Background: an optimization exercise with open tools, aiming at small area and a short achievable clock period. Do not read the settings as production practice. Function was checked by simulation only, so behaviour that the tests miss may differ from the original. The series may have gaps, and a smaller design here may also do less where the tests do not look. Power and IR drop assume default switching activity.

<file path="design/flow/design.v">
module RLE(in,load,clk,out);
	input [15:0] in;
	input load,clk;
	output reg [15:0] out;
        wire [15:0] mxout;
	wire [15:0] dffout;
	reg [15:0] dffin;
	reg [15:0] mxin;
	  MuxRLE #(16) Mux(mxin,in,load,mxout);
	  vDFF #(16) DFF(clk,dffin,dffout);
	  always @(*) begin
	   dffin = mxout;
	   mxin = dffout;
	   out = dffout;
	  end
endmodule
module Dec(a, b);
 parameter n=2 ;
 parameter m=4 ;
 input [n-1:0] a ;
 output [m-1:0] b ;
 wire [m-1:0] b = 1<<a ;
endmodule
module MuxRLE(in0,in1,load,out);
  	parameter k=1;
	input [k-1:0] in0,in1;
	input load;
	output reg[k-1:0] out;
	always @(*) begin
		case(load)
		 1'b0: out = in0;
		 1'b1: out = in1;
		 default: out = {k{1'bx}};
		endcase
	end
endmodule
module vDFF(clk, in, out) ;
	parameter n=1;
	input clk;
	input [n-1:0] in;
	output [n-1:0] out;
	reg [n-1:0] out;
	always @(posedge clk)
		out <= in;
endmodule
module ANDs(in,write,out);
 input [7:0] in;
 input write;
 output [7:0] out;
 assign out[0] = in[0] & write;
 assign out[1] = in[1] & write;
 assign out[2] = in[2] & write;
 assign out[3] = in[3] & write;
 assign out[4] = in[4] & write;
 assign out[5] = in[5] & write;
 assign out[6] = in[6] & write;
 assign out[7] = in[7] & write;
endmodule
module MuxMain(in0,in1,in2,in3,in4,in5,in6,in7,load,out);
  	parameter k=1;
	input [k-1:0] in0,in1,in2,in3,in4,in5,in6,in7;
	input [7:0] load;
	output reg[k-1:0] out;
	always @(*) begin
		case(load)
		 8'b00000001: out = in0;
		 8'b00000010: out = in1;
		 8'b00000100: out = in2;
		 8'b00001000: out = in3;
		 8'b00010000: out = in4;
		 8'b00100000: out = in5;
		 8'b01000000: out = in6;
		 8'b10000000: out = in7;
		 default: out = {k{1'bx}};
		endcase
	end
endmodule
module regfile(writenum,write,data_in,clk,readnum,data_out);
 input [15:0] data_in;
 input [2:0] writenum, readnum;
 input clk, write;
 output [15:0] data_out;
 wire [15:0] RLE_out0, RLE_out1, RLE_out2, RLE_out3, RLE_out4, RLE_out5, RLE_out6, RLE_out7;
 wire [7:0] dec_out0, dec_out1, AND_out;
 Dec #(3,8) dec0(writenum,dec_out0); 
 Dec #(3,8) dec1(readnum,dec_out1);
 ANDs ands(dec_out0,write,AND_out);
 RLE R0(data_in, AND_out[0], clk, RLE_out0);
 RLE R1(data_in, AND_out[1], clk, RLE_out1);
 RLE R2(data_in, AND_out[2], clk, RLE_out2);
 RLE R3(data_in, AND_out[3], clk, RLE_out3);
 RLE R4(data_in, AND_out[4], clk, RLE_out4);
 RLE R5(data_in, AND_out[5], clk, RLE_out5);
 RLE R6(data_in, AND_out[6], clk, RLE_out6);
 RLE R7(data_in, AND_out[7], clk, RLE_out7);
 MuxMain #(16) BIGMux(RLE_out0, RLE_out1, RLE_out2, RLE_out3, RLE_out4, RLE_out5, RLE_out6, RLE_out7, dec_out1, data_out);
endmodule
module pipelinereg(in,load,clk,out);
	input [15:0] in;
	input load,clk;
	output reg [15:0] out;
	wire [15:0] mxout,dffout;
	reg [15:0] dffin,mxin;
	MuxPLR #(16) Mux(mxin,in,load,mxout);
	vDFF2 #(16) DFF(clk,dffin,dffout);
	always@(*)begin
		dffin = mxout;
		mxin = dffout;
		out = dffout;
	end
endmodule
module vDFF2(clk, in, out) ;
	parameter n=1;
	input clk;
	input [n-1:0] in;
	output [n-1:0] out;
	reg [n-1:0] out;
	always @(posedge clk)
		out <= in;
endmodule
module MuxPLR(in0,in1,load,out);
  	parameter k=1;
	input [k-1:0] in0,in1;
	input load;
	output reg[k-1:0] out;
	always @(*) begin
		case(load)
		 1'b0: out = in0;
		 1'b1: out = in1;
		 default: out = {k{1'bx}};
		endcase
	end
endmodule
module pipelinereg_status(in,load,clk,out);
	input in;
	input load,clk;
	output reg out;
	wire mxout,dffout;
	reg dffin,mxin;
	MuxPLR #(1) Mux(mxin,in,load,mxout);
	vDFF2 #(1) DFF(clk,dffin,dffout);
	always@(*)begin
		dffin = mxout;
		mxin = dffout;
		out = dffout;
	end
endmodule
module sourcemux(muxin0,muxin1,select,muxout);
	parameter k=1;
	input[15:0] muxin0,muxin1;
	input select;
	output reg [15:0] muxout;
	always @(*) begin
		case(select)
		 1'b0: muxout = muxin0;
		 1'b1: muxout = muxin1;
		 default: muxout = {k{1'bx}};
		endcase
	end
endmodule
module shifter(in,shift,out);
  input [15:0] in;
  input [1:0] shift;
  output reg [15:0] out;
  always @(*) begin
    if (shift == 2'b0)
      out = in;
    else if (shift == 2'b01)
       out = in << 1;
    else if (shift == 2'b10)
       out = in >> 1;
    else if (shift == 2'b11) begin
       out = in >> 1;
       out[15] = in[15];
    end   
    else
       out = in;  
  end
endmodule
module ALU(Ain,Bin,ALUop,ALUout,status);
	input [15:0] Ain,Bin;
	input [1:0] ALUop;
	output reg status;
	output reg [15:0] ALUout;
	always@(*)begin
		case(ALUop)
		 2'b00: ALUout = Ain + Bin;
		 2'b01: ALUout = Ain - Bin;
		 2'b10: ALUout = Ain & Bin;
		 2'b11: ALUout =  ~Bin;
		endcase
	end
	always@(*)begin
		case(ALUout)
		 16'b0: status = 1'b1;
		 default: status = 1'b0;
		endcase
	end
endmodule
module datapath(clk,readnum,vsel,loada,loadb,shift,asel,bsel,ALUop,loadc,loads,writenum,write,datapath_in,status,datapath_out);
	input [2:0] readnum,writenum;
	input clk,vsel,loada,loadb,asel,bsel,loadc,loads,write;
	input [1:0] shift,ALUop;
	input [15:0] datapath_in;
	output status;
	output [15:0] datapath_out;
	wire [15:0] data_in, data_out, regA_out, regB_out, shiftB_out, Ain, Bin, ALUout;
	wire state;
	sourcemux sMUX(datapath_out,datapath_in,vsel,data_in);
	regfile datapathreg(writenum,write,data_in,clk,readnum,data_out);
	pipelinereg regA(data_out,loada,clk,regA_out);
	pipelinereg regB(data_out,loadb,clk,regB_out);
	shifter shifterB(regB_out,shift,shiftB_out);
	sourcemux muxA(regA_out,16'b0,asel,Ain);
	sourcemux muxB(shiftB_out,{11'b0,datapath_in[4:0]},bsel,Bin);
	ALU datapathALU(Ain,Bin,ALUop,ALUout,state);
	pipelinereg_status statusReg(state,loads,clk,status);
	pipelinereg regC(ALUout,loadc,clk,datapath_out);
 endmodule
</file>
<file path="design/flow/constraint.sdc">
create_clock -name core_clock -period 5.0 [get_ports {clk}]
set_input_delay 1.0000 -clock core_clock [delete_from_list [all_inputs] [get_ports {clk}]]
set_output_delay 1.0000 -clock core_clock [all_outputs]
set_load 0.01 [all_outputs]
</file>
<file path="design/flow/run.sh">
#!/bin/bash
# synth_recipe.tcl (not shown) runs the flow's synth.tcl, then flattens the netlist and writes it again
# the make line also repeats each setting of config.mk as NAME=value (left out here)
make -C /OpenROAD-flow-scripts/flow DESIGN_CONFIG=/design/flow/config.mk WORK_HOME=/design/flow/orfs CLKGATE_MAP_FILE= SYNTH_SCRIPT=/design/flow/synth_recipe.tcl finish
</file>
<file path="design/flow/config.mk">
export PLATFORM = sky130hd
export DESIGN_NAME = datapath
export DESIGN_NICKNAME = datapath
export VERILOG_FILES = /design/flow/design.v
export SDC_FILE = /design/flow/constraint.sdc
export NUM_CORES = 4
export LEC_CHECK = 0
export CAP_MARGIN = 20
export CORE_MARGIN = 2
export CORE_UTILIZATION = 40
export SETUP_SLACK_MARGIN = 1.5
export SLEW_MARGIN = 20
</file>
**Run 1: the metal 1 layer**

Bar = 50 microns.
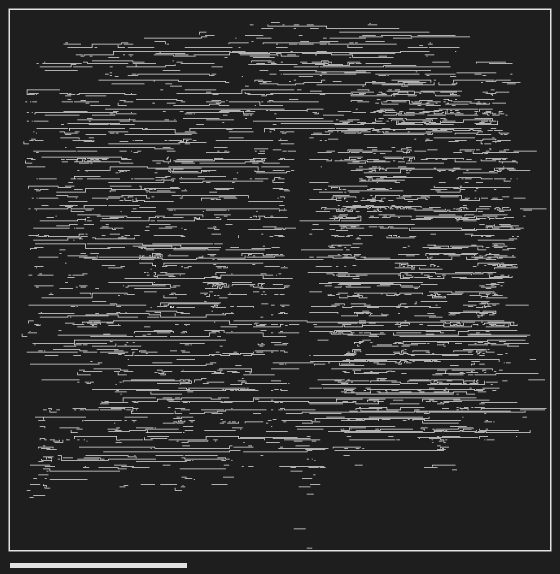
The longest straight run is 63.0 microns. The wires run mostly horizontal. The layer carries 10100 microns of wire. 845 nets have wire on it.
Vias: 6114
Global Route met1 Usage: 0.2548

**Run 1: signal wires on met2**

Cells faint in the background.
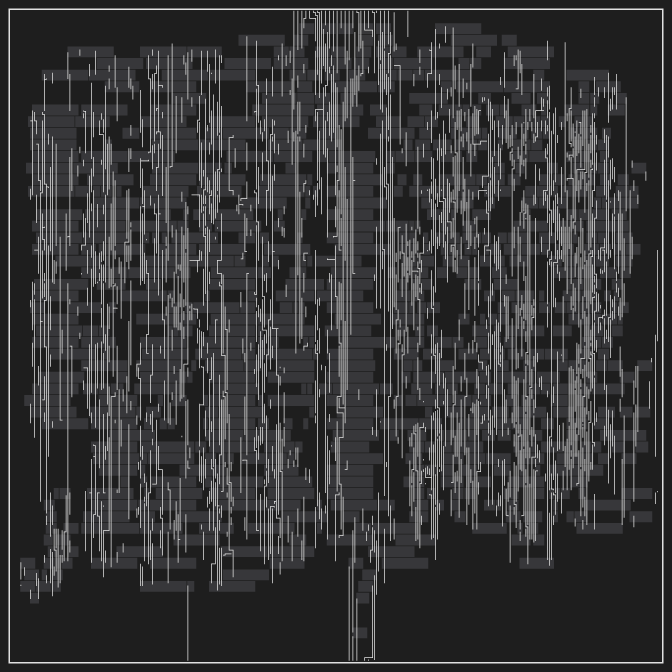
The wires run mostly vertical. 776 nets have wire on it. The longest straight run is 72.2 microns. The layer carries 11400 microns of wire. The layer holds 51% of the routed length.

**Run 1: met3 routing**

Bar = 50 microns. Cells faint in the background.
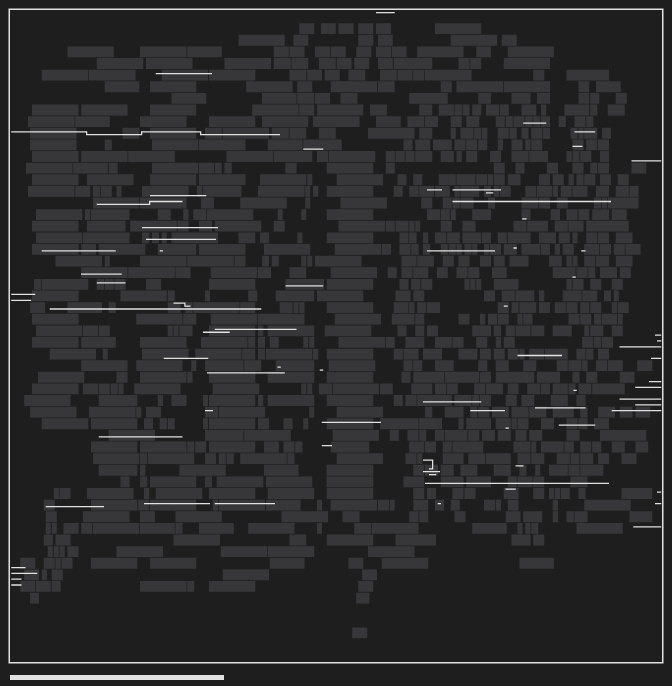
The longest straight run is 49.2 microns. The layer holds 2.9% of the routed length. The wires run mostly horizontal.
Total Wirelength: 22.54 mm
M3 GR Usage: 0.02673

**Run 1: M4 wires**

Bar = 50 microns. Cells faint in the background.
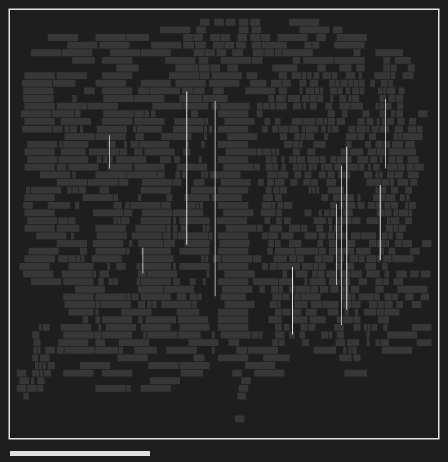
The wires run mostly vertical. The layer holds 1.6% of the routed length. 8 nets have wire on it.

==> results_dict.tcl, run 1 <==
set metrics [dict create \
    clk_latency_ns 0.42 \
    ys_ff_latch 177 \
    core-area_sq_um 21760 \
    hold_end "regA.DFF.out[6]" \
    cpMaxStageDelayCell "or4b_1" \
    synth_cells 674 \
    met1_length_mm 10.07 \
    grt_overflow 0 \
    required_ns 5.24 \
    tritoncts "built" \
    die_x_microns 152.6 \
    cts_root_buffer "clkbuf_16" \
    vdd_drop_max_mv 0.3487 \
    async_flop_share 0 \
    comb_power_share 0.216 \
    drive_gt1_frac 0.3333 \
    antenna_cells 0 \
    hold_violations 0 \
    synth_top_family_by_area "multiplexers" \
    layout_common_cells "edfxtp_1 (177), buf_4 (119), nor2_1 (53)" \
    clock-sinks 177 \
    cts_buffers 17 \
    slew_violations 0 \
    muxShareOfSynthArea 0.1167 \
    status "complete, no violations" \
    synth_seq_area_share 0.6017 \
    comb_power_uw 871 \
    leakage_nw 4.314 \
    clkCellAreaFrac 0.05366 \
    cp.arrival_ns 4.81 \
    hold_path_class "reg2reg" \
    io_buffer_count 51 \
    synth_fp_nets 727 \
    dp_cells 1085 \
    mostFrequentLayoutCell "edfxtp_1" \
    use_met2 0.3376 \
    cts_buffer_depth 2 \
    nWellTaps 280 \
    r2r_end "statusReg.DFF.out" \
    signal_buffers 184 \
    htree_levels 4 \
    crit_chain "buf_12, or3b_4, a21oi_4, buf_6, nor3_4, and3_4, nor2_2, xnor2_1, ha_2, or3_1, o211a_1, or2_4, a31o_1, a311o_1, or4b_1, or3_1, nor4_2" \
    hold_start "datapathreg.R0.DFF.out[6]" \
    multi_input_area_sq_um 3712 \
    synth_cell_types 65 \
    crit_top_cell "or3_1" \
    postPlaceCellArea_sq_um 10480 \
    switching_share 0.2592 \
    grt_pass1_vias 6256 \
    regToRegStartpoint "regB.DFF.out[1]" \
    cp-endpoint "statusReg.DFF.out" \
    grt_util_all_layers 0.1942 \
    seqCellArea_sq_um 5315 \
    hold_path_depth 2 \
    grt_pass1_wl_mm 34.78 \
    post_drt_wl_per_cell_microns 19.80 \
    cp-end-kind "register" \
    synthMostInstantiatedCell "edfxtp_1" \
    p_per_area_nw_per_um2 345.7 \
    yosys.area.top_type "edfxtp_1" \
    yosys.area_share.adder 0.02635 \
    clock_skew_ns 0.01331 \
    syn_to_final_growth_pct 31.71 \
    cp-start-kind "primary input" \
    cp_max_fo 7 \
    syn_avg_cell_area_sq_um 13.11 \
    finalPower_mw 4.022 \
    post-cts-setup-buffers 13 \
    setup_tns_ns 0 \
    dieArea_sq_um 23290 \
    reg2reg_slack_ns 0.65 \
    top_layer "met4" \
    critPathTopFamily "simple AND/OR/NAND/NOR gates" \
    rsz0062_at_grt "yes" \
    ff2ff_path_depth 16 \
    gp_congestion 0.8912 \
    worst_pin_slew_ns 0.9448 \
    die_h_microns 152.6 \
]
**Run 1: signal routing as the flow saved it**

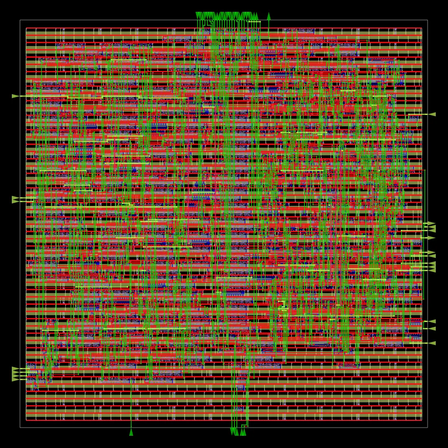

==> inputs of run 2 (changes only) <==
==> design/flow/design.v (replaced) <==
module datapath(clk,readnum,vsel,loada,loadb,shift,asel,bsel,ALUop,loadc,loads,writenum,write,datapath_in,status,datapath_out);
	input [2:0] readnum,writenum;
	input clk,vsel,loada,loadb,asel,bsel,loadc,loads,write;
	input [1:0] shift,ALUop;
	input [15:0] datapath_in;
	output status;
	output [15:0] datapath_out;
	reg [15:0] R0,R1,R2,R3,R4,R5,R6,R7;
	reg [15:0] A,B,C;
	reg S;
	assign datapath_out = C;
	assign status = S;
	wire [15:0] wd = vsel ? datapath_in : C;
	always @(posedge clk) begin
		if (write && writenum==3'd0) R0 <= wd;
		if (write && writenum==3'd1) R1 <= wd;
		if (write && writenum==3'd2) R2 <= wd;
		if (write && writenum==3'd3) R3 <= wd;
		if (write && writenum==3'd4) R4 <= wd;
		if (write && writenum==3'd5) R5 <= wd;
		if (write && writenum==3'd6) R6 <= wd;
		if (write && writenum==3'd7) R7 <= wd;
	end
	wire [7:0] rs = 8'd1 << readnum;
	wire [15:0] rd = ({16{rs[0]}} & R0) | ({16{rs[1]}} & R1) | ({16{rs[2]}} & R2) | ({16{rs[3]}} & R3)
	               | ({16{rs[4]}} & R4) | ({16{rs[5]}} & R5) | ({16{rs[6]}} & R6) | ({16{rs[7]}} & R7);
	always @(posedge clk) begin
		if (loada) A <= rd;
		if (loadb) B <= rd;
	end
	reg [15:0] bs;
	always @(*) begin
		case (shift)
			2'b00: bs = B;
			2'b01: bs = {B[14:0],1'b0};
			2'b10: bs = {1'b0,B[15:1]};
			default: bs = {B[15],B[15:1]};
		endcase
	end
	wire [15:0] ain = asel ? 16'd0 : A;
	wire [15:0] bin = bsel ? {11'd0,datapath_in[4:0]} : bs;
	wire sub = ~ALUop[1] & ALUop[0];
	wire [15:0] bb = bin ^ {16{sub}};
	wire [15:0] g0 = ain & bb;
	wire [15:0] p0 = ain ^ bb;
	wire [15:0] gA, pA, gB, pB, gC, pC, gD;
	wire gin0 = g0[0] | (p0[0] & sub);
	genvar i;
	generate for (i=0;i<16;i=i+1) begin : ks
		wire gi = (i==0) ? gin0 : g0[i];
		if (i>=1) begin
			assign gA[i] = gi | (p0[i] & ((i-1==0) ? gin0 : g0[i-1]));
			assign pA[i] = p0[i] & p0[i-1];
		end else begin
			assign gA[i] = gi; assign pA[i] = p0[i];
		end
		if (i>=2) begin
			assign gB[i] = gA[i] | (pA[i] & gA[i-2]);
			assign pB[i] = pA[i] & pA[i-2];
		end else begin
			assign gB[i] = gA[i]; assign pB[i] = pA[i];
		end
		if (i>=4) begin
			assign gC[i] = gB[i] | (pB[i] & gB[i-4]);
			assign pC[i] = pB[i] & pB[i-4];
		end else begin
			assign gC[i] = gB[i]; assign pC[i] = pB[i];
		end
		if (i>=8) begin
			assign gD[i] = gC[i] | (pC[i] & gC[i-8]);
		end else begin
			assign gD[i] = gC[i];
		end
	end endgenerate
	wire [15:0] cy = {gD[14:0], sub};
	wire [15:0] sum = p0 ^ cy;
	wire [15:0] res = ALUop[1] ? (ALUop[0] ? ~bin : (ain & bin)) : sum;
	wire [15:0] kk = {ain[14:0] | bb[14:0], sub};
	wire zas = &(p0 ~^ kk);
	wire z = ALUop[1] ? (ALUop[0] ? &bin : ~|(ain & bin)) : zas;
	always @(posedge clk) begin
		if (loadc) C <= res;
		if (loads) S <= z;
	end
endmodule
**Run 2: signal routing as the flow saved it**

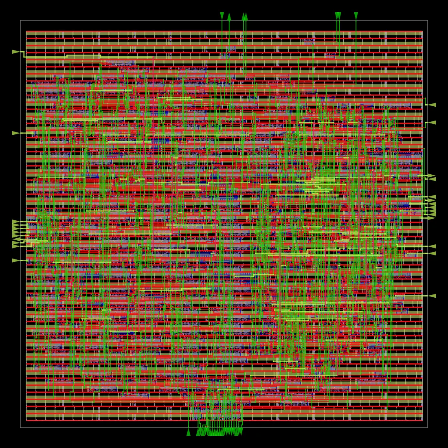
routed wl met2: 11.60 mm
Total Wirelength: 23.79 mm
M1 WL: 10.51 mm
GRT Util Overall: 0.1984
Top Metal Used: met4

**Run 2: signal wires on met2**

Cells faint in the background.
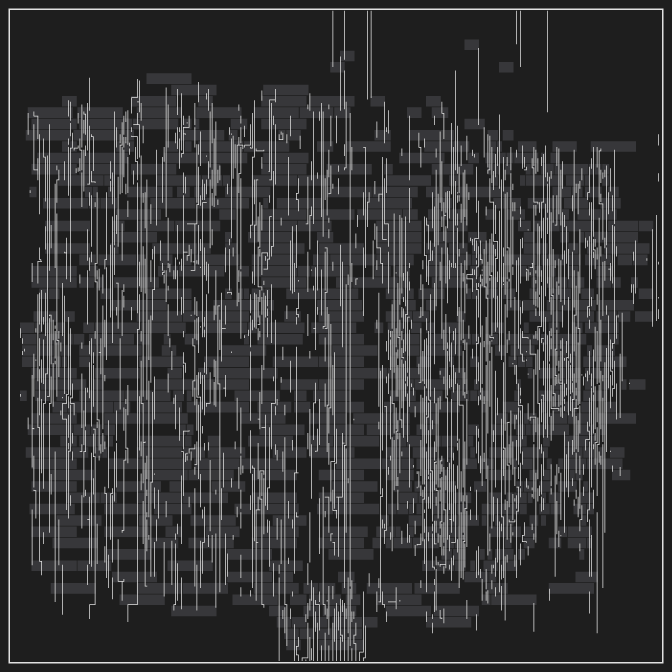
The layer holds 49% of the routed length. The layer carries 11600 microns of wire. The longest straight run is 114 microns. The wires run mostly vertical.

==> run 2 against run 1 <==
Core utilization down 4.0 points. Clock skew down 0.00064 ns. First-iteration DRC count down 2.2%. Routed wire length up 5.6%. Still clean. Register-to-register slack better by 1.4 ns. Combinational power down 12%. Sequential share of layout area up 1.5 points. Clock-buffer cell count unchanged. Maximum frequency up 34%. Critical path type unchanged.
==> results_dict.tcl, run 2 <==
set metrics [dict create \
    crit_top_cell "o211ai_1" \
    die_h_microns 156.6 \
    vias 6200 \
    hold_end "B[12]" \
    cts_buffer_depth 2 \
    use_met2 0.3304 \
    p_per_area_nw_per_um2 340.0 \
    clk_latency_ns 0.42 \
    synth_seq_area_share 0.5709 \
    reg2reg_slack_ns 2.00 \
    seqCellArea_sq_um 5315 \
    status "complete, no violations" \
    hold_path_depth 1 \
    dieArea_sq_um 24510 \
    core-area_sq_um 22780 \
    cp-endpoint "C[14]" \
    critPathTopFamily "compound AO/OA/AOI/OAI gates" \
    clock_skew_ns 0.01266 \
    muxShareOfSynthArea 0.1107 \
    antenna_cells 0 \
    rsz0062_at_grt "no" \
    grt_use_met1 0.2606 \
    synth_cell_types 66 \
    required_ns 5.16 \
    syn_to_final_growth_pct 21.01 \
    gr-usage-met3 0.04126 \
    clkCellAreaFrac 0.05220 \
    synthMostInstantiatedCell "edfxtp_1" \
    postPlaceCellArea_sq_um 10230 \
    r2r_end "C[13]" \
    drive_gt1_frac 0.2305 \
    comb_power_uw 768 \
    hold_violations 0 \
    synth_cells 725 \
    regToRegStartpoint "B[1]" \
    cp-end-kind "register" \
    grt_pass1_vias 6222 \
    crit_chain "clkdlybuf4s50_1, o22ai_4, mux2i_4, fa_2, a21oi_4, o211ai_1, a211oi_2, o21ai_2, a21oi_2, o21a_1, o211ai_1" \
    slew_violations 0 \
    hold_path_class "reg2reg" \
    cp.arrival_ns 3.58 \
    tritoncts "built" \
    dp_cells 1070 \
    hold_start "R0[12]" \
    cp_max_fo 4 \
    switching_share 0.2830 \
    leakage_nw 4.009 \
    grt_pass1_wl_mm 35.84 \
    gp_congestion 0.8960 \
]
**Run 2: the metal 1 layer**

Bar = 50 microns.
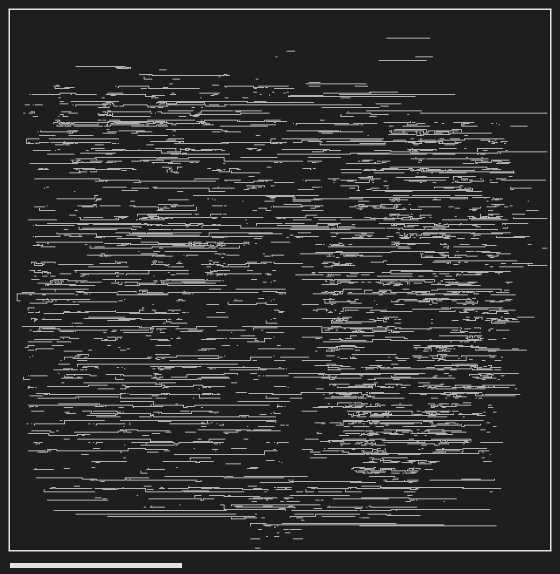
795 nets have wire on it. The layer holds 44% of the routed length. The wires run mostly horizontal. The longest straight run is 52.4 microns.

**Run 2: clock nets**

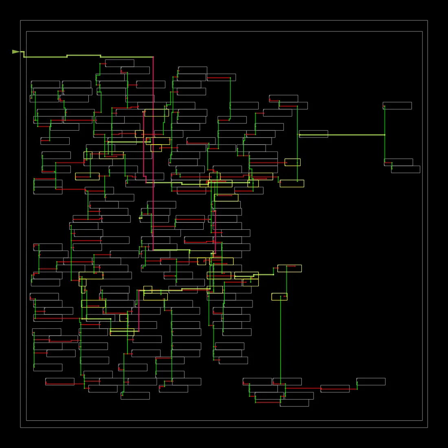
num sequential: 177
total CTS buffers: 17
clock buf count: 18
Num Clock Sinks: 177

**Run 2: M4 wires**

Bar = 50 microns. Cells faint in the background.
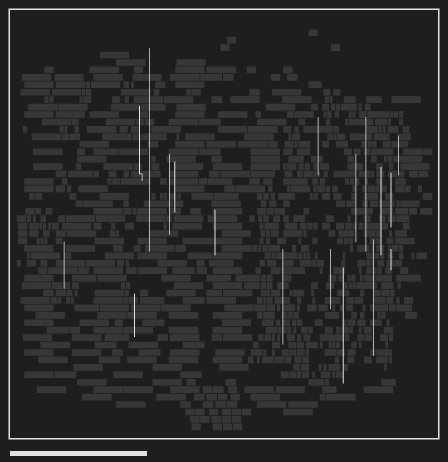

==> inputs of run 3 (changes only) <==
--- a/design/flow/config.mk
+++ b/design/flow/config.mk
@@ -6,4 +6,5 @@
 export NUM_CORES = 4
 export LEC_CHECK = 0
+export ABC_AREA = 1
 export CAP_MARGIN = 20
 export CORE_MARGIN = 2
**Run 3: M4 wires**

Bar = 50 microns. Cells faint in the background.
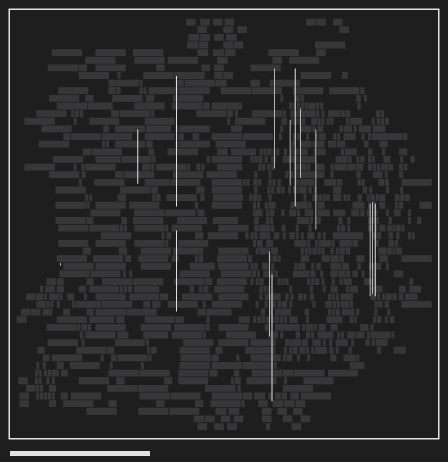
The longest straight run is 49.0 microns. The wires run mostly vertical. 11 nets have wire on it. The layer holds 1.9% of the routed length. The layer carries 435 microns of wire.
Vias: 6173
Total Wirelength: 22.89 mm

**Run 3: signal routing as the flow saved it**

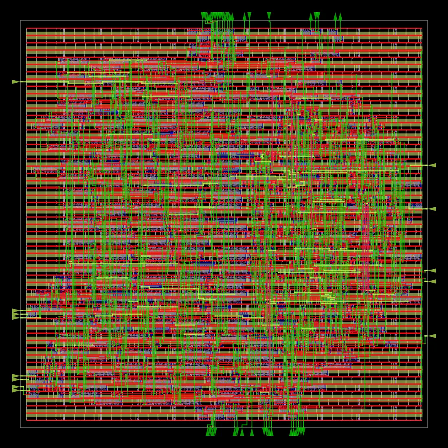
wire per inst: 19.48 microns
GRT Util Overall: 0.1998
met3 WL: 862 microns
M1 WL: 10.14 mm
routed wl met2: 11.46 mm

==> run 3 against run 2 <==
Largest cell class unchanged. Power is 3.2% lower. Clock skew is 0.0055 ns lower. Non-clock buffer count is 16 lower. Still clean. Worst setup slack better by 0.11 ns. Sequential share of layout area is 3.9 points higher. Critical path type unchanged. Maximum frequency is 3.2% higher.
==> results_dict.tcl, run 3 <==
set metrics [dict create \
    status "complete, no violations" \
    synth_cells 811 \
    dp_cells 1135 \
    syn_to_final_growth_pct 17.89 \
    hold_start "R5[10]" \
    antenna_cells 0 \
    synth_xor_area_frac 0.02764 \
    hold_path_depth 2 \
    seqCellArea_sq_um 5315 \
    cts_buffer_depth 2 \
    grt_pass1_vias 6163 \
    gr-usage-met3 0.03441 \
    cp-endpoint "C[8]" \
    r2r_end "C[10]" \
    rsz0062_at_grt "no" \
    reg2reg_slack_ns 2.27 \
    slew_violations 0 \
    clock-sinks 177 \
    leakage_nw 4.045 \
    cp_max_fo 8 \
    p_per_area_nw_per_um2 356.3 \
    required_ns 5.18 \
    switching_share 0.2795 \
    muxShareOfSynthArea 0.02041 \
    synthMostInstantiatedCell "nand2_1" \
    top_layer "met4" \
    cts_buffers 17 \
    seq_cells 177 \
    cp.arrival_ns 3.49 \
    grt_pass1_wl_mm 35.20 \
    critPathTopFamily "compound AO/OA/AOI/OAI gates" \
    comb_power_uw 600 \
    clkCellAreaFrac 0.05760 \
    die_h_microns 152.5 \
    tritoncts "built" \
    hold_violations 0 \
    cp-end-kind "register" \
    post-route-period-util 0.6618 \
    hold_path_class "reg2reg" \
    clkbuf_count 18 \
    core-area_sq_um 21760 \
    synth_cell_types 44 \
    gp_congestion 0.8958 \
    crit_chain "clkbuf_2, inv_1, nor2_4, buf_4, nand2_1, nand3_1, nand2_1, xor2_1, ha_1, a21oi_1, nand2_1, a21oi_1, nand2_1, nand2_1, o22ai_1" \
]
**Run 3: clock nets**

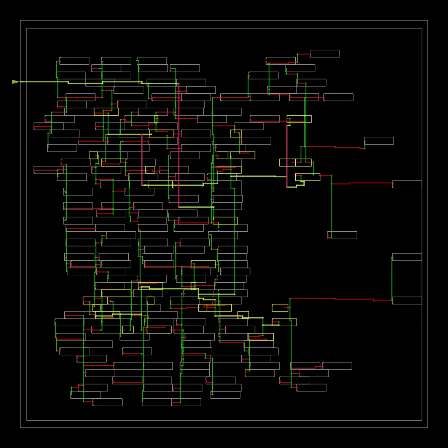
clock-net power: 1.34 mW
Clock Latency Late Sink: 0.43 ns
clock skew: 0.007134 ns

**Run 3: the metal 1 layer**

Bar = 50 microns.
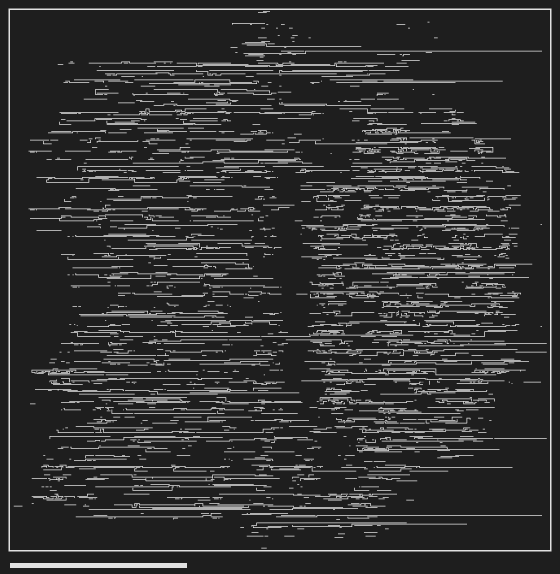
The layer carries 10100 microns of wire. The wires run mostly horizontal. The layer holds 44% of the routed length.
Global Route met1 Usage: 0.2582

**Run 3: met3 routing**

Bar = 50 microns. Cells faint in the background.
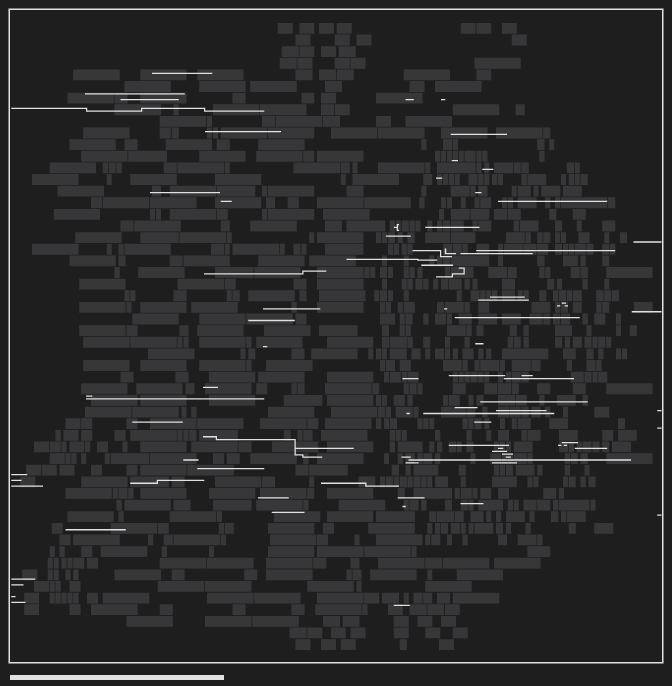

==> inputs of run 4 (changes only) <==
--- a/design/flow/config.mk
+++ b/design/flow/config.mk
@@ -6,8 +6,7 @@
 export NUM_CORES = 4
 export LEC_CHECK = 0
-export ABC_AREA = 1
 export CAP_MARGIN = 20
 export CORE_MARGIN = 2
 export CORE_UTILIZATION = 40
-export SETUP_SLACK_MARGIN = 1.5
+export SETUP_SLACK_MARGIN = 2.5
 export SLEW_MARGIN = 20
**Run 4: met3 routing**

Bar = 50 microns. Cells faint in the background.
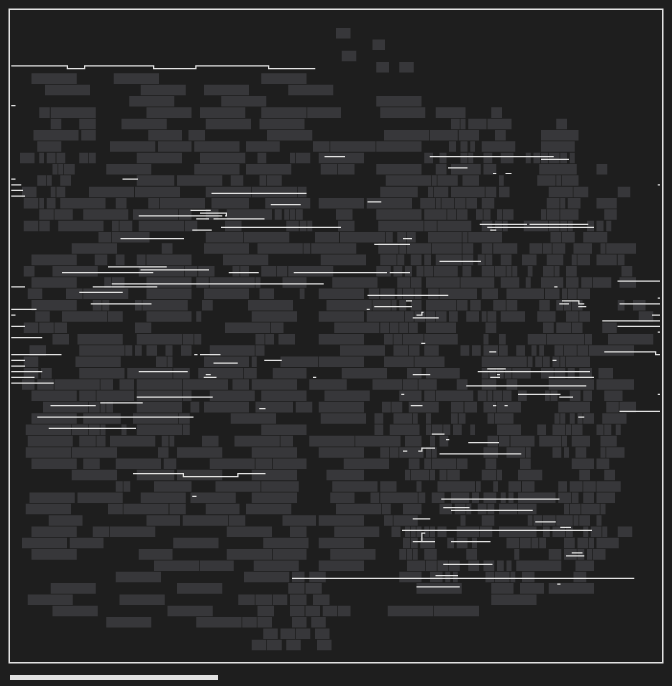
The layer holds 4.9% of the routed length. 90 nets have wire on it.
Total Wirelength: 24.84 mm
M3 GR Usage: 0.03323
Vias: 6281

**Run 4: signal routing as the flow saved it**

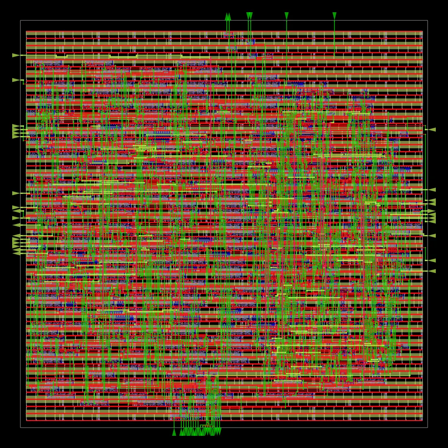
wire per inst: 21.66 microns
met3 WL: 1.215 mm
M1 WL: 10.84 mm

==> run 4 against run 3 <==
Maximum frequency rose by 0.77%. Critical path depth decreased by 1. Die area increased by 5.3%. Critical endpoint is now C[12]. Highest routed layer unchanged.
==> results_dict.tcl, run 4 <==
set metrics [dict create \
    top_layer "met4" \
    finalInstanceArea_sq_um 11840 \
    critPathTopFamily "compound AO/OA/AOI/OAI gates" \
    core-area_sq_um 22780 \
    reg2reg_slack_ns 2.03 \
    synth_seq_area_share 0.5709 \
    gp_congestion 0.9047 \
    yosys.area_share.adder 0.04516 \
    die_h_microns 156.6 \
    grt_util_all_layers 0.2066 \
    synthMostInstantiatedCell "edfxtp_1" \
    max_freq_ghz 0.3045 \
    finalPower_mw 4.003 \
    required_ns 5.27 \
    yosys.area.top_type "edfxtp_1" \
    hold_path_class "reg2reg" \
    cts_buffer_depth 2 \
    synth_cells 725 \
    hold_violations 0 \
    setup_ws_ns 1.716 \
    syn_to_final_growth_pct 27.17 \
    cp.arrival_ns 3.56 \
    crit_top_cell "buf_12" \
    cts_root_buffer "clkbuf_16" \
    r2r_end "C[13]" \
    hold_start "R0[12]" \
    clkCellAreaFrac 0.05189 \
    grt_max_degree 45 \
    p_per_area_nw_per_um2 338.1 \
    post-route-period-util 0.6567 \
    max_stage_delay_ns 0.31 \
    seqCellArea_sq_um 5315 \
    num-multi-input-gates 468 \
    synth_cell_types 66 \
    antenna_cells 0 \
    final_cells 1147 \
    status "complete, no violations" \
    synth_xor_area_frac 0.03857 \
    async_flop_share 0 \
    cp-end-kind "register" \
    rows 55 \
    crit_chain "buf_12, buf_12, mux2i_4, a211oi_4, xnor2_2, buf_4, ha_4, nand3_2, o211ai_1, a211oi_2, o21ai_2, a21oi_2, o211a_1, a221oi_2" \
    cp_max_fo 6 \
    dp_cells 1065 \
    hold_path_depth 1 \
    slew_violations 0 \
    hpwl_mm 17.06 \
    cts_buffers 17 \
    slew_headroom 0.3331 \
    wl_met2_mm 12.09 \
    grt_pass1_wl_mm 36.90 \
    multi_input_area_sq_um 4289 \
    comb_power_uw 860 \
    leakage_nw 4.231 \
    clk-power_mw 1.36 \
    switching_share 0.2873 \
    cp-endpoint "C[12]" \
    muxShareOfSynthArea 0.1107 \
    grt_pass1_vias 6197 \
    layout_common_cells "edfxtp_1 (177), buf_4 (64), nand2_1 (37)" \
    seq_cells 177 \
]
**Run 4: clock nets**

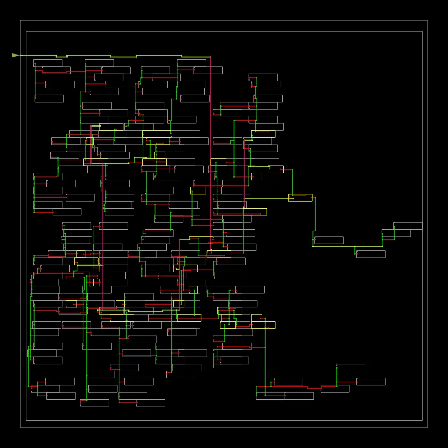
clock buf count: 17
clock skew: 0.02137 ns
Clock Latency Late Sink: 0.44 ns

**Run 4: the metal 1 layer**

Bar = 50 microns.
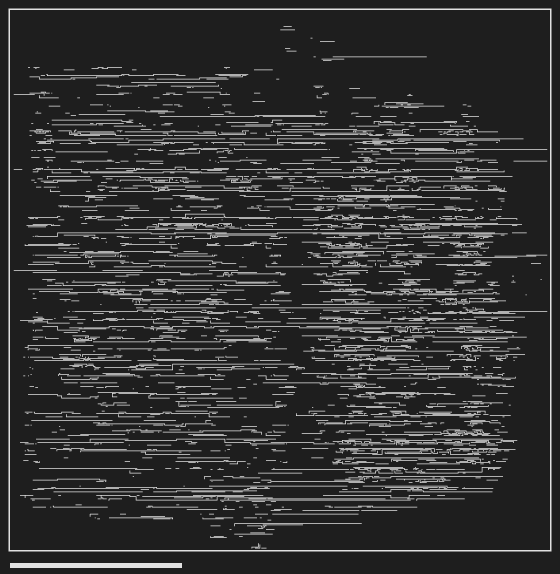
824 nets have wire on it. The wires run mostly horizontal. The layer holds 44% of the routed length. The layer carries 10800 microns of wire.
Global Route met1 Usage: 0.2752

**Run 4: signal wires on met2**

Cells faint in the background.
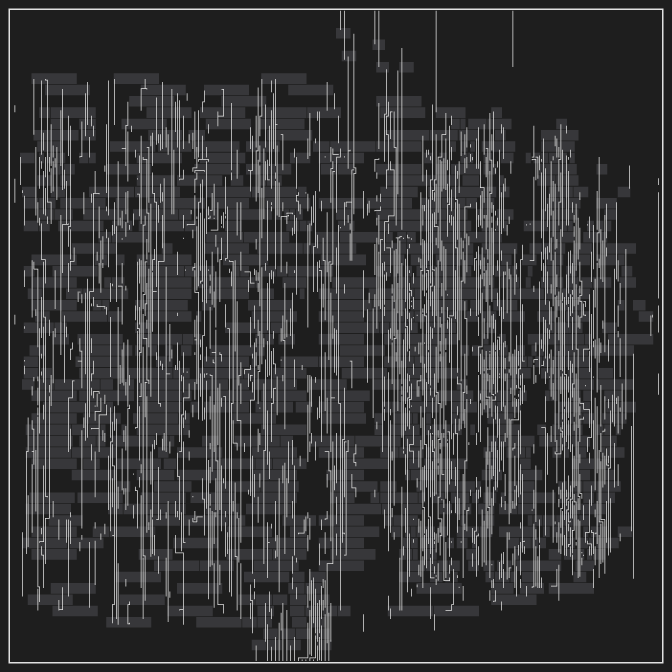

==> inputs of run 5 (changes only) <==
==> design/flow/flow/run.sh (new file) <==
#!/bin/bash
# Standard layout, with plain buffers on the ports instead of delay cells and
# timing repair free to resize across cell footprints.
set -euo pipefail
export BUFFER_PORTS_ARGS="-buffer_cell sky130_fd_sc_hd__buf_2"
bash standard.sh MATCH_CELL_FOOTPRINT=0 finish > flow_standard.log 2>&1
==> design/flow/standard.sh (new file) <==
#!/bin/bash
# synth_recipe.tcl (not shown) runs the flow's synth.tcl, then flattens the netlist and writes it again
# the make line also repeats each setting of config.mk as NAME=value (left out here)
make -C /OpenROAD-flow-scripts/flow DESIGN_CONFIG=/design/flow/config.mk WORK_HOME=/design/flow/orfs CLKGATE_MAP_FILE= SYNTH_SCRIPT=/design/flow/synth_recipe.tcl "${@:-finish}"
--- a/design/flow/config.mk
+++ b/design/flow/config.mk
@@ -9,4 +9,4 @@
 export CORE_MARGIN = 2
 export CORE_UTILIZATION = 40
-export SETUP_SLACK_MARGIN = 2.5
+export SETUP_SLACK_MARGIN = 1.5
 export SLEW_MARGIN = 20
removed: design/flow/run.sh
**Run 5: signal wires on met2**

Cells faint in the background.
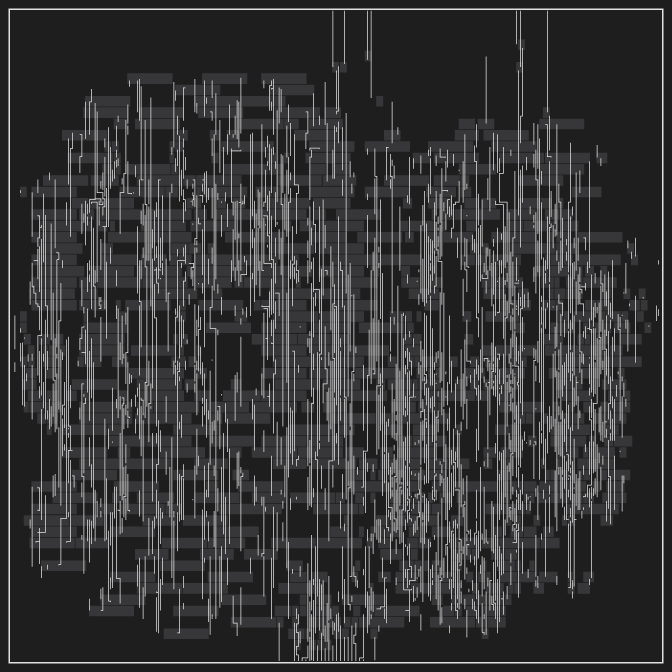
The layer carries 12000 microns of wire. The wires run mostly vertical.

**Run 5: the metal 1 layer**

Bar = 50 microns.
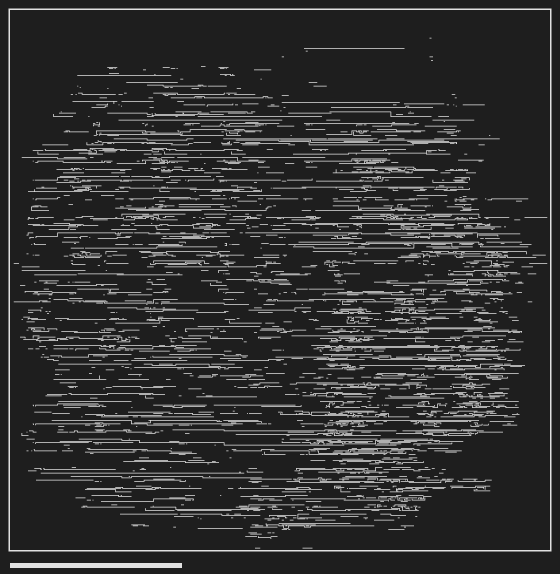
The longest straight run is 58.9 microns. The layer holds 43% of the routed length.

**Run 5: signal routing as the flow saved it**

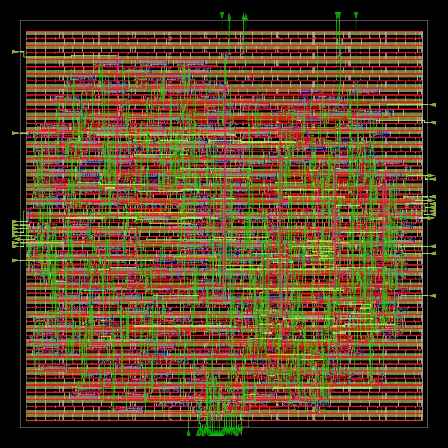
M1 WL: 10.42 mm
Vias: 6276
wire per inst: 22.17 microns
routed wl met2: 12.01 mm

**Run 5: met3 routing**

Bar = 50 microns. Cells faint in the background.
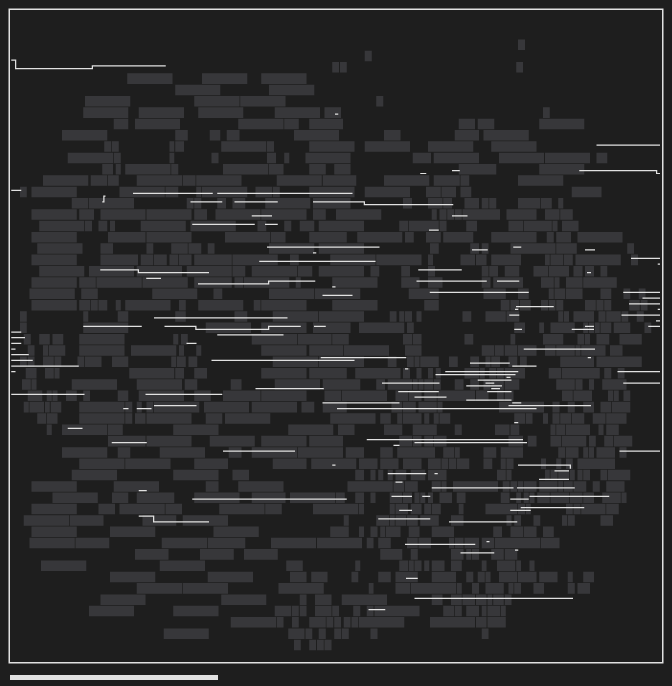
91 nets have wire on it. The layer holds 5.4% of the routed length. The wires run mostly horizontal. The longest straight run is 47.6 microns.

==> run 5 against run 4 <==
Still clean. Power down 4.8%. Worst setup slack worse by 0.088 ns. Global-route usage down 0.26 points. Via count about the same. Sequential power about the same. Clock power about the same. Critical path depth down 1. Clock-buffer cell count up 1. Combinational power down 18%. Critical path type unchanged. Highest routed layer unchanged.
==> results_dict.tcl, run 5 <==
set metrics [dict create \
    setup_ws_ns 1.628 \
    grt_use_met1 0.2687 \
    leakage_nw 3.903 \
    finalWirelength_mm 24.49 \
    r2r_end "C[15]" \
    finalPower_mw 3.812 \
    clock_skew_ns 0.01512 \
    seq_cells 177 \
    cp_max_fo 15 \
    status "complete, no violations" \
    num-multi-input-gates 468 \
    crit_chain "buf_4, buf_8, o21ai_2, mux2i_4, xnor2_2, ha_1, and3_1, and4b_1, mux2_4, o211ai_4, a21oi_2, o31a_1, o211ai_1" \
    ys_top_cells_by_count "edfxtp_1 (177), nand2_1 (38), a21oi_1 (37), xnor2_1 (36), inv_1 (35)" \
    clkbuf_count 18 \
    synth_edf_count 177 \
    hold_path_depth 1 \
    synth_cells 725 \
    synth_xor_area_frac 0.03857 \
    required_ns 5.29 \
    critPathTopFamily "compound AO/OA/AOI/OAI gates" \
    reg2reg_slack_ns 2.00 \
    clkCellAreaFrac 0.05431 \
    rows 55 \
    synth.area.top_cells "edfxtp_1 (57%), ha_1 (4.3%), mux2_2 (4.0%), mux4_2 (3.4%), xnor2_1 (3.4%)" \
    cts_root_buffer "clkbuf_16" \
    worst_hold_slack_ns 0.6132 \
    grt_max_degree 45 \
    post-route-period-util 0.6743 \
    final_cells 1105 \
    cp-endpoint "C[13]" \
    slew_headroom 0.3589 \
    vdd_drop_max_mv 0.2127 \
    synth_seq_area_share 0.5709 \
    cp-end-kind "register" \
    comb_power_uw 709 \
    slew_violations 0 \
    async_flop_share 0 \
    grt_util_all_layers 0.2039 \
    hold_start "R0[12]" \
    layout_common_cells "edfxtp_1 (177), buf_2 (48), nand2_1 (38)" \
    syn_to_final_growth_pct 16.56 \
    grt_pass1_wl_mm 36.62 \
    hold_path_class "reg2reg" \
    synthMostInstantiatedCell "edfxtp_1" \
    switching_share 0.2928 \
    grt_pass1_vias 6176 \
    wl_met3_mm 1.320 \
    hpwl_mm 16.76 \
    seqCellArea_sq_um 5315 \
    setup_tns_ns 0 \
    clk_latency_ns 0.44 \
    cts_buffers 17 \
    muxShareOfSynthArea 0.1107 \
    top_layer "met4" \
    finalInstanceArea_sq_um 10850 \
    max_stage_delay_ns 0.36 \
    yosys.area.top_type "edfxtp_1" \
    antenna_cells 0 \
    yosys.area_share.adder 0.04516 \
    cts_buffer_depth 2 \
    dp_cells 1061 \
    hold_violations 0 \
    gr-usage-met3 0.03988 \
    gp_congestion 0.8646 \
    fill_cells 1989 \
    core-area_sq_um 22780 \
    multi_input_area_sq_um 3899 \
]
**Run 5: M4 wires**

Bar = 50 microns. Cells faint in the background.
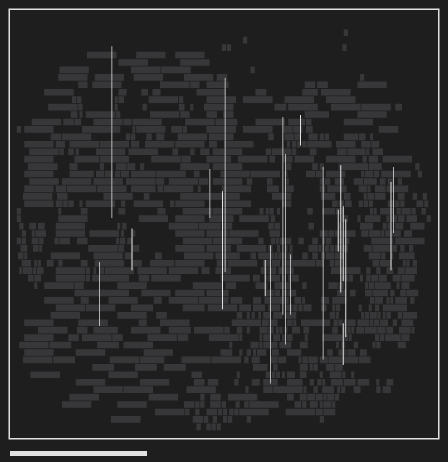

==> inputs of run 6 (changes only) <==
==> design/flow/flow/run.sh (replaced) <==
#!/bin/bash
# Standard layout (standard.sh), with three changes:
#  - the port buffers are buf_4 cells instead of the delay cells buffer_ports picks by default,
#  - timing repair may resize a cell to one of another footprint,
#  - the half and full adder cells are kept out of synthesis (their carry and sum outputs are
#    slow); the gates ABC maps the adders to instead are faster.
# Each make/tool run writes its own logs under orfs/logs; the whole output goes to flow_standard.log.
set -euo pipefail
PLATFORM_DONT_USE=$(make -s -C "$FLOW_HOME" DESIGN_CONFIG="$PWD/config.mk" WORK_HOME="$PWD/orfs" print-DONT_USE_CELLS | sed -n 's/^DONT_USE_CELLS: //p')
EXTRA_DONT_USE="sky130_fd_sc_hd__ha_1 sky130_fd_sc_hd__ha_2 sky130_fd_sc_hd__ha_4 sky130_fd_sc_hd__fa_1 sky130_fd_sc_hd__fa_2 sky130_fd_sc_hd__fa_4"
export BUFFER_PORTS_ARGS="-buffer_cell sky130_fd_sc_hd__buf_4"
bash standard.sh MATCH_CELL_FOOTPRINT=0 "DONT_USE_CELLS=$PLATFORM_DONT_USE $EXTRA_DONT_USE" finish > flow_standard.log 2>&1
--- a/design/flow/config.mk
+++ b/design/flow/config.mk
@@ -6,7 +6,8 @@
 export NUM_CORES = 4
 export LEC_CHECK = 0
+export ABC_AREA = 1
 export CAP_MARGIN = 20
 export CORE_MARGIN = 2
-export CORE_UTILIZATION = 40
+export CORE_UTILIZATION = 60
 export SETUP_SLACK_MARGIN = 1.5
 export SLEW_MARGIN = 20
**Run 6: M4 wires**

Bar = 50 microns. Cells faint in the background.
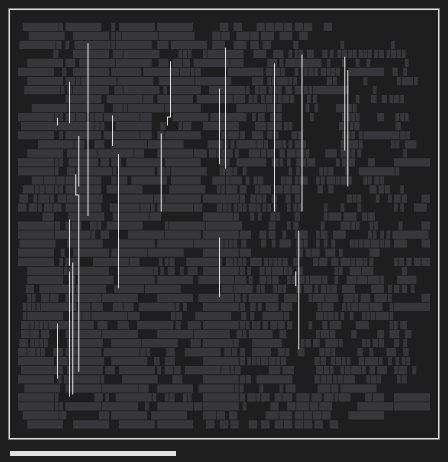
18 nets have wire on it. The longest straight run is 53.0 microns.

**Run 6: signal routing as the flow saved it**

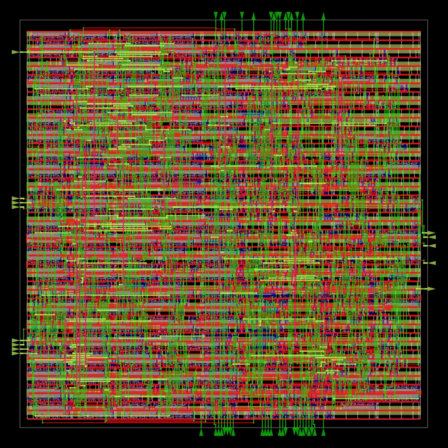
GRT Util Overall: 0.2985
Vias: 7044

**Run 6: signal wires on met2**

Cells faint in the background.
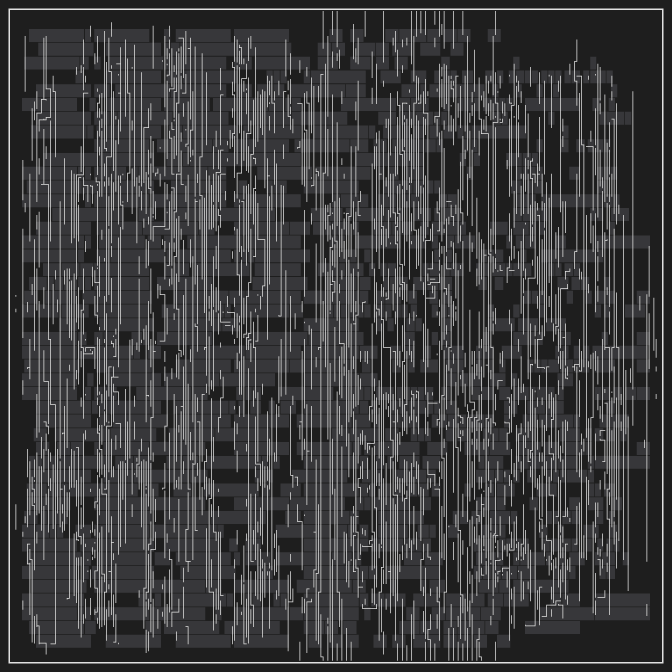
The layer holds 50% of the routed length. The layer carries 11900 microns of wire.
met2 Resource Use GR: 0.5107
Total Wirelength: 23.62 mm

**Run 6: met3 routing**

Bar = 50 microns. Cells faint in the background.
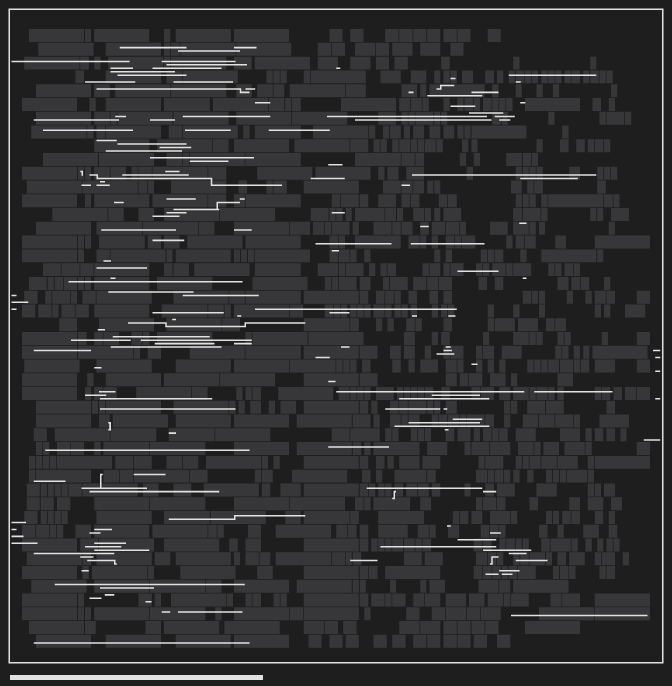
The wires run mostly horizontal. The layer carries 1560 microns of wire.

==> run 6 against run 5 <==
Largest power group unchanged. Die area shrank 32%. Register-to-register slack gained 0.68 ns. Flip-flop and latch count is the same. First-iteration DRC count grew 5.5%. Largest cell class unchanged. Global-route usage grew 9.5 points. Routed wire length shrank 3.6%. Clock-buffer cell count shrank 1. Area after synthesis grew 0.40%. Combinational power shrank 16%. Via count grew 12%. Critical path type unchanged. Clock power shrank 5%. Synthesized cell count grew 26%.
==> results_dict.tcl, run 6 <==
set metrics [dict create \
    synth_seq_area_share 0.5686 \
    cts_buffers 17 \
    via_per_inst 6.052 \
    clk_latency_ns 0.43 \
    ys_top_cells_by_count "nand2_1 (213), edfxtp_1 (177), nand3_1 (78), inv_1 (70), nor2_1 (47)" \
    vdd_drop_max_mv 0.3778 \
    busiest_layer "met2" \
    multi_input_area_share 0.3392 \
    nWellTaps 188 \
    yosys.area.top_type "edfxtp_1" \
    cts_root_buffer "clkbuf_16" \
    required_ns 5.17 \
    finalInstanceArea_sq_um 10510 \
    slew_violations 0 \
    async_flop_share 0 \
    fill_cells 1124 \
    grt_pass1_vias 6777 \
    switching_share 0.2883 \
    post-route-period-util 0.6332 \
    grt_use_met1 0.3910 \
    yosys.area_share.adder 0 \
    syn_to_final_growth_pct 12.42 \
    wl_met3_mm 1.558 \
    die_h_microns 128.8 \
    clock_skew_ns 0.01076 \
    muxShareOfSynthArea 0.01927 \
    die_x_microns 128.8 \
    core-area_sq_um 15200 \
    crit_chain "buf_4, inv_2, nand2_4, inv_4, nand3_2, nand2_2, nand2_2, nand2_2, inv_2, nand2_2, nor2_1, a21oi_1, nand3_1, nand3_1, nand2_1" \
    cp-endpoint "C[13]" \
    dp_cells 1132 \
    synth.area.top_cells "edfxtp_1 (57%), nand2_1 (8.6%), nand3_1 (4.2%), nand3_2 (3.9%), nand2_2 (2.9%)" \
    gp_congestion 0.9572 \
    critPathTopFamily "simple AND/OR/NAND/NOR gates" \
    setup_tns_ns 0 \
    seq_cells 177 \
    hold_start "R5[4]" \
    post_drt_wl_per_cell_microns 20.29 \
    slew_headroom 0.3819 \
    finalPower_mw 3.629 \
    cp_max_fo 25 \
    max_stage_delay_ns 0.33 \
    seqCellArea_sq_um 5315 \
    antenna_cells 0 \
    clkbuf_count 17 \
    setup_ws_ns 1.834 \
    hold_violations 0 \
    cp-end-kind "register" \
    met1_length_mm 9.562 \
    grt_max_degree 30 \
    top_layer "met4" \
    hold_path_class "reg2reg" \
    grt_pass1_wl_mm 36.70 \
    leakage_nw 4.244 \
    multi_input_area_sq_um 3565 \
    gr-usage-met3 0.04324 \
    synth_top_cell_area_share 0.5686 \
    cts_buffer_depth 2 \
    comb_power_uw 596 \
    hpwl_mm 16.82 \
    reg2reg_slack_ns 2.68 \
    finalSetupViolations 0 \
    hold_path_depth 2 \
    synth_cells 910 \
    num-multi-input-gates 615 \
    layout_common_cells "nand2_1 (213), edfxtp_1 (177), nand3_1 (78)" \
    worst_hold_slack_ns 0.5803 \
    drtIter0Drc 668 \
    r2r_end "C[13]" \
    synthMostInstantiatedCell "nand2_1" \
    synth_edf_count 177 \
    status "complete, no violations" \
]
**Run 6: clock nets**

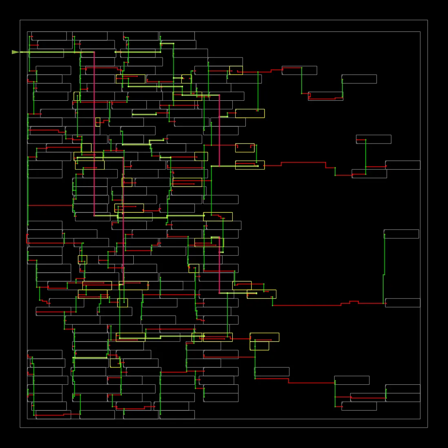

==> inputs of run 7 (changes only) <==
--- a/design/flow/config.mk
+++ b/design/flow/config.mk
@@ -10,4 +10,4 @@
 export CORE_MARGIN = 2
 export CORE_UTILIZATION = 60
-export SETUP_SLACK_MARGIN = 1.5
+export SETUP_SLACK_MARGIN = 2.5
 export SLEW_MARGIN = 20
**Run 7: clock nets**

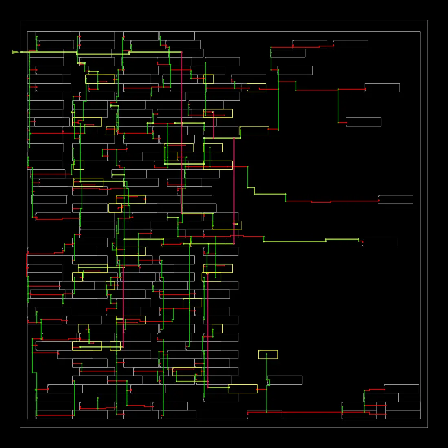
clock skew: 0.008458 ns
Clock Latency Late Sink: 0.43 ns
clock-net power: 1.32 mW

**Run 7: M4 wires**

Bar = 50 microns. Cells faint in the background.
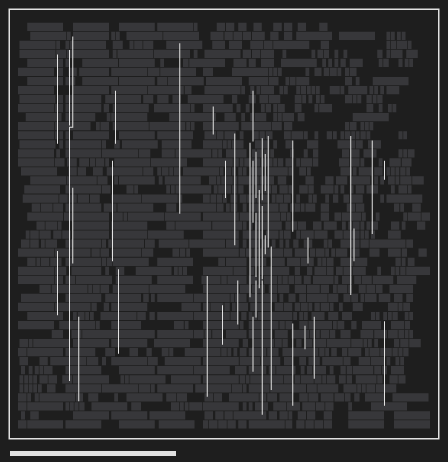
The layer carries 996 microns of wire. 34 nets have wire on it. The layer holds 3.6% of the routed length. The longest straight run is 76.2 microns.

==> run 7 against run 6 <==
Still clean. Sequential power about the same. Register-to-register slack improved by 0.05 ns. Maximum frequency rose by 23%. Clock skew fell by 0.0023 ns. Flip-flop and latch count stayed put. Critical path depth rose by 2. Via count is 10% higher. Global-route usage rose by 1.3 points. Critical path type unchanged. Critical endpoint is now C[9].
==> results_dict.tcl, run 7 <==
set metrics [dict create \
    status "complete, no violations" \
    synth_cells 910 \
    pwr-share-clk 0.342 \
    hold_path_depth 2 \
    max_stage_delay_ns 0.19 \
    hold_violations 0 \
    signal_buffers 117 \
    seq_cells 177 \
    cpMaxStageDelayCell "nor2_4" \
    use_met2 0.5468 \
    seq_power_mw 1.76 \
    layout_common_cells "edfxtp_1 (177), nand2_1 (170), buf_4 (103)" \
    multi_input_area_sq_um 4159 \
    core-area_sq_um 15200 \
    switching_share 0.3041 \
    finalPower_mw 3.848 \
    nWellTaps 188 \
    required_ns 5.19 \
    setup_ws_ns 2.419 \
    first_pass_iters 5 \
    sh_seq_area 0.4514 \
    drive_gt1_frac 0.3665 \
    final_antenna_net_count 0 \
    hold_path_class "reg2reg" \
    largestClassByArea "flip-flops and latches" \
    cts_buffer_depth 2 \
    dieArea_sq_um 16590 \
    top_layer "met4" \
    synth_fp_nets 945 \
    cp-end-kind "register" \
    tritoncts "built" \
    post-cts-setup-buffers 15 \
    clock-sinks 177 \
    post-route-period-util 0.5162 \
    num-multi-input-gates 618 \
    synthMostInstantiatedCell "nand2_1" \
    via_per_inst 6.338 \
    dp_slack_ns 1.051 \
    hold_start "R3[9]" \
    ys_top_cells_by_count "nand2_1 (213), edfxtp_1 (177), nand3_1 (78), inv_1 (70), nor2_1 (47)" \
    vdd_drop_max_mv 0.2676 \
    grt_pass1_wl_mm 38.43 \
    fill_cells 937 \
    slew_headroom 0.6246 \
    busiest_layer "met2" \
    setup_tns_ns 0 \
    synth_xor_area_frac 0.01218 \
    wl_met3_mm 2.128 \
    clkbuf_count 17 \
    startpoint "shift[0]" \
    cp-start-kind "primary input" \
    dp_cells 1132 \
    yosys.area_share.adder 0 \
    die_x_microns 128.8 \
    antenna_cells 0 \
    leakage_nw 4.754 \
    cts_root_buffer "clkbuf_16" \
    power.internal_mw 2.678 \
    grt_pass1_vias 7057 \
    cts_hold_buf 0 \
    bufAreaShareNonClock 0.08788 \
    start_util 0.6149 \
    finalSetupViolations 0 \
    wl_met2_mm 14.19 \
    synth_seq_area_share 0.5686 \
    multi_input_area_share 0.3532 \
    slew_violations 0 \
    synth_top_cell_area_share 0.5686 \
    crit_chain "buf_16, nor2_4, buf_4, nand2_2, nand3_4, nand2_4, nand2_2, nand3_4, nand2_4, nor2_4, nand2_2, inv_2, nand3b_1, buf_4, nand4_1, nand3_2, nand2_1" \
    reg2reg_slack_ns 2.73 \
    cp-endpoint "C[9]" \
    met1_length_mm 10.27 \
    async_flop_share 0 \
    r2r_end "C[9]" \
    cp_max_fo 6 \
    hpwl_mm 16.72 \
    regToRegStartpoint "B[4]" \
    worst_hold_slack_ns 0.5829 \
    hold_end "B[9]" \
    grt_max_degree 30 \
    synth.area.top_cells "edfxtp_1 (57%), nand2_1 (8.6%), nand3_1 (4.2%), nand3_2 (3.9%), nand2_2 (2.9%)" \
    gp_congestion 0.9191 \
    critPathTopFamily "simple AND/OR/NAND/NOR gates" \
    cap_violations 0 \
    grt_util_all_layers 0.3116 \
    finalInstanceArea_sq_um 11780 \
    post_drt_wl_per_cell_microns 22.58 \
    grt_use_met1 0.3972 \
    muxShareOfSynthArea 0.01927 \
    seqCellArea_sq_um 5315 \
    die_h_microns 128.8 \
    drtIter0Drc 738 \
    mostFrequentLayoutCell "edfxtp_1" \
    comb_power_share 0.199 \
    nets 1056 \
    yosys.area.top_type "edfxtp_1" \
    synth_edf_count 177 \
    comb_power_uw 766 \
    syn_to_final_growth_pct 25.97 \
    cts_buffers 17 \
]
**Run 7: met3 routing**

Bar = 50 microns. Cells faint in the background.
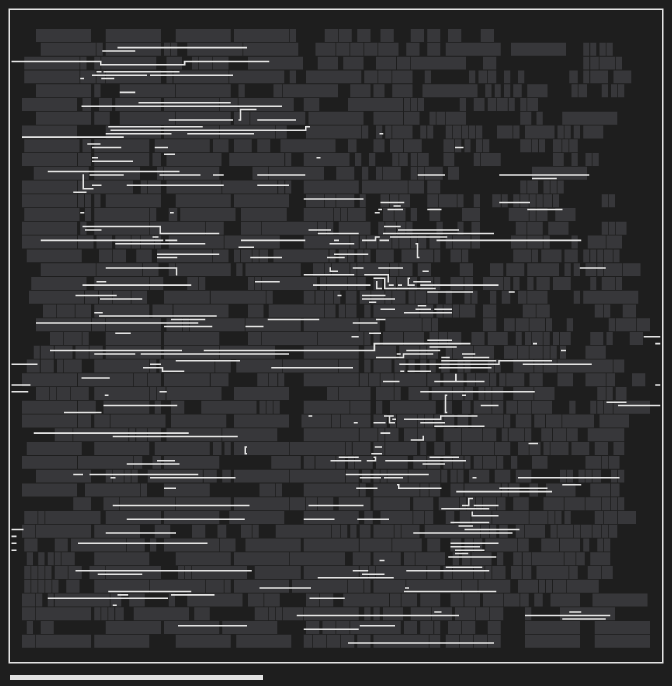
The layer carries 2130 microns of wire. The longest straight run is 39.3 microns. The layer holds 7.7% of the routed length.
M3 GR Usage: 0.04449
Vias: 7745
Total Wirelength: 27.59 mm

**Run 7: signal wires on met2**

Cells faint in the background.
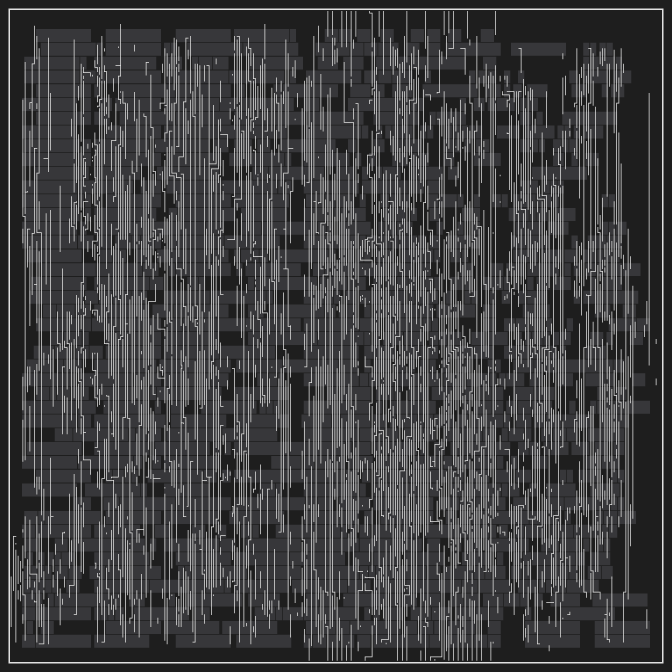
The layer carries 14200 microns of wire. The wires run mostly vertical. 926 nets have wire on it. The longest straight run is 55.8 microns. The layer holds 51% of the routed length.

**Run 7: the metal 1 layer**

Bar = 50 microns.
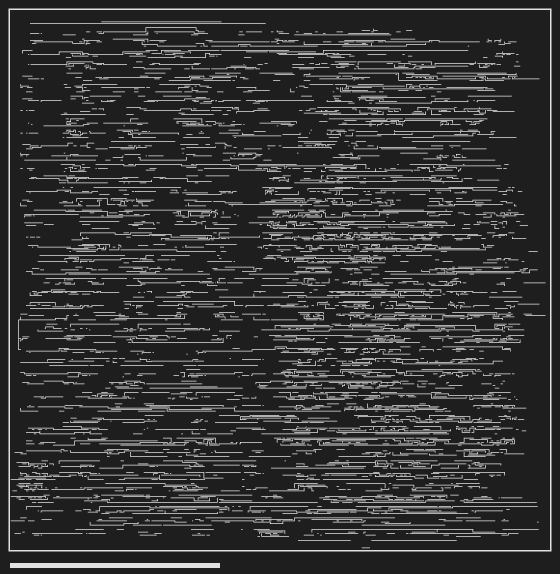

==> inputs of run 8 (changes only) <==
==> design/flow/flow/run.sh (replaced) <==
#!/bin/bash
# Layout flow: standard.sh (standard ORFS flow) with these changes:
#  - port buffers are plain buf cells (buffer_ports otherwise picks slow delay cells),
#  - timing repair may resize a cell to one of another footprint,
#  - half/full adder cells are kept out (their outputs are slow; ABC maps the adder to gates),
#  - a smaller clock tree: clkbuf_4/clkbuf_8 buffers, no dummy loads.
# The complete output of the flow goes to flow_standard.log here; ORFS keeps each
# step's own log under orfs/logs.
set -euo pipefail
PLATFORM_DONT_USE=$(make -s -C "$FLOW_HOME" DESIGN_CONFIG="$PWD/config.mk" WORK_HOME="$PWD/orfs" print-DONT_USE_CELLS | sed -n 's/^DONT_USE_CELLS: //p')
EXTRA_DONT_USE="sky130_fd_sc_hd__ha_1 sky130_fd_sc_hd__ha_2 sky130_fd_sc_hd__ha_4 sky130_fd_sc_hd__fa_1 sky130_fd_sc_hd__fa_2 sky130_fd_sc_hd__fa_4"
source flow/knobs.sh
export BUFFER_PORTS_ARGS="-buffer_cell $PORT_BUF"
bash standard.sh MATCH_CELL_FOOTPRINT=0 "DONT_USE_CELLS=$PLATFORM_DONT_USE $EXTRA_DONT_USE" "CTS_ARGS=$CTS" finish > flow_standard.log 2>&1
==> design/flow/flow/knobs.sh (new file) <==
PORT_BUF=sky130_fd_sc_hd__buf_2
CTS="-sink_clustering_enable -repair_clock_nets -dont_use_dummy_load -buf_list {sky130_fd_sc_hd__clkbuf_4 sky130_fd_sc_hd__clkbuf_8} -sink_clustering_size 20 -sink_clustering_max_diameter 60"
--- a/design/flow/config.mk
+++ b/design/flow/config.mk
@@ -9,5 +9,5 @@
 export CAP_MARGIN = 20
 export CORE_MARGIN = 2
-export CORE_UTILIZATION = 60
+export CORE_UTILIZATION = 55
 export SETUP_SLACK_MARGIN = 2.5
 export SLEW_MARGIN = 20
**Run 8: the metal 1 layer**

Bar = 50 microns.
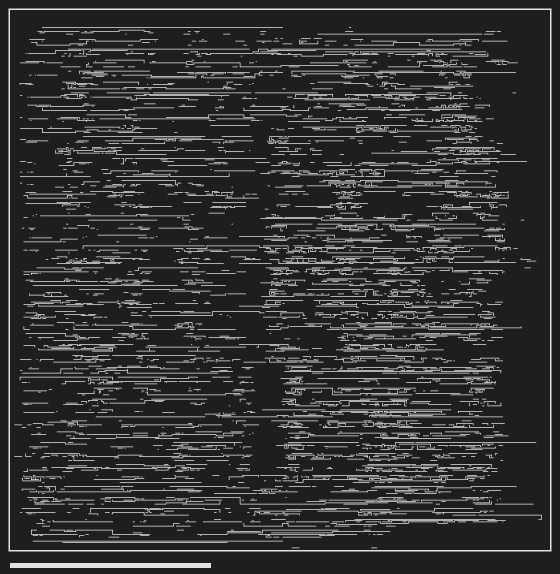
1004 nets have wire on it. The wires run mostly horizontal. The layer carries 10200 microns of wire. The layer holds 39% of the routed length. The longest straight run is 62.1 microns.

**Run 8: M4 wires**

Bar = 50 microns. Cells faint in the background.
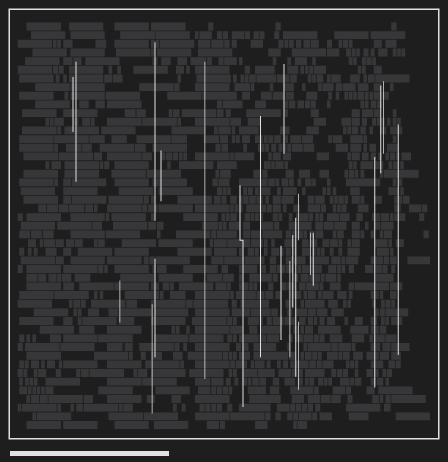
The wires run mostly vertical. 20 nets have wire on it.

==> run 8 against run 7 <==
Worst setup slack better by 0.0033 ns. Core utilization down 9.1 points. Power down 16%. Register-to-register slack worse by 0.02 ns. Cell area down 3.8%. Maximum frequency up 0.13%. Area after synthesis unchanged. Final cell count up 1.1%. Via count down 5.5%. Largest power group unchanged.
==> results_dict.tcl, run 8 <==
set metrics [dict create \
    sh_seq_area 0.4691 \
    synth_edf_count 177 \
    core-area_sq_um 16580 \
    worst_hold_slack_ns 0.5822 \
    post-cts-setup-buffers 15 \
    pin_count 52 \
    hold_end "B[7]" \
    cts_buffer_depth 2 \
    met1_length_mm 10.24 \
    leakage_nw 4.571 \
    setup_tns_ns 0 \
    finalPower_mw 3.251 \
    synth.area.top_cells "edfxtp_1 (57%), nand2_1 (8.6%), nand3_1 (4.2%), nand3_2 (3.9%), nand2_2 (2.9%)" \
    nets 1053 \
    required_ns 5.18 \
    regToRegStartpoint "B[7]" \
    comb_power_share 0.231 \
    finalSetupViolations 0 \
    comb_power_uw 752 \
    switching_share 0.2917 \
    crit_chain "buf_16, nor2_8, nand2_2, nand3_4, nand2_4, nand2_4, nand2_4, nand2_4, nand2_4, nor2_4, nand2_2, inv_2, nand3b_1, nand3_1, nand2_1, nand3_2, nand2_1" \
    seq_power_mw 1.76 \
    r2r_end "C[15]" \
    power.internal_mw 2.303 \
    die_x_microns 134.4 \
    clkbuf_count 17 \
    via_per_inst 5.920 \
    cp_num_cells 17 \
    slew_headroom 0.6190 \
    setup_ws_ns 2.423 \
    final_antenna_net_count 0 \
    antenna_cells 0 \
    first_pass_iters 5 \
    post-route-period-util 0.5155 \
    layout_common_cells "edfxtp_1 (177), nand2_1 (177), inv_1 (67)" \
    dp_slack_ns 0.9168 \
    max_stage_delay_ns 0.20 \
    cp-endpoint "C[9]" \
    grt_max_degree 25 \
    cp_max_fo 5 \
    clk-power_uw 739 \
    wl_met2_mm 13.57 \
    hpwl_mm 17.40 \
    cts_hold_buf 0 \
    reg2reg_slack_ns 2.71 \
    synth_cells 910 \
    seq_cells 177 \
    cp-start-kind "primary input" \
    cts_buffers 17 \
    status "complete, no violations" \
    top_layer "met4" \
    synth_xor_area_frac 0.01218 \
    cp-end-kind "register" \
    syn_to_final_growth_pct 21.22 \
    start_util 0.5637 \
    fill_cells 1269 \
    seqCellArea_sq_um 5315 \
    slew_violations 0 \
    clock-sinks 177 \
    cap_violations 0 \
    pwr-share-clk 0.227 \
    cts_root_buffer "clkbuf_8" \
    nWellTaps 220 \
    grt_use_met1 0.3535 \
    startpoint "shift[1]" \
    hold_path_class "reg2reg" \
    multi_input_area_share 0.3667 \
    grt_pass1_vias 7109 \
    muxShareOfSynthArea 0.01927 \
    largestClassByArea "flip-flops and latches" \
    gp_congestion 0.8603 \
    use_met2 0.5085 \
    die_h_microns 134.4 \
    async_flop_share 0 \
    synth_top_cell_area_share 0.5686 \
    signal_buffers 117 \
    hold_violations 0 \
    vdd_drop_max_mv 0.3432 \
    synth_fp_nets 945 \
    synth_seq_area_share 0.5686 \
    grt_pass1_wl_mm 38.58 \
    finalInstanceArea_sq_um 11330 \
    hold_start "R4[7]" \
    dp_cells 1164 \
    num-multi-input-gates 617 \
    bufAreaShareNonClock 0.08304 \
    busiest_layer "met2" \
    drtIter0Drc 486 \
    critPathTopFamily "simple AND/OR/NAND/NOR gates" \
    clk_latency_ns 0.47 \
    yosys.area_share.adder 0 \
    cpMaxStageDelayCell "nand3b_1" \
    drive_gt1_frac 0.3543 \
    ys_top_cells_by_count "nand2_1 (213), edfxtp_1 (177), nand3_1 (78), inv_1 (70), nor2_1 (47)" \
    tritoncts "built" \
    yosys.area.top_type "edfxtp_1" \
]
**Run 8: signal routing as the flow saved it**

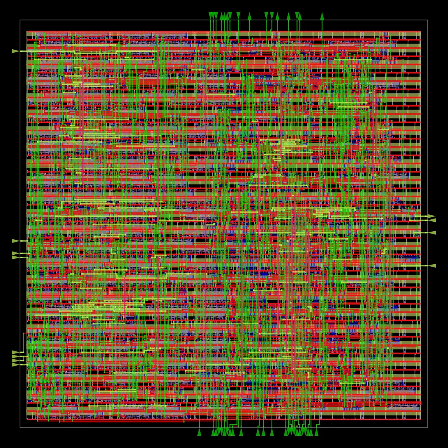
wire per inst: 21.05 microns
Vias: 7317
Total Wirelength: 26.01 mm
GRT Util Overall: 0.2853
met3 WL: 1.338 mm

**Run 8: met3 routing**

Bar = 50 microns. Cells faint in the background.
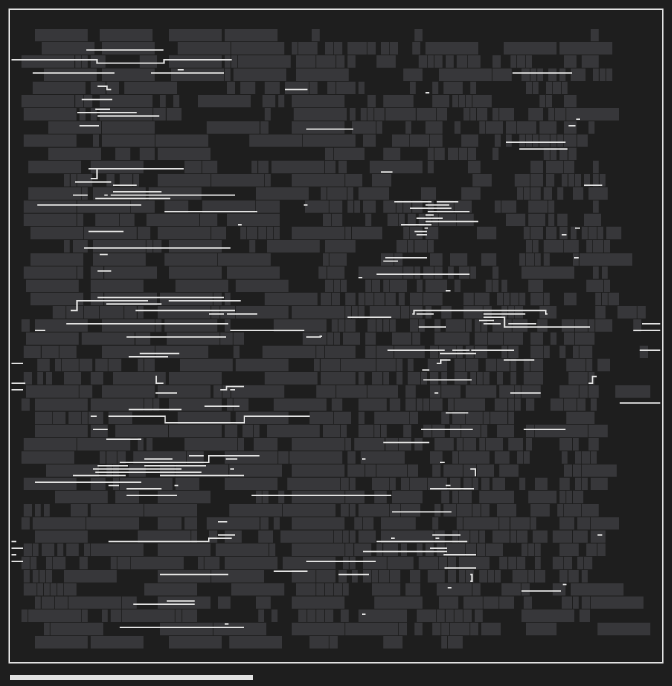
The longest straight run is 33.1 microns. 96 nets have wire on it. The wires run mostly horizontal. The layer carries 1340 microns of wire. The layer holds 5.1% of the routed length.

==> run 9: a larger rewrite; changed files in full <==
==> design/flow/design.v <==
module regread_bit(s, r, o);
	input [7:0] s, r;
	output o;
	assign o = ~(~((s[0]&r[0]) | (s[1]&r[1]) | (s[2]&r[2]))
	           & ~((s[3]&r[3]) | (s[4]&r[4]) | (s[5]&r[5]))
	           & ~((s[6]&r[6]) | (s[7]&r[7])));
endmodule
module ALU(A,B,datapath_in,asel,bsel,shift,ALUop,ALUout,status);
	input [15:0] A,B,datapath_in;
	input asel,bsel;
	input [1:0] shift,ALUop;
	output [15:0] ALUout;
	output status;
	wire cN = ~bsel & ~shift[1] & ~shift[0];
	wire cL = ~bsel & ~shift[1] &  shift[0];
	wire cR = ~bsel &  shift[1];
	wire cS = ~bsel &  shift[1] &  shift[0];
	wire [15:0] Bl = {B[14:0],1'b0};
	wire [15:0] Br = {B[15]&cS,B[15:1]};
	wire [15:0] Bd = {11'd0,datapath_in[4:0]};
	wire [15:0] bin = ({16{cN}} & B) | ({16{cL}} & Bl) | ({16{cR}} & Br) | ({16{bsel}} & Bd);
	wire [15:0] ain = A & {16{~asel}};
	wire sub = ~ALUop[1] & ALUop[0];
	wire [15:0] bb = bin ^ {16{sub}};
	wire [15:0] p = ain ^ bb;
	wire [15:0] g = ain & bb;
	wire [15:0] k = ain | bb;
	wire [15:0] G0 = {g[15:1], g[0] | (p[0] & sub)};
	wire [15:0] G1,P1,G2,P2,G3,P3,G4;
	genvar i;
	generate for (i=0;i<16;i=i+1) begin : sk
		if (i%2==1) begin
			assign G1[i] = G0[i] | (p[i] & G0[i-1]);
			assign P1[i] = p[i] & p[i-1];
		end else begin
			assign G1[i] = G0[i]; assign P1[i] = p[i];
		end
		if (i%4>=2) begin
			assign G2[i] = G1[i] | (P1[i] & G1[(i/4)*4+1]);
			assign P2[i] = P1[i] & P1[(i/4)*4+1];
		end else begin
			assign G2[i] = G1[i]; assign P2[i] = P1[i];
		end
		if (i%8>=4) begin
			assign G3[i] = G2[i] | (P2[i] & G2[(i/8)*8+3]);
			assign P3[i] = P2[i] & P2[(i/8)*8+3];
		end else begin
			assign G3[i] = G2[i]; assign P3[i] = P2[i];
		end
		if (i>=8) assign G4[i] = G3[i] | (P3[i] & G3[7]);
		else assign G4[i] = G3[i];
	end endgenerate
	wire [15:0] cy = {G4[14:0], sub};
	wire [15:0] sum = p ^ cy;
	wire [15:0] lg = ALUop[0] ? ~bb : g;
	assign ALUout = ALUop[1] ? lg : sum;
	wire [15:0] kk = {k[14:0], sub};
	wire [15:0] zb = ALUop[1] ? ~lg : ~(p ^ kk);
	assign status = &zb;
endmodule
module datapath(clk,readnum,vsel,loada,loadb,shift,asel,bsel,ALUop,loadc,loads,writenum,write,datapath_in,status,datapath_out);
	input [2:0] readnum,writenum;
	input clk,vsel,loada,loadb,asel,bsel,loadc,loads,write;
	input [1:0] shift,ALUop;
	input [15:0] datapath_in;
	output status;
	output [15:0] datapath_out;
	reg [15:0] R0,R1,R2,R3,R4,R5,R6,R7;
	reg [15:0] A,B,C;
	reg S;
	assign datapath_out = C;
	assign status = S;
	wire [15:0] wd = vsel ? datapath_in : C;
	always @(posedge clk) begin
		if (write && writenum==3'd0) R0 <= wd;
		if (write && writenum==3'd1) R1 <= wd;
		if (write && writenum==3'd2) R2 <= wd;
		if (write && writenum==3'd3) R3 <= wd;
		if (write && writenum==3'd4) R4 <= wd;
		if (write && writenum==3'd5) R5 <= wd;
		if (write && writenum==3'd6) R6 <= wd;
		if (write && writenum==3'd7) R7 <= wd;
	end
	wire [7:0] rs = 8'd1 << readnum;
	wire [15:0] rd;
	genvar j;
	generate for (j=0;j<16;j=j+1) begin : rdbit
		regread_bit rb(rs, {R7[j],R6[j],R5[j],R4[j],R3[j],R2[j],R1[j],R0[j]}, rd[j]);
	end endgenerate
	always @(posedge clk) begin
		if (loada) A <= rd;
		if (loadb) B <= rd;
	end
	wire [15:0] alu_out;
	wire alu_zero;
	ALU alu(A,B,datapath_in,asel,bsel,shift,ALUop,alu_out,alu_zero);
	always @(posedge clk) begin
		if (loadc) C <= alu_out;
		if (loads) S <= alu_zero;
	end
endmodule
==> design/flow/flow/run.sh <==
#!/bin/bash
# Layout flow: standard.sh (the standard ORFS flow) with these changes:
#  - half/full adder cells are kept out (their outputs are slow),
#  - port buffers are plain buf cells (buffer_ports otherwise picks slow delay cells),
#  - timing repair may resize a cell to one of another footprint,
#  - a smaller clock tree (knobs.sh).
# Each step's full log is under orfs/logs; the make output goes to flow_*.log here.
set -euo pipefail
W=$PWD
source flow/knobs.sh
PLATFORM_DONT_USE=$(make -s -C "$FLOW_HOME" DESIGN_CONFIG="$W/config.mk" WORK_HOME="$W/orfs" print-DONT_USE_CELLS | sed -n 's/^DONT_USE_CELLS: //p')
EXTRA_DONT_USE="sky130_fd_sc_hd__ha_1 sky130_fd_sc_hd__ha_2 sky130_fd_sc_hd__ha_4 sky130_fd_sc_hd__fa_1 sky130_fd_sc_hd__fa_2 sky130_fd_sc_hd__fa_4"
ARGS=(MATCH_CELL_FOOTPRINT=0 "DONT_USE_CELLS=$PLATFORM_DONT_USE $EXTRA_DONT_USE" "CTS_ARGS=$CTS")
export BUFFER_PORTS_ARGS="-buffer_cell $PORT_BUF"
export POST_GLOBAL_PLACE_TCL=$W/flow/ctrl_bufs.tcl
export CTRL_BUF

# 1. the standard synthesis, kept for the flip-flop comparison
bash standard.sh "${ARGS[@]}" synth > flow_ref_synth.log 2>&1
RES=orfs/results/sky130hd/datapath/base
cp $RES/1_2_yosys.v ref_synth.v
rm -rf orfs

# 2. the per-module-mapped synthesis
sed -e "s#^\(\s*\)log_cmd abc {\*}\$abc_args#\1my_abc \$abc_args#" "$FLOW_HOME/scripts/synth.tcl" > my_synth.tcl
grep -q "my_abc \$abc_args" my_synth.tcl
{ echo "source $W/flow/my_abc.tcl"; sed -e "s#source \$::env(SCRIPTS_DIR)/synth.tcl#source $W/my_synth.tcl#" synth_recipe.tcl; } > my_synth_recipe.tcl
grep -q "source $W/my_synth.tcl" my_synth_recipe.tcl
sed -e "s#SYNTH_SCRIPT=[^ ]*#SYNTH_SCRIPT=$W/my_synth_recipe.tcl#" standard.sh > my_standard.sh
export MY_ABC_MODULES="ALU $W/flow/abc_alu.script regread_bit $W/flow/abc_rest.script datapath $W/flow/abc_rest.script"
bash my_standard.sh "${ARGS[@]}" "SYNTH_KEEP_MODULES=ALU regread_bit" synth > flow_synth.log 2>&1

ffs() { grep -oE "sky130_fd_sc_hd__[a-z0-9_]*df[a-z0-9_]* +[^ ]+" "$1" | sort; }
if [[ "$(ffs ref_synth.v)" != "$(ffs $RES/1_2_yosys.v)" ]]; then
  echo "flip-flops differ from the standard synthesis; using it" > synth_fallback.txt
  rm -rf orfs
  bash standard.sh "${ARGS[@]}" synth > flow_synth.log 2>&1
fi

# 3. the rest of the flow
bash my_standard.sh "${ARGS[@]}" "SYNTH_KEEP_MODULES=ALU regread_bit" finish > flow_standard.log 2>&1
==> design/flow/flow/abc_alu.script <==
strash
dch
map -B 0.9
topo
stime -c
buffer -c
upsize -c
dnsize -c
==> design/flow/flow/abc_rest.script <==
&get -n
&st
&dch
&nf -a
&put
==> design/flow/flow/ctrl_bufs.tcl <==
# After global placement: the ALU's control inputs each fan out to every bit, so
# their port buffers get a strong drive from the start (timing repair sizes the rest).
foreach port {asel bsel {shift[0]} {shift[1]} {ALUop[0]} {ALUop[1]}} {
  set net [get_nets -of_objects [get_ports $port]]
  foreach pin [get_pins -of_objects $net -filter "direction == input"] {
    set inst [get_cells -of_objects $pin]
    puts "ctrl_bufs: [get_full_name $inst] -> $::env(CTRL_BUF)"
    replace_cell $inst $::env(CTRL_BUF)
  }
}
==> design/flow/flow/knobs.sh <==
PORT_BUF=sky130_fd_sc_hd__buf_2
CTS="-sink_clustering_enable -repair_clock_nets -dont_use_dummy_load -buf_list {sky130_fd_sc_hd__clkbuf_4 sky130_fd_sc_hd__clkbuf_8} -sink_clustering_size 20 -sink_clustering_max_diameter 60"
CTRL_BUF=sky130_fd_sc_hd__buf_8
==> design/flow/flow/my_abc.tcl <==
# Technology mapping per module: the ALU (the critical paths) with ORFS's area
# script, the rest (register file read slices, write data, decoders) with an
# area-oriented &nf mapping. Replaces synth.tcl's single "abc" call.
proc my_abc { abc_args } {
  set i [lsearch -exact $abc_args -script]
  set rest [lreplace $abc_args $i [expr { $i + 1 }]]
  foreach {mod script} $::env(MY_ABC_MODULES) {
    log_cmd abc -script $script {*}$rest $mod
  }
}
==> design/flow/config.mk <==
export PLATFORM = sky130hd
export DESIGN_NAME = datapath
export DESIGN_NICKNAME = datapath
export VERILOG_FILES = /design/flow/design.v
export SDC_FILE = /design/flow/constraint.sdc
export NUM_CORES = 4
export LEC_CHECK = 0
export CAP_MARGIN = 20
export CORE_MARGIN = 2
export CORE_UTILIZATION = 50
export SETUP_SLACK_MARGIN = 3.0
export SLEW_MARGIN = 20
==> run 9 against run 8 <==
Synthesized cell count decreased by 19%. Area after synthesis decreased by 9.7%. The run now fails in global placement.
==> results_dict.tcl, run 9 <==
set metrics [dict create \
    synth_top_cell_area_share 0.6297 \
    synth_flop_cell "edfxtp_1" \
    haltStage "global placement" \
    start_util 0.5108 \
    die_h_microns 133.9 \
    synth_top_family_by_area "simple AND/OR/NAND/NOR gates" \
    syn_avg_cell_area_sq_um 11.47 \
    yosys.area_share.simple 0.2225 \
    status "aborted with a tool error" \
    synth_edf_count 177 \
    die_x_microns 133.9 \
    synth_seq_area_share 0.6297 \
    synth_xor_area_frac 0.01008 \
    muxShareOfSynthArea 0.02135 \
    rows 47 \
    synth_cell_types 47 \
    yosysWarningCount 1 \
    pin_count 52 \
    stop_error "[ERROR STA-0100] unsupported object type Port." \
    io_buffer_count 51 \
    ys_ff_latch 177 \
    ys_top_cells_by_count "edfxtp_1 (177), nand2_1 (170), nand3_1 (90), inv_1 (52), a222oi_1 (32)" \
    synth.area.top_cells "edfxtp_1 (63%), nand2_1 (7.6%), nand3_1 (5.3%), a222oi_1 (3.8%), inv_1 (2.3%)" \
    synth_compound_area_frac 0.07931 \
    yosys.area.top_type "edfxtp_1" \
    synth_area_sq_um 8441 \
    synth_fp_nets 771 \
    synthMostInstantiatedCell "edfxtp_1" \
    synth_cells 736 \
    yosys.area_share.adder 0 \
    async_flop_share 0 \
]
==> inputs of run 10 (changes only) <==
--- a/design/flow/config.mk
+++ b/design/flow/config.mk
@@ -9,4 +9,4 @@
 export CORE_MARGIN = 2
 export CORE_UTILIZATION = 50
-export SETUP_SLACK_MARGIN = 3.0
+export SETUP_SLACK_MARGIN = 2.5
 export SLEW_MARGIN = 20
==> run 10 against run 9 <==
The run again fails in global placement. Synthesized cell count is the same. Area after synthesis unchanged.
==> results_dict.tcl, run 10 <==
set metrics [dict create \
    status "aborted with a tool error" \
    haltStage "global placement" \
    stop_error "[ERROR STA-0100] unsupported object type Port." \
    yosys.area.top_type "edfxtp_1" \
    synth_top_family_by_area "simple AND/OR/NAND/NOR gates" \
    ys_top_cells_by_count "edfxtp_1 (177), nand2_1 (170), nand3_1 (90), inv_1 (52), a222oi_1 (32)" \
    yosysWarningCount 1 \
    synth_area_sq_um 8441 \
    pin_count 52 \
    rows 47 \
    ys_ff_latch 177 \
    synth_top_cell_area_share 0.6297 \
    io_buffer_count 51 \
    muxShareOfSynthArea 0.02135 \
    async_flop_share 0 \
    synth_cell_types 47 \
    synth_edf_count 177 \
    synth_fp_nets 771 \
    syn_avg_cell_area_sq_um 11.47 \
    synthMostInstantiatedCell "edfxtp_1" \
    start_util 0.5108 \
    synth.area.top_cells "edfxtp_1 (63%), nand2_1 (7.6%), nand3_1 (5.3%), a222oi_1 (3.8%), inv_1 (2.3%)" \
    die_x_microns 133.9 \
    synth_seq_area_share 0.6297 \
    synth_xor_area_frac 0.01008 \
    die_h_microns 133.9 \
    synth_flop_cell "edfxtp_1" \
    synth_compound_area_frac 0.07931 \
    synth_cells 736 \
    yosys.area_share.simple 0.2225 \
    yosys.area_share.adder 0 \
]
==> inputs of run 11 (changes only) <==
==> design/flow/flow/ctrl_bufs.tcl (replaced) <==
# After global placement: the ALU's control inputs each fan out to every bit, so
# their port buffers get a strong drive from the start (timing repair sizes the rest).
set block [ord::get_db_block]
foreach port {asel bsel {shift[0]} {shift[1]} {ALUop[0]} {ALUop[1]}} {
  set net [[$block findBTerm $port] getNet]
  foreach iterm [$net getITerms] {
    set inst [$iterm getInst]
    puts "ctrl_bufs: [$inst getName] ([[$inst getMaster] getName]) -> $::env(CTRL_BUF)"
    replace_cell [$inst getName] $::env(CTRL_BUF)
  }
}
--- a/design/flow/config.mk
+++ b/design/flow/config.mk
@@ -9,4 +9,4 @@
 export CORE_MARGIN = 2
 export CORE_UTILIZATION = 50
-export SETUP_SLACK_MARGIN = 2.5
+export SETUP_SLACK_MARGIN = 3.0
 export SLEW_MARGIN = 20
**Run 11: signal wires on met2**

Cells faint in the background.
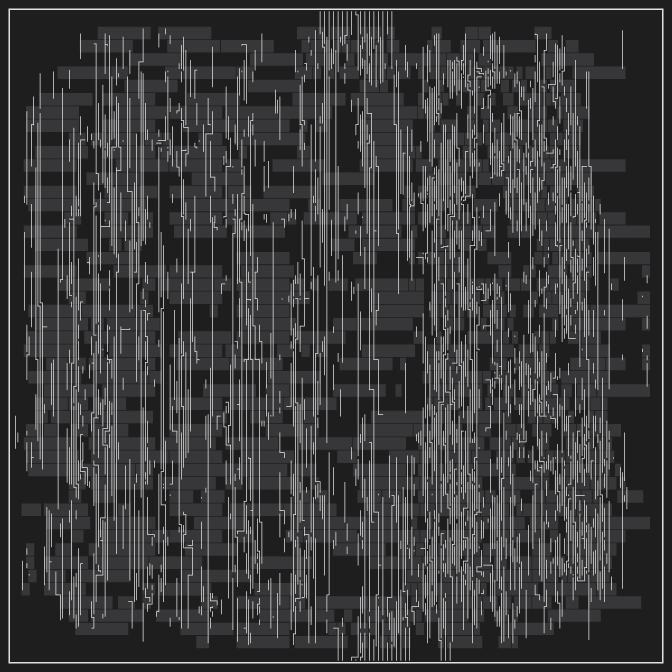
The layer holds 51% of the routed length. 771 nets have wire on it. The wires run mostly vertical. The layer carries 11000 microns of wire.

**Run 11: signal routing as the flow saved it**

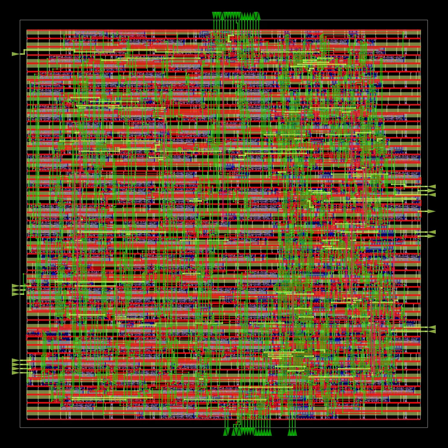
routed wl met2: 10.98 mm
wire per inst: 19.86 microns
GRT Util Overall: 0.2375

==> run 11 against run 10 <==
Now clean on timing, DRC and antenna. Synthesized cell count did not move. Area after synthesis did not move.
==> results_dict.tcl, run 11 <==
set metrics [dict create \
    htree_levels 4 \
    synthMostInstantiatedCell "edfxtp_1" \
    status "complete, no violations" \
    dieArea_sq_um 17940 \
    critPathTopFamily "simple AND/OR/NAND/NOR gates" \
    yosys.area_share.simple 0.2225 \
    synth.area.top_cells "edfxtp_1 (63%), nand2_1 (7.6%), nand3_1 (5.3%), a222oi_1 (3.8%), inv_1 (2.3%)" \
    synth_seq_area_share 0.6297 \
    synth_edf_count 177 \
    hold_path_depth 2 \
    comb_power_uw 654 \
    busiest_layer "met2" \
    die_h_microns 133.9 \
    signal_buffers 131 \
    ys_top_cells_by_count "edfxtp_1 (177), nand2_1 (170), nand3_1 (90), inv_1 (52), a222oi_1 (32)" \
    muxShareOfSynthArea 0.02135 \
    syn_avg_cell_area_sq_um 11.47 \
    start_util 0.5108 \
    setup_ws_ns 2.399 \
    cpMaxStageDelayCell "nor3_4" \
    synth_flop_cell "edfxtp_1" \
    ys_ff_latch 177 \
    slew_violations 0 \
    synth_area_sq_um 8441 \
    hold_start "R7[4]" \
    seq_power_mw 1.77 \
    synth_top_cell_area_share 0.6297 \
    pwr-share-clk 0.231 \
    synth_top_family_by_area "simple AND/OR/NAND/NOR gates" \
    io_buffer_count 51 \
    synth_fp_nets 771 \
    switchingPower_uw 856.1 \
    synth_cells 736 \
    pin_count 52 \
    synth_compound_area_frac 0.07931 \
    yosys.area_share.adder 0 \
    seq_cells 177 \
    cp-endpoint "C[14]" \
    multi_input_area_sq_um 3401 \
    antenna_cells 0 \
    startpoint "shift[0]" \
    yosysWarningCount 1 \
    synth_cell_types 47 \
    die_x_microns 133.9 \
    drtIter0Drc 746 \
    rows 47 \
    yosys.area.top_type "edfxtp_1" \
    sh_seq_area 0.5042 \
    synth_xor_area_frac 0.01008 \
    async_flop_share 0 \
]
**Run 11: M4 wires**

Bar = 50 microns. Cells faint in the background.
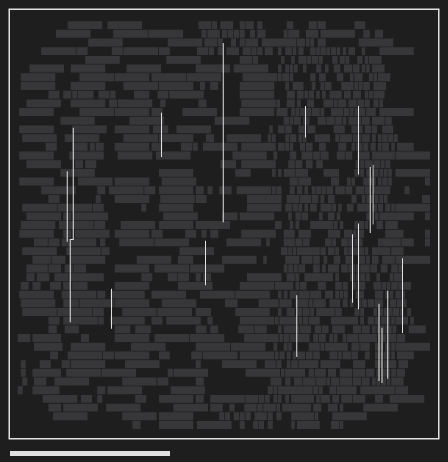
The longest straight run is 55.8 microns. 15 nets have wire on it. The layer holds 1.9% of the routed length.

**Run 11: clock nets**

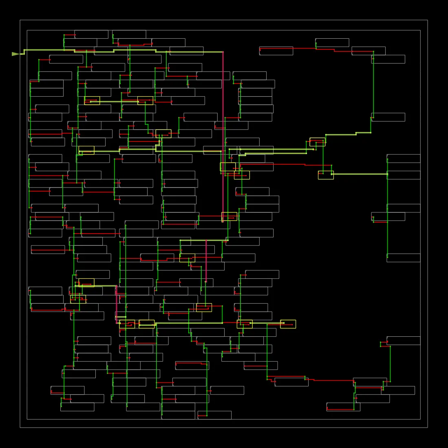
clock-net power: 727 uW
Clock Latency Late Sink: 0.46 ns
clock skew: 0.03604 ns

**Run 11: met3 routing**

Bar = 50 microns. Cells faint in the background.
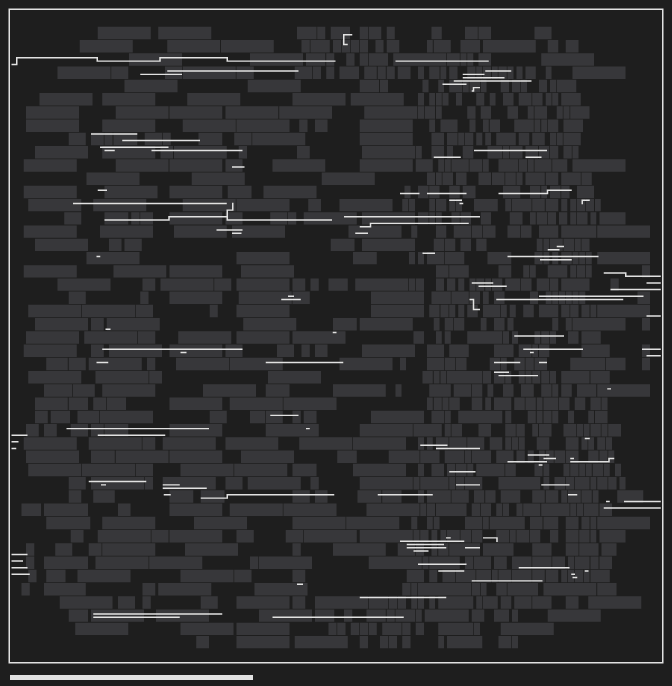

==> inputs of run 12 (changes only) <==
--- a/design/flow/config.mk
+++ b/design/flow/config.mk
@@ -9,4 +9,4 @@
 export CORE_MARGIN = 2
 export CORE_UTILIZATION = 50
-export SETUP_SLACK_MARGIN = 3.0
+export SETUP_SLACK_MARGIN = 2.5
 export SLEW_MARGIN = 20
**Run 12: met3 routing**

Bar = 50 microns. Cells faint in the background.
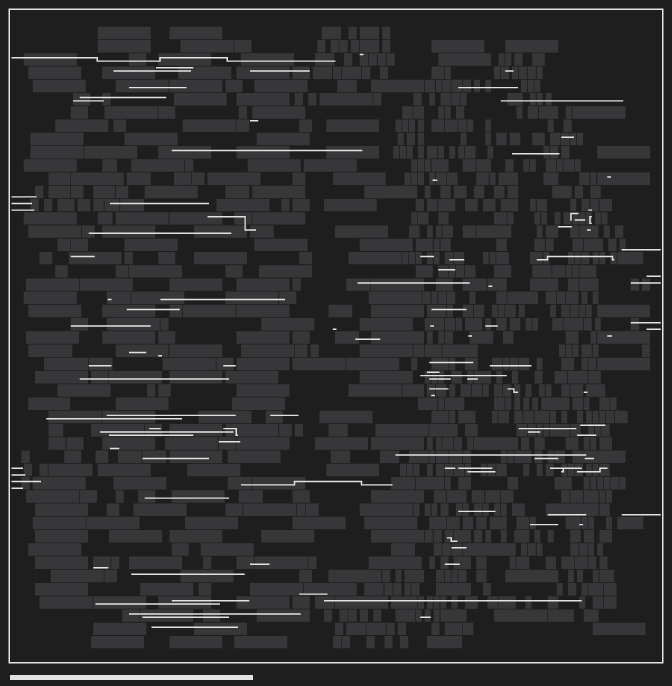
78 nets have wire on it. The layer carries 1070 microns of wire. The wires run mostly horizontal. The layer holds 5.1% of the routed length. The longest straight run is 52.7 microns.
Vias: 6160
Total Wirelength: 21.15 mm
M3 GR Usage: 0.03968

**Run 12: the metal 1 layer**

Bar = 50 microns.
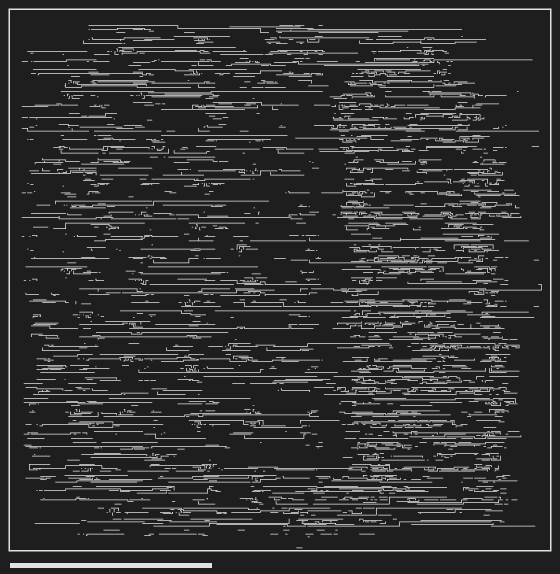
818 nets have wire on it. The layer holds 43% of the routed length. The longest straight run is 38.2 microns. The wires run mostly horizontal. The layer carries 9100 microns of wire.

==> run 12 against run 11 <==
Still clean on timing, DRC and antenna. Non-clock buffer count decreased by 38. Combinational power decreased by 16%. Clock skew increased by 0.017 ns. Sequential share of layout area increased by 3.4 points. Global-route usage increased by 0.36 points. Die area unchanged. Register-to-register slack improved by 0.12 ns. Critical endpoint is now C[12]. Largest cell class unchanged.
==> results_dict.tcl, run 12 <==
set metrics [dict create \
    synth_xor_area_frac 0.01008 \
    synth_flop_cell "edfxtp_1" \
    signal_buffers 93 \
    synthMostInstantiatedCell "edfxtp_1" \
    post_drt_wl_per_cell_microns 20.10 \
    synth_cells 736 \
    yosys.area.top_type "edfxtp_1" \
    cp-endpoint "C[12]" \
    bufAreaShareNonClock 0.06806 \
    hold_start "R7[2]" \
    critPathTopFamily "simple AND/OR/NAND/NOR gates" \
    setup_ws_ns 2.407 \
    rows 47 \
    yosys.area_share.adder 0 \
    pin_count 52 \
    busiest_layer "met2" \
    seq_power_mw 1.77 \
    synth.area.top_cells "edfxtp_1 (63%), nand2_1 (7.6%), nand3_1 (5.3%), a222oi_1 (3.8%), inv_1 (2.3%)" \
    seq_cells 177 \
    yosys.area_share.simple 0.2225 \
    synth_top_family_by_area "simple AND/OR/NAND/NOR gates" \
    synth_cell_types 47 \
    drtIter0Drc 615 \
    synth_fp_nets 771 \
    status "complete, no violations" \
    synth_seq_area_share 0.6297 \
    ys_ff_latch 177 \
    synth_edf_count 177 \
    async_flop_share 0 \
    dieArea_sq_um 17940 \
    yosysWarningCount 1 \
    ys_top_cells_by_count "edfxtp_1 (177), nand2_1 (170), nand3_1 (90), inv_1 (52), a222oi_1 (32)" \
    startpoint "shift[0]" \
    syn_avg_cell_area_sq_um 11.47 \
    pwr-share-clk 0.242 \
    sh_seq_area 0.5384 \
    critPathKind "in2reg" \
    htree_levels 4 \
    muxShareOfSynthArea 0.02135 \
    finalSetupViolations 0 \
    synth_top_cell_area_share 0.6297 \
    antenna_cells 0 \
    synth_area_sq_um 8441 \
    synth_compound_area_frac 0.07931 \
    io_buffer_count 51 \
    start_util 0.5108 \
]
**Run 12: clock nets**

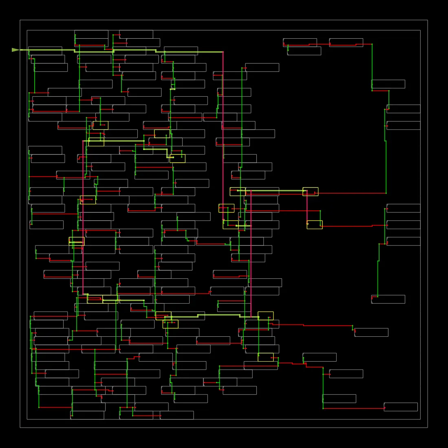
Clock Latency Late Sink: 0.47 ns
clock-net power: 738 uW
clock skew: 0.05329 ns

**Run 12: signal wires on met2**

Cells faint in the background.
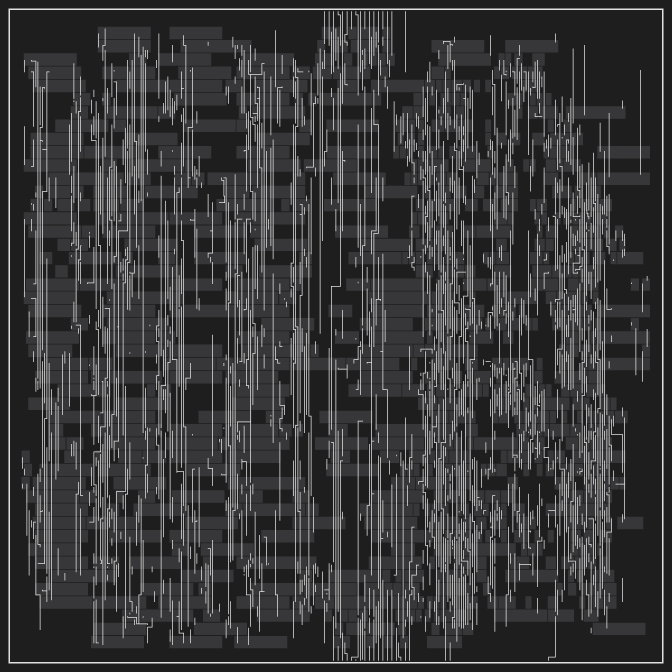
The layer holds 50% of the routed length. The longest straight run is 79.2 microns. The layer carries 10600 microns of wire. The wires run mostly vertical. 736 nets have wire on it.

**Run 12: signal routing as the flow saved it**

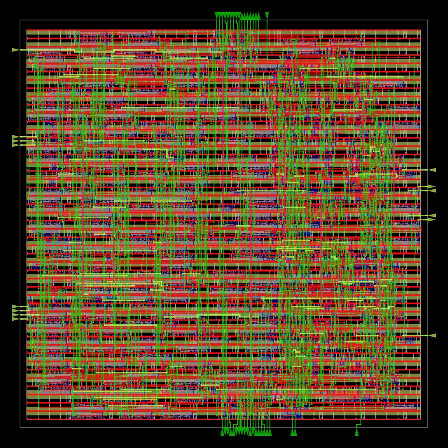

==> inputs of run 13 (changes only) <==
--- a/design/flow/flow/run.sh
+++ b/design/flow/flow/run.sh
@@ -13,6 +13,4 @@
 ARGS=(MATCH_CELL_FOOTPRINT=0 "DONT_USE_CELLS=$PLATFORM_DONT_USE $EXTRA_DONT_USE" "CTS_ARGS=$CTS")
 export BUFFER_PORTS_ARGS="-buffer_cell $PORT_BUF"
-export POST_GLOBAL_PLACE_TCL=$W/flow/ctrl_bufs.tcl
-export CTRL_BUF
 
 # 1. the standard synthesis, kept for the flip-flop comparison
==> design/flow/flow/abc_alu.script (replaced) <==
&get -n
&st
&dch
&nf
&st
&syn2
&if -g -K 6
&synch2
&nf
&st
&syn2
&if -g -K 6
&synch2
&nf
&st
&syn2
&if -g -K 6
&synch2
&nf
&st
&syn2
&if -g -K 6
&synch2
&nf
&st
&syn2
&if -g -K 6
&synch2
&nf
&put
buffer -c
topo
stime -c
upsize -c
dnsize -c
==> design/flow/flow/knobs.sh (replaced) <==
PORT_BUF=sky130_fd_sc_hd__buf_2
CTS="-sink_clustering_enable -repair_clock_nets -dont_use_dummy_load -buf_list {sky130_fd_sc_hd__clkbuf_4 sky130_fd_sc_hd__clkbuf_8} -sink_clustering_size 20 -sink_clustering_max_diameter 60"
removed: design/flow/flow/ctrl_bufs.tcl
**Run 13: signal routing as the flow saved it**

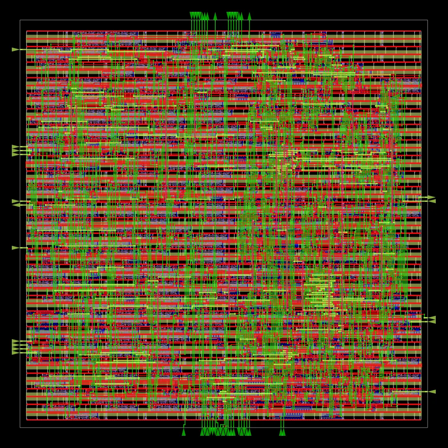
Total Wirelength: 26.47 mm
GRT Util Overall: 0.2573
Vias: 7426

**Run 13: signal wires on met2**

Cells faint in the background.
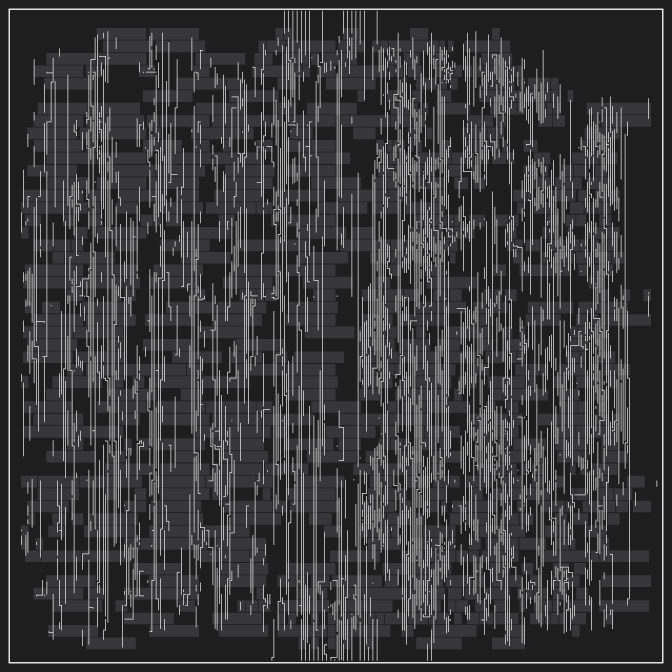
The wires run mostly vertical. The layer holds 50% of the routed length. The layer carries 13200 microns of wire. The longest straight run is 67.0 microns. 804 nets have wire on it.
met2 Resource Use GR: 0.4307

==> run 13 against run 12 <==
Worst hold slack got worse by 0.0019 ns. Register-to-register slack lost 1.1 ns. Critical path depth fell by 1. Non-clock buffer count is 18 higher. Largest cell class unchanged.
==> results_dict.tcl, run 13 <==
set metrics [dict create \
    hold_end "B[3]" \
    yosysWarningCount 1 \
    gr-usage-met3 0.03802 \
    synth_edf_count 177 \
    synth_compound_area_frac 0.1846 \
    hold_path_class "reg2reg" \
    cp-end-kind "register" \
    largestClassByArea "flip-flops and latches" \
    synth_top_cell_area_share 0.5534 \
    setup_ws_ns 1.453 \
    switchingPower_uw 963.0 \
    pin_count 52 \
    post_drt_wl_per_cell_microns 23.61 \
    cts_resized 49 \
    cp-endpoint "C[8]" \
    start_util 0.5117 \
    hold_start "R7[3]" \
    startpoint "asel" \
    num-multi-input-gates 572 \
    async_flop_share 0 \
    signal_buffers 111 \
    worst_pin_slew_ns 1.034 \
    synth_seq_area_share 0.5534 \
    clkCellAreaFrac 0.02064 \
    yosys.area_share.adder 0.005602 \
    drtIter0Drc 670 \
    synth_cell_types 86 \
    postPlaceCellArea_sq_um 10250 \
    hold_path_depth 2 \
    clk_latency_ns 0.46 \
    cp.arrival_ns 3.74 \
    slew_headroom 0.3101 \
    yosys.area.top_type "edfxtp_1" \
    multi_input_area_sq_um 4567 \
    io_buffer_count 51 \
    cp_max_fo 10 \
    cts_buffer_depth 2 \
    synth.area.top_cells "edfxtp_1 (55%), a222oi_1 (3.4%), xnor2_1 (3.0%), a21oi_1 (2.3%), mux2_1 (2.0%)" \
    via_per_inst 6.624 \
    rsz0062_at_grt "yes" \
    seq_cells 177 \
    comb_power_uw 803 \
    required_ns 5.20 \
    core-area_sq_um 18770 \
    muxShareOfSynthArea 0.03791 \
    synth_fp_nets 840 \
    ys_ff_latch 177 \
    drive_gt1_frac 0.2706 \
    antenna_found_initial 0 \
    clkTransAtPathRegs_ns 0.09 \
    cts_root_buffer "clkbuf_8" \
    yosys.area_share.simple 0.1480 \
    rows 50 \
    grt_pass1_wl_mm 39.04 \
    dieArea_sq_um 20330 \
    bufAreaShareNonClock 0.07782 \
    synthMostInstantiatedCell "edfxtp_1" \
    htree_levels 4 \
    syn_avg_cell_area_sq_um 11.93 \
    pwr-share-clk 0.222 \
    p_per_area_nw_per_um2 294.3 \
    nWellTaps 234 \
    cp_num_cells 13 \
    grt_max_degree 47 \
    mostFrequentLayoutCell "edfxtp_1" \
    antenna_cells 0 \
    gp_congestion 0.9066 \
    post-cts-setup-buffers 23 \
    synth_cells 805 \
    reg2reg_slack_ns 1.73 \
    ys_top_cells_by_count "edfxtp_1 (177), a21oi_1 (45), nand2_1 (43), nor2_1 (41), nand3_1 (35)" \
    die_h_microns 142.6 \
    nets 924 \
    finalSetupViolations 0 \
    final_cells 1121 \
    seq_power_mw 1.79 \
    synth_top_family_by_area "compound AO/OA/AOI/OAI gates" \
    busiest_layer "met2" \
    critPathKind "in2reg" \
    synth_flop_cell "edfxtp_1" \
    path_buf_inv 2 \
    clkbuf_count 17 \
    setup_tns_ns 0 \
    synth_area_sq_um 9604 \
    sh_seq_area 0.4689 \
    synth_xor_area_frac 0.04091 \
    critPathTopFamily "compound AO/OA/AOI/OAI gates" \
    status "complete, no violations" \
]
**Run 13: clock nets**

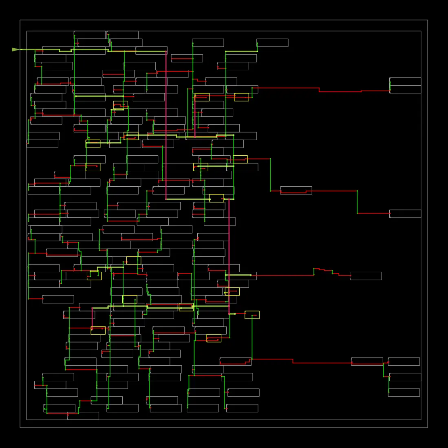
clock skew: 0.04010 ns
clock-net power: 739 uW

**Run 13: M4 wires**

Bar = 50 microns. Cells faint in the background.
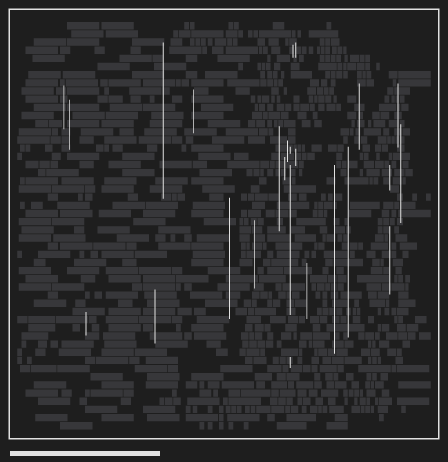
The layer carries 553 microns of wire. 23 nets have wire on it. The layer holds 2.1% of the routed length.

**Run 13: met3 routing**

Bar = 50 microns. Cells faint in the background.
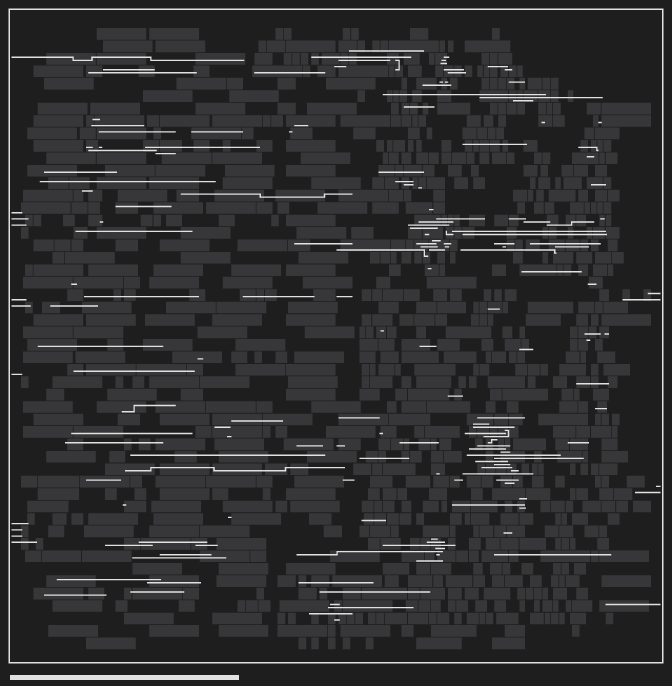

==> inputs of run 14 (changes only) <==
==> design/flow/flow/abc_alu.script (replaced) <==
&get -n
&st
&syn2
&dch
&nf
&put
buffer -c
topo
stime -c
upsize -c
dnsize -c
**Run 14: met3 routing**

Bar = 50 microns. Cells faint in the background.
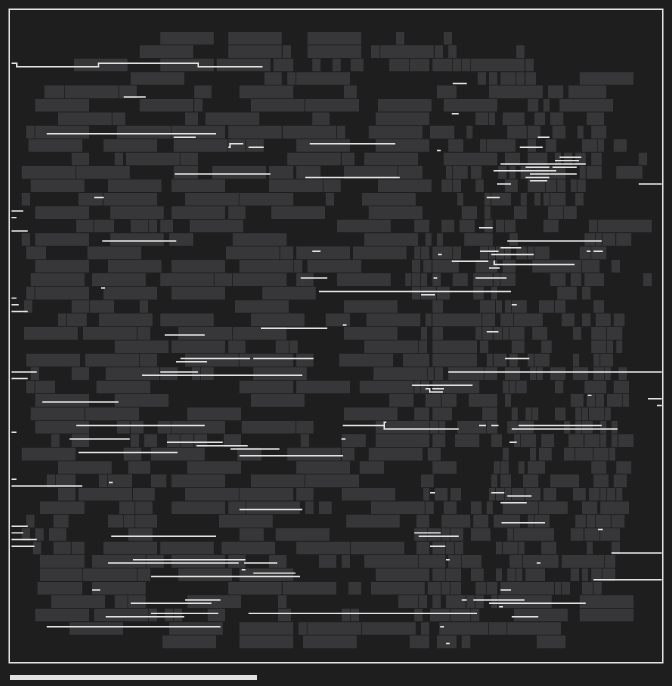
The layer holds 5.5% of the routed length. 91 nets have wire on it. The longest straight run is 46.0 microns. The layer carries 1140 microns of wire.
M3 GR Usage: 0.04844
Vias: 5549
Total Wirelength: 20.84 mm

**Run 14: M4 wires**

Bar = 50 microns. Cells faint in the background.
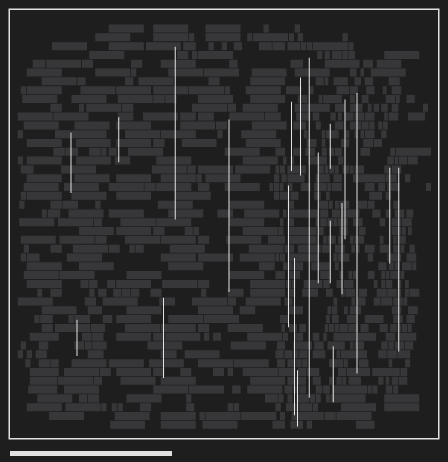
17 nets have wire on it. The wires run mostly vertical. The layer carries 770 microns of wire.

**Run 14: the metal 1 layer**

Bar = 50 microns.
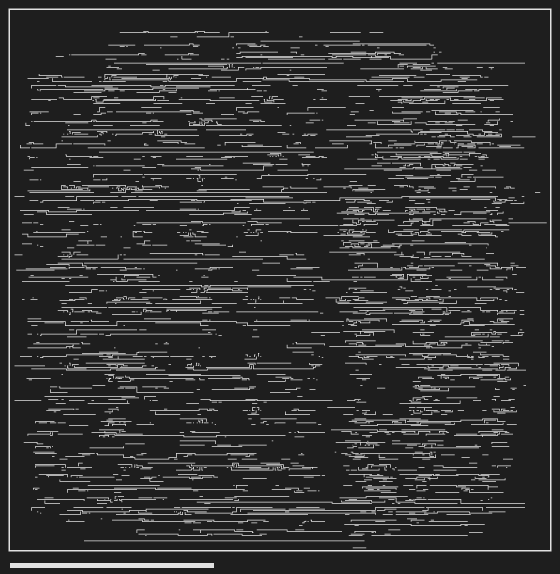
The wires run mostly horizontal. The layer holds 41% of the routed length.

**Run 14: clock nets**

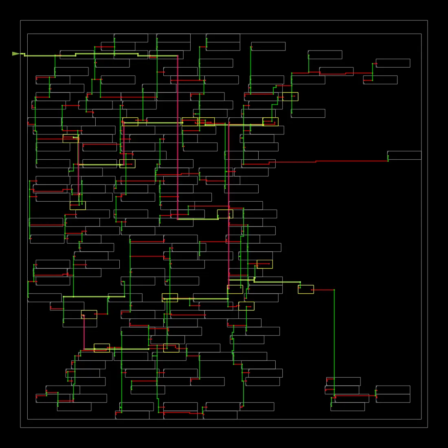
clock-net power: 723 uW
Clock Latency Late Sink: 0.44 ns
clock skew: 0.03440 ns

==> run 14 against run 13 <==
Flip-flop and latch count unchanged. Clock skew decreased by 0.0057 ns. Non-clock buffer count decreased by 24. Via count decreased by 25%. Routed wire length decreased by 21%. Largest power group unchanged. Still clean on timing, DRC and antenna.
==> results_dict.tcl, run 14 <==
set metrics [dict create \
    status "complete, no violations" \
    synth_top_cell_area_share 0.6468 \
    reg2reg_slack_ns 1.84 \
    worst_pin_slew_ns 1.025 \
    synth_top_family_by_area "compound AO/OA/AOI/OAI gates" \
    yosysWarningCount 1 \
    cts_resized 31 \
    yosys.area_share.adder 0 \
    pin_count 52 \
    cp-end-kind "register" \
    synth_xor_area_frac 0.04933 \
    htree_levels 4 \
    synth_compound_area_frac 0.1497 \
    post_drt_wl_per_cell_microns 23.34 \
    drive_gt1_frac 0.2600 \
    slew_headroom 0.3164 \
    muxShareOfSynthArea 0.02710 \
    sh_seq_area 0.5584 \
    cp.arrival_ns 3.56 \
    die_h_microns 132.2 \
    grt_pass1_wl_mm 31.37 \
    synth_area_sq_um 8218 \
    via_per_inst 6.214 \
    async_flop_share 0 \
    bufAreaShareNonClock 0.06730 \
    critPathKind "in2reg" \
    largestClassByArea "flip-flops and latches" \
    cp_max_fo 7 \
    core-area_sq_um 16000 \
    grt_util_all_layers 0.2432 \
    cp-endpoint "C[15]" \
    finalSetupViolations 0 \
    synth.area.top_cells "edfxtp_1 (65%), a222oi_1 (3.9%), xnor2_1 (3.1%), mux2_1 (2.2%), a21oi_1 (2.0%)" \
    rsz0062_at_grt "yes" \
    synth_edf_count 177 \
    cts_root_buffer "clkbuf_8" \
    ys_ff_latch 177 \
    multi_input_area_sq_um 2988 \
    use_met2 0.4097 \
    synth_cells 592 \
    yosys.area_share.simple 0.1060 \
    cts_buffer_depth 2 \
    p_per_area_nw_per_um2 323.2 \
    synthMostInstantiatedCell "edfxtp_1" \
    clkbuf_count 17 \
    synth_cell_types 74 \
]

==> gallery <==
Clock nets.
(a)
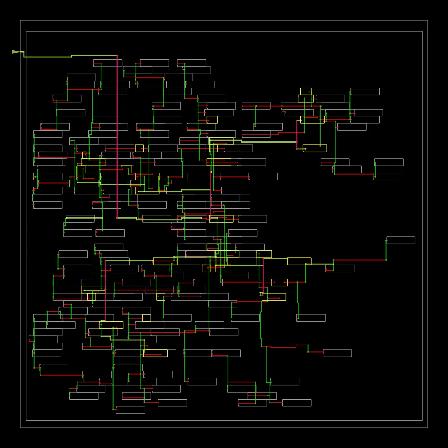
(b)
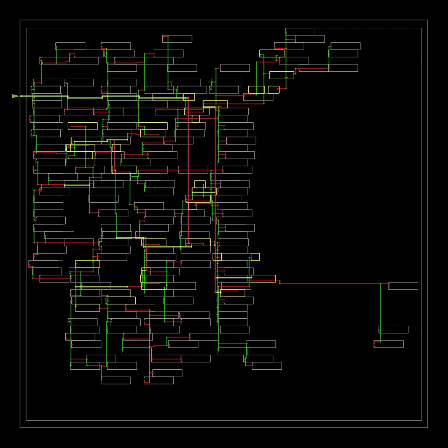
(c)
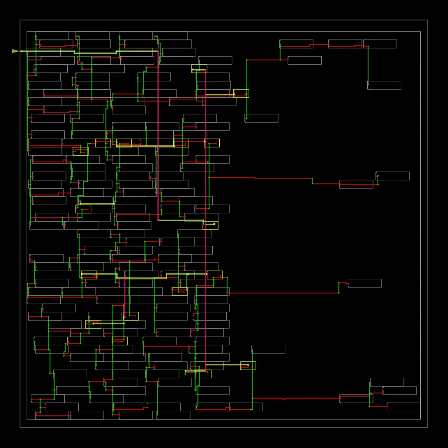
For run 1, see (b).
For run 8, see (c).
For run 5, see (a).


==> notes/layouts.md <==
Pictures saved along the way, in no particular order.

Signal wires on met2.
Cells faint in the background.
Plate I
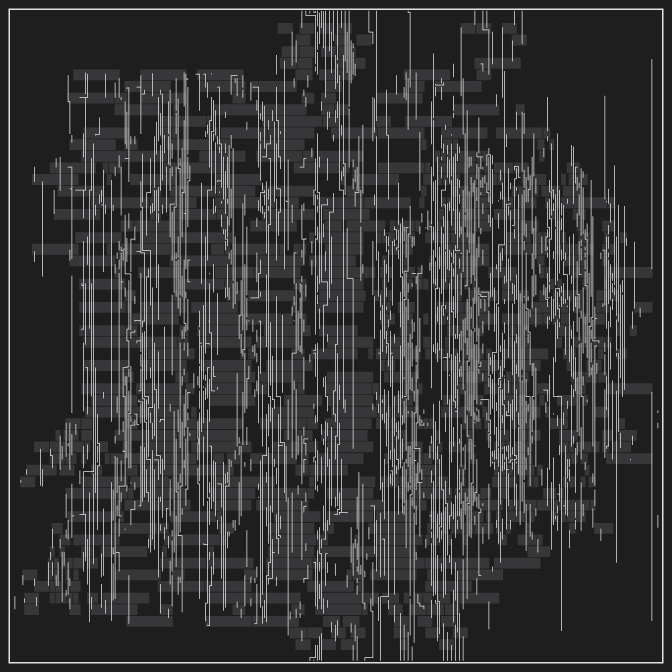
Plate II
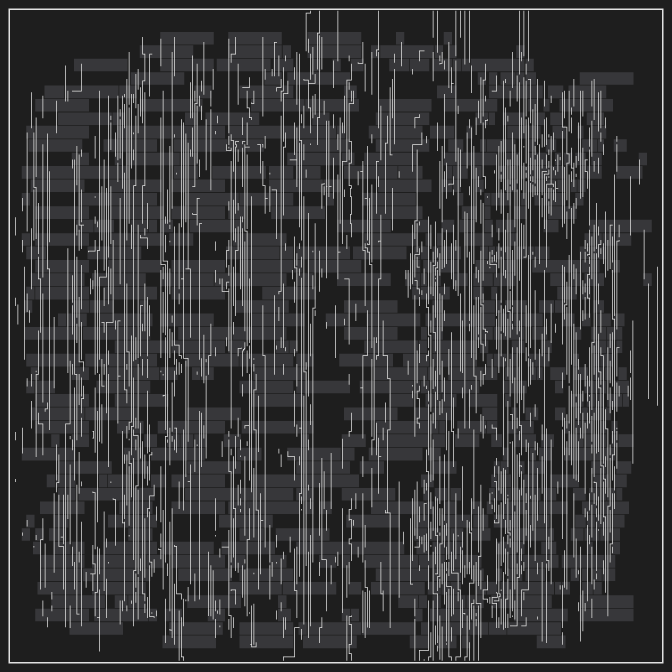
Plate III
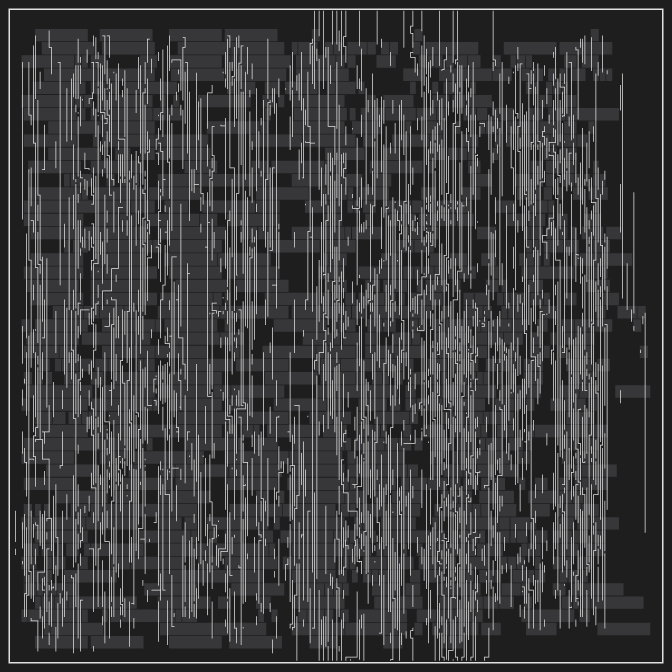
- Plate III = run 8
- Plate II = run 14
- Plate I = run 3

Key to Plate II:
The wires run mostly vertical. The longest straight run is 59.8 microns. The layer holds 50% of the routed length. The layer carries 10300 microns of wire. 631 nets have wire on it.

port drivers added, routing unchanged:
The results above use ideal ports. As a check the final layouts listed here were re-extracted and re-timed, cells and wires unchanged.
Step 1 assumes that a clkbuf_16 drives the clock port and a buf_2 every other input.
Step 2, shift: input delay + t, output delay - t, t = (earliest + latest rising clock arrival at the registers) / 2. This alone moves slack from input paths to output paths.
a / b / c = ideal / step 1 / step 2; a / b = the first two.
run | t (ns) | setup slack, ns | latest minus earliest clock arrival (ns)
run 1 | 0.462 | 0.430 / 0.424 / -0.038 | 0.014 / 0.014
run 2 | 0.463 | 1.584 / 1.573 / 1.110 | 0.013 / 0.013
run 3 | 0.472 | 1.691 / 1.709 / 1.237 | 0.008 / 0.009
run 4 | 0.474 | 1.716 / 1.710 / 1.236 | 0.024 / 0.024
run 5 | 0.476 | 1.628 / 1.632 / 1.156 | 0.015 / 0.015
run 6 | 0.467 | 1.834 / 1.853 / 1.386 | 0.014 / 0.014
run 7 | 0.473 | 2.419 / 2.262 / 1.788 | 0.008 / 0.009
run 8 | 0.486 | 2.423 / 2.329 / 1.843 | 0.044 / 0.044
run 11 | 0.482 | 2.399 / 2.374 / 1.892 | 0.037 / 0.037
run 12 | 0.480 | 2.407 / 2.384 / 1.904 | 0.054 / 0.053
run 13 | 0.476 | 1.453 / 1.409 / 0.934 | 0.041 / 0.041
run 14 | 0.462 | 1.605 / 1.484 / 1.022 | 0.036 / 0.037
Met with ideal ports but missed after step 2: setup timing in run 1. For run 7, which loses most, drivers alone change the setup slack by -0.157 ns; drivers and shift together by -0.631 ns.
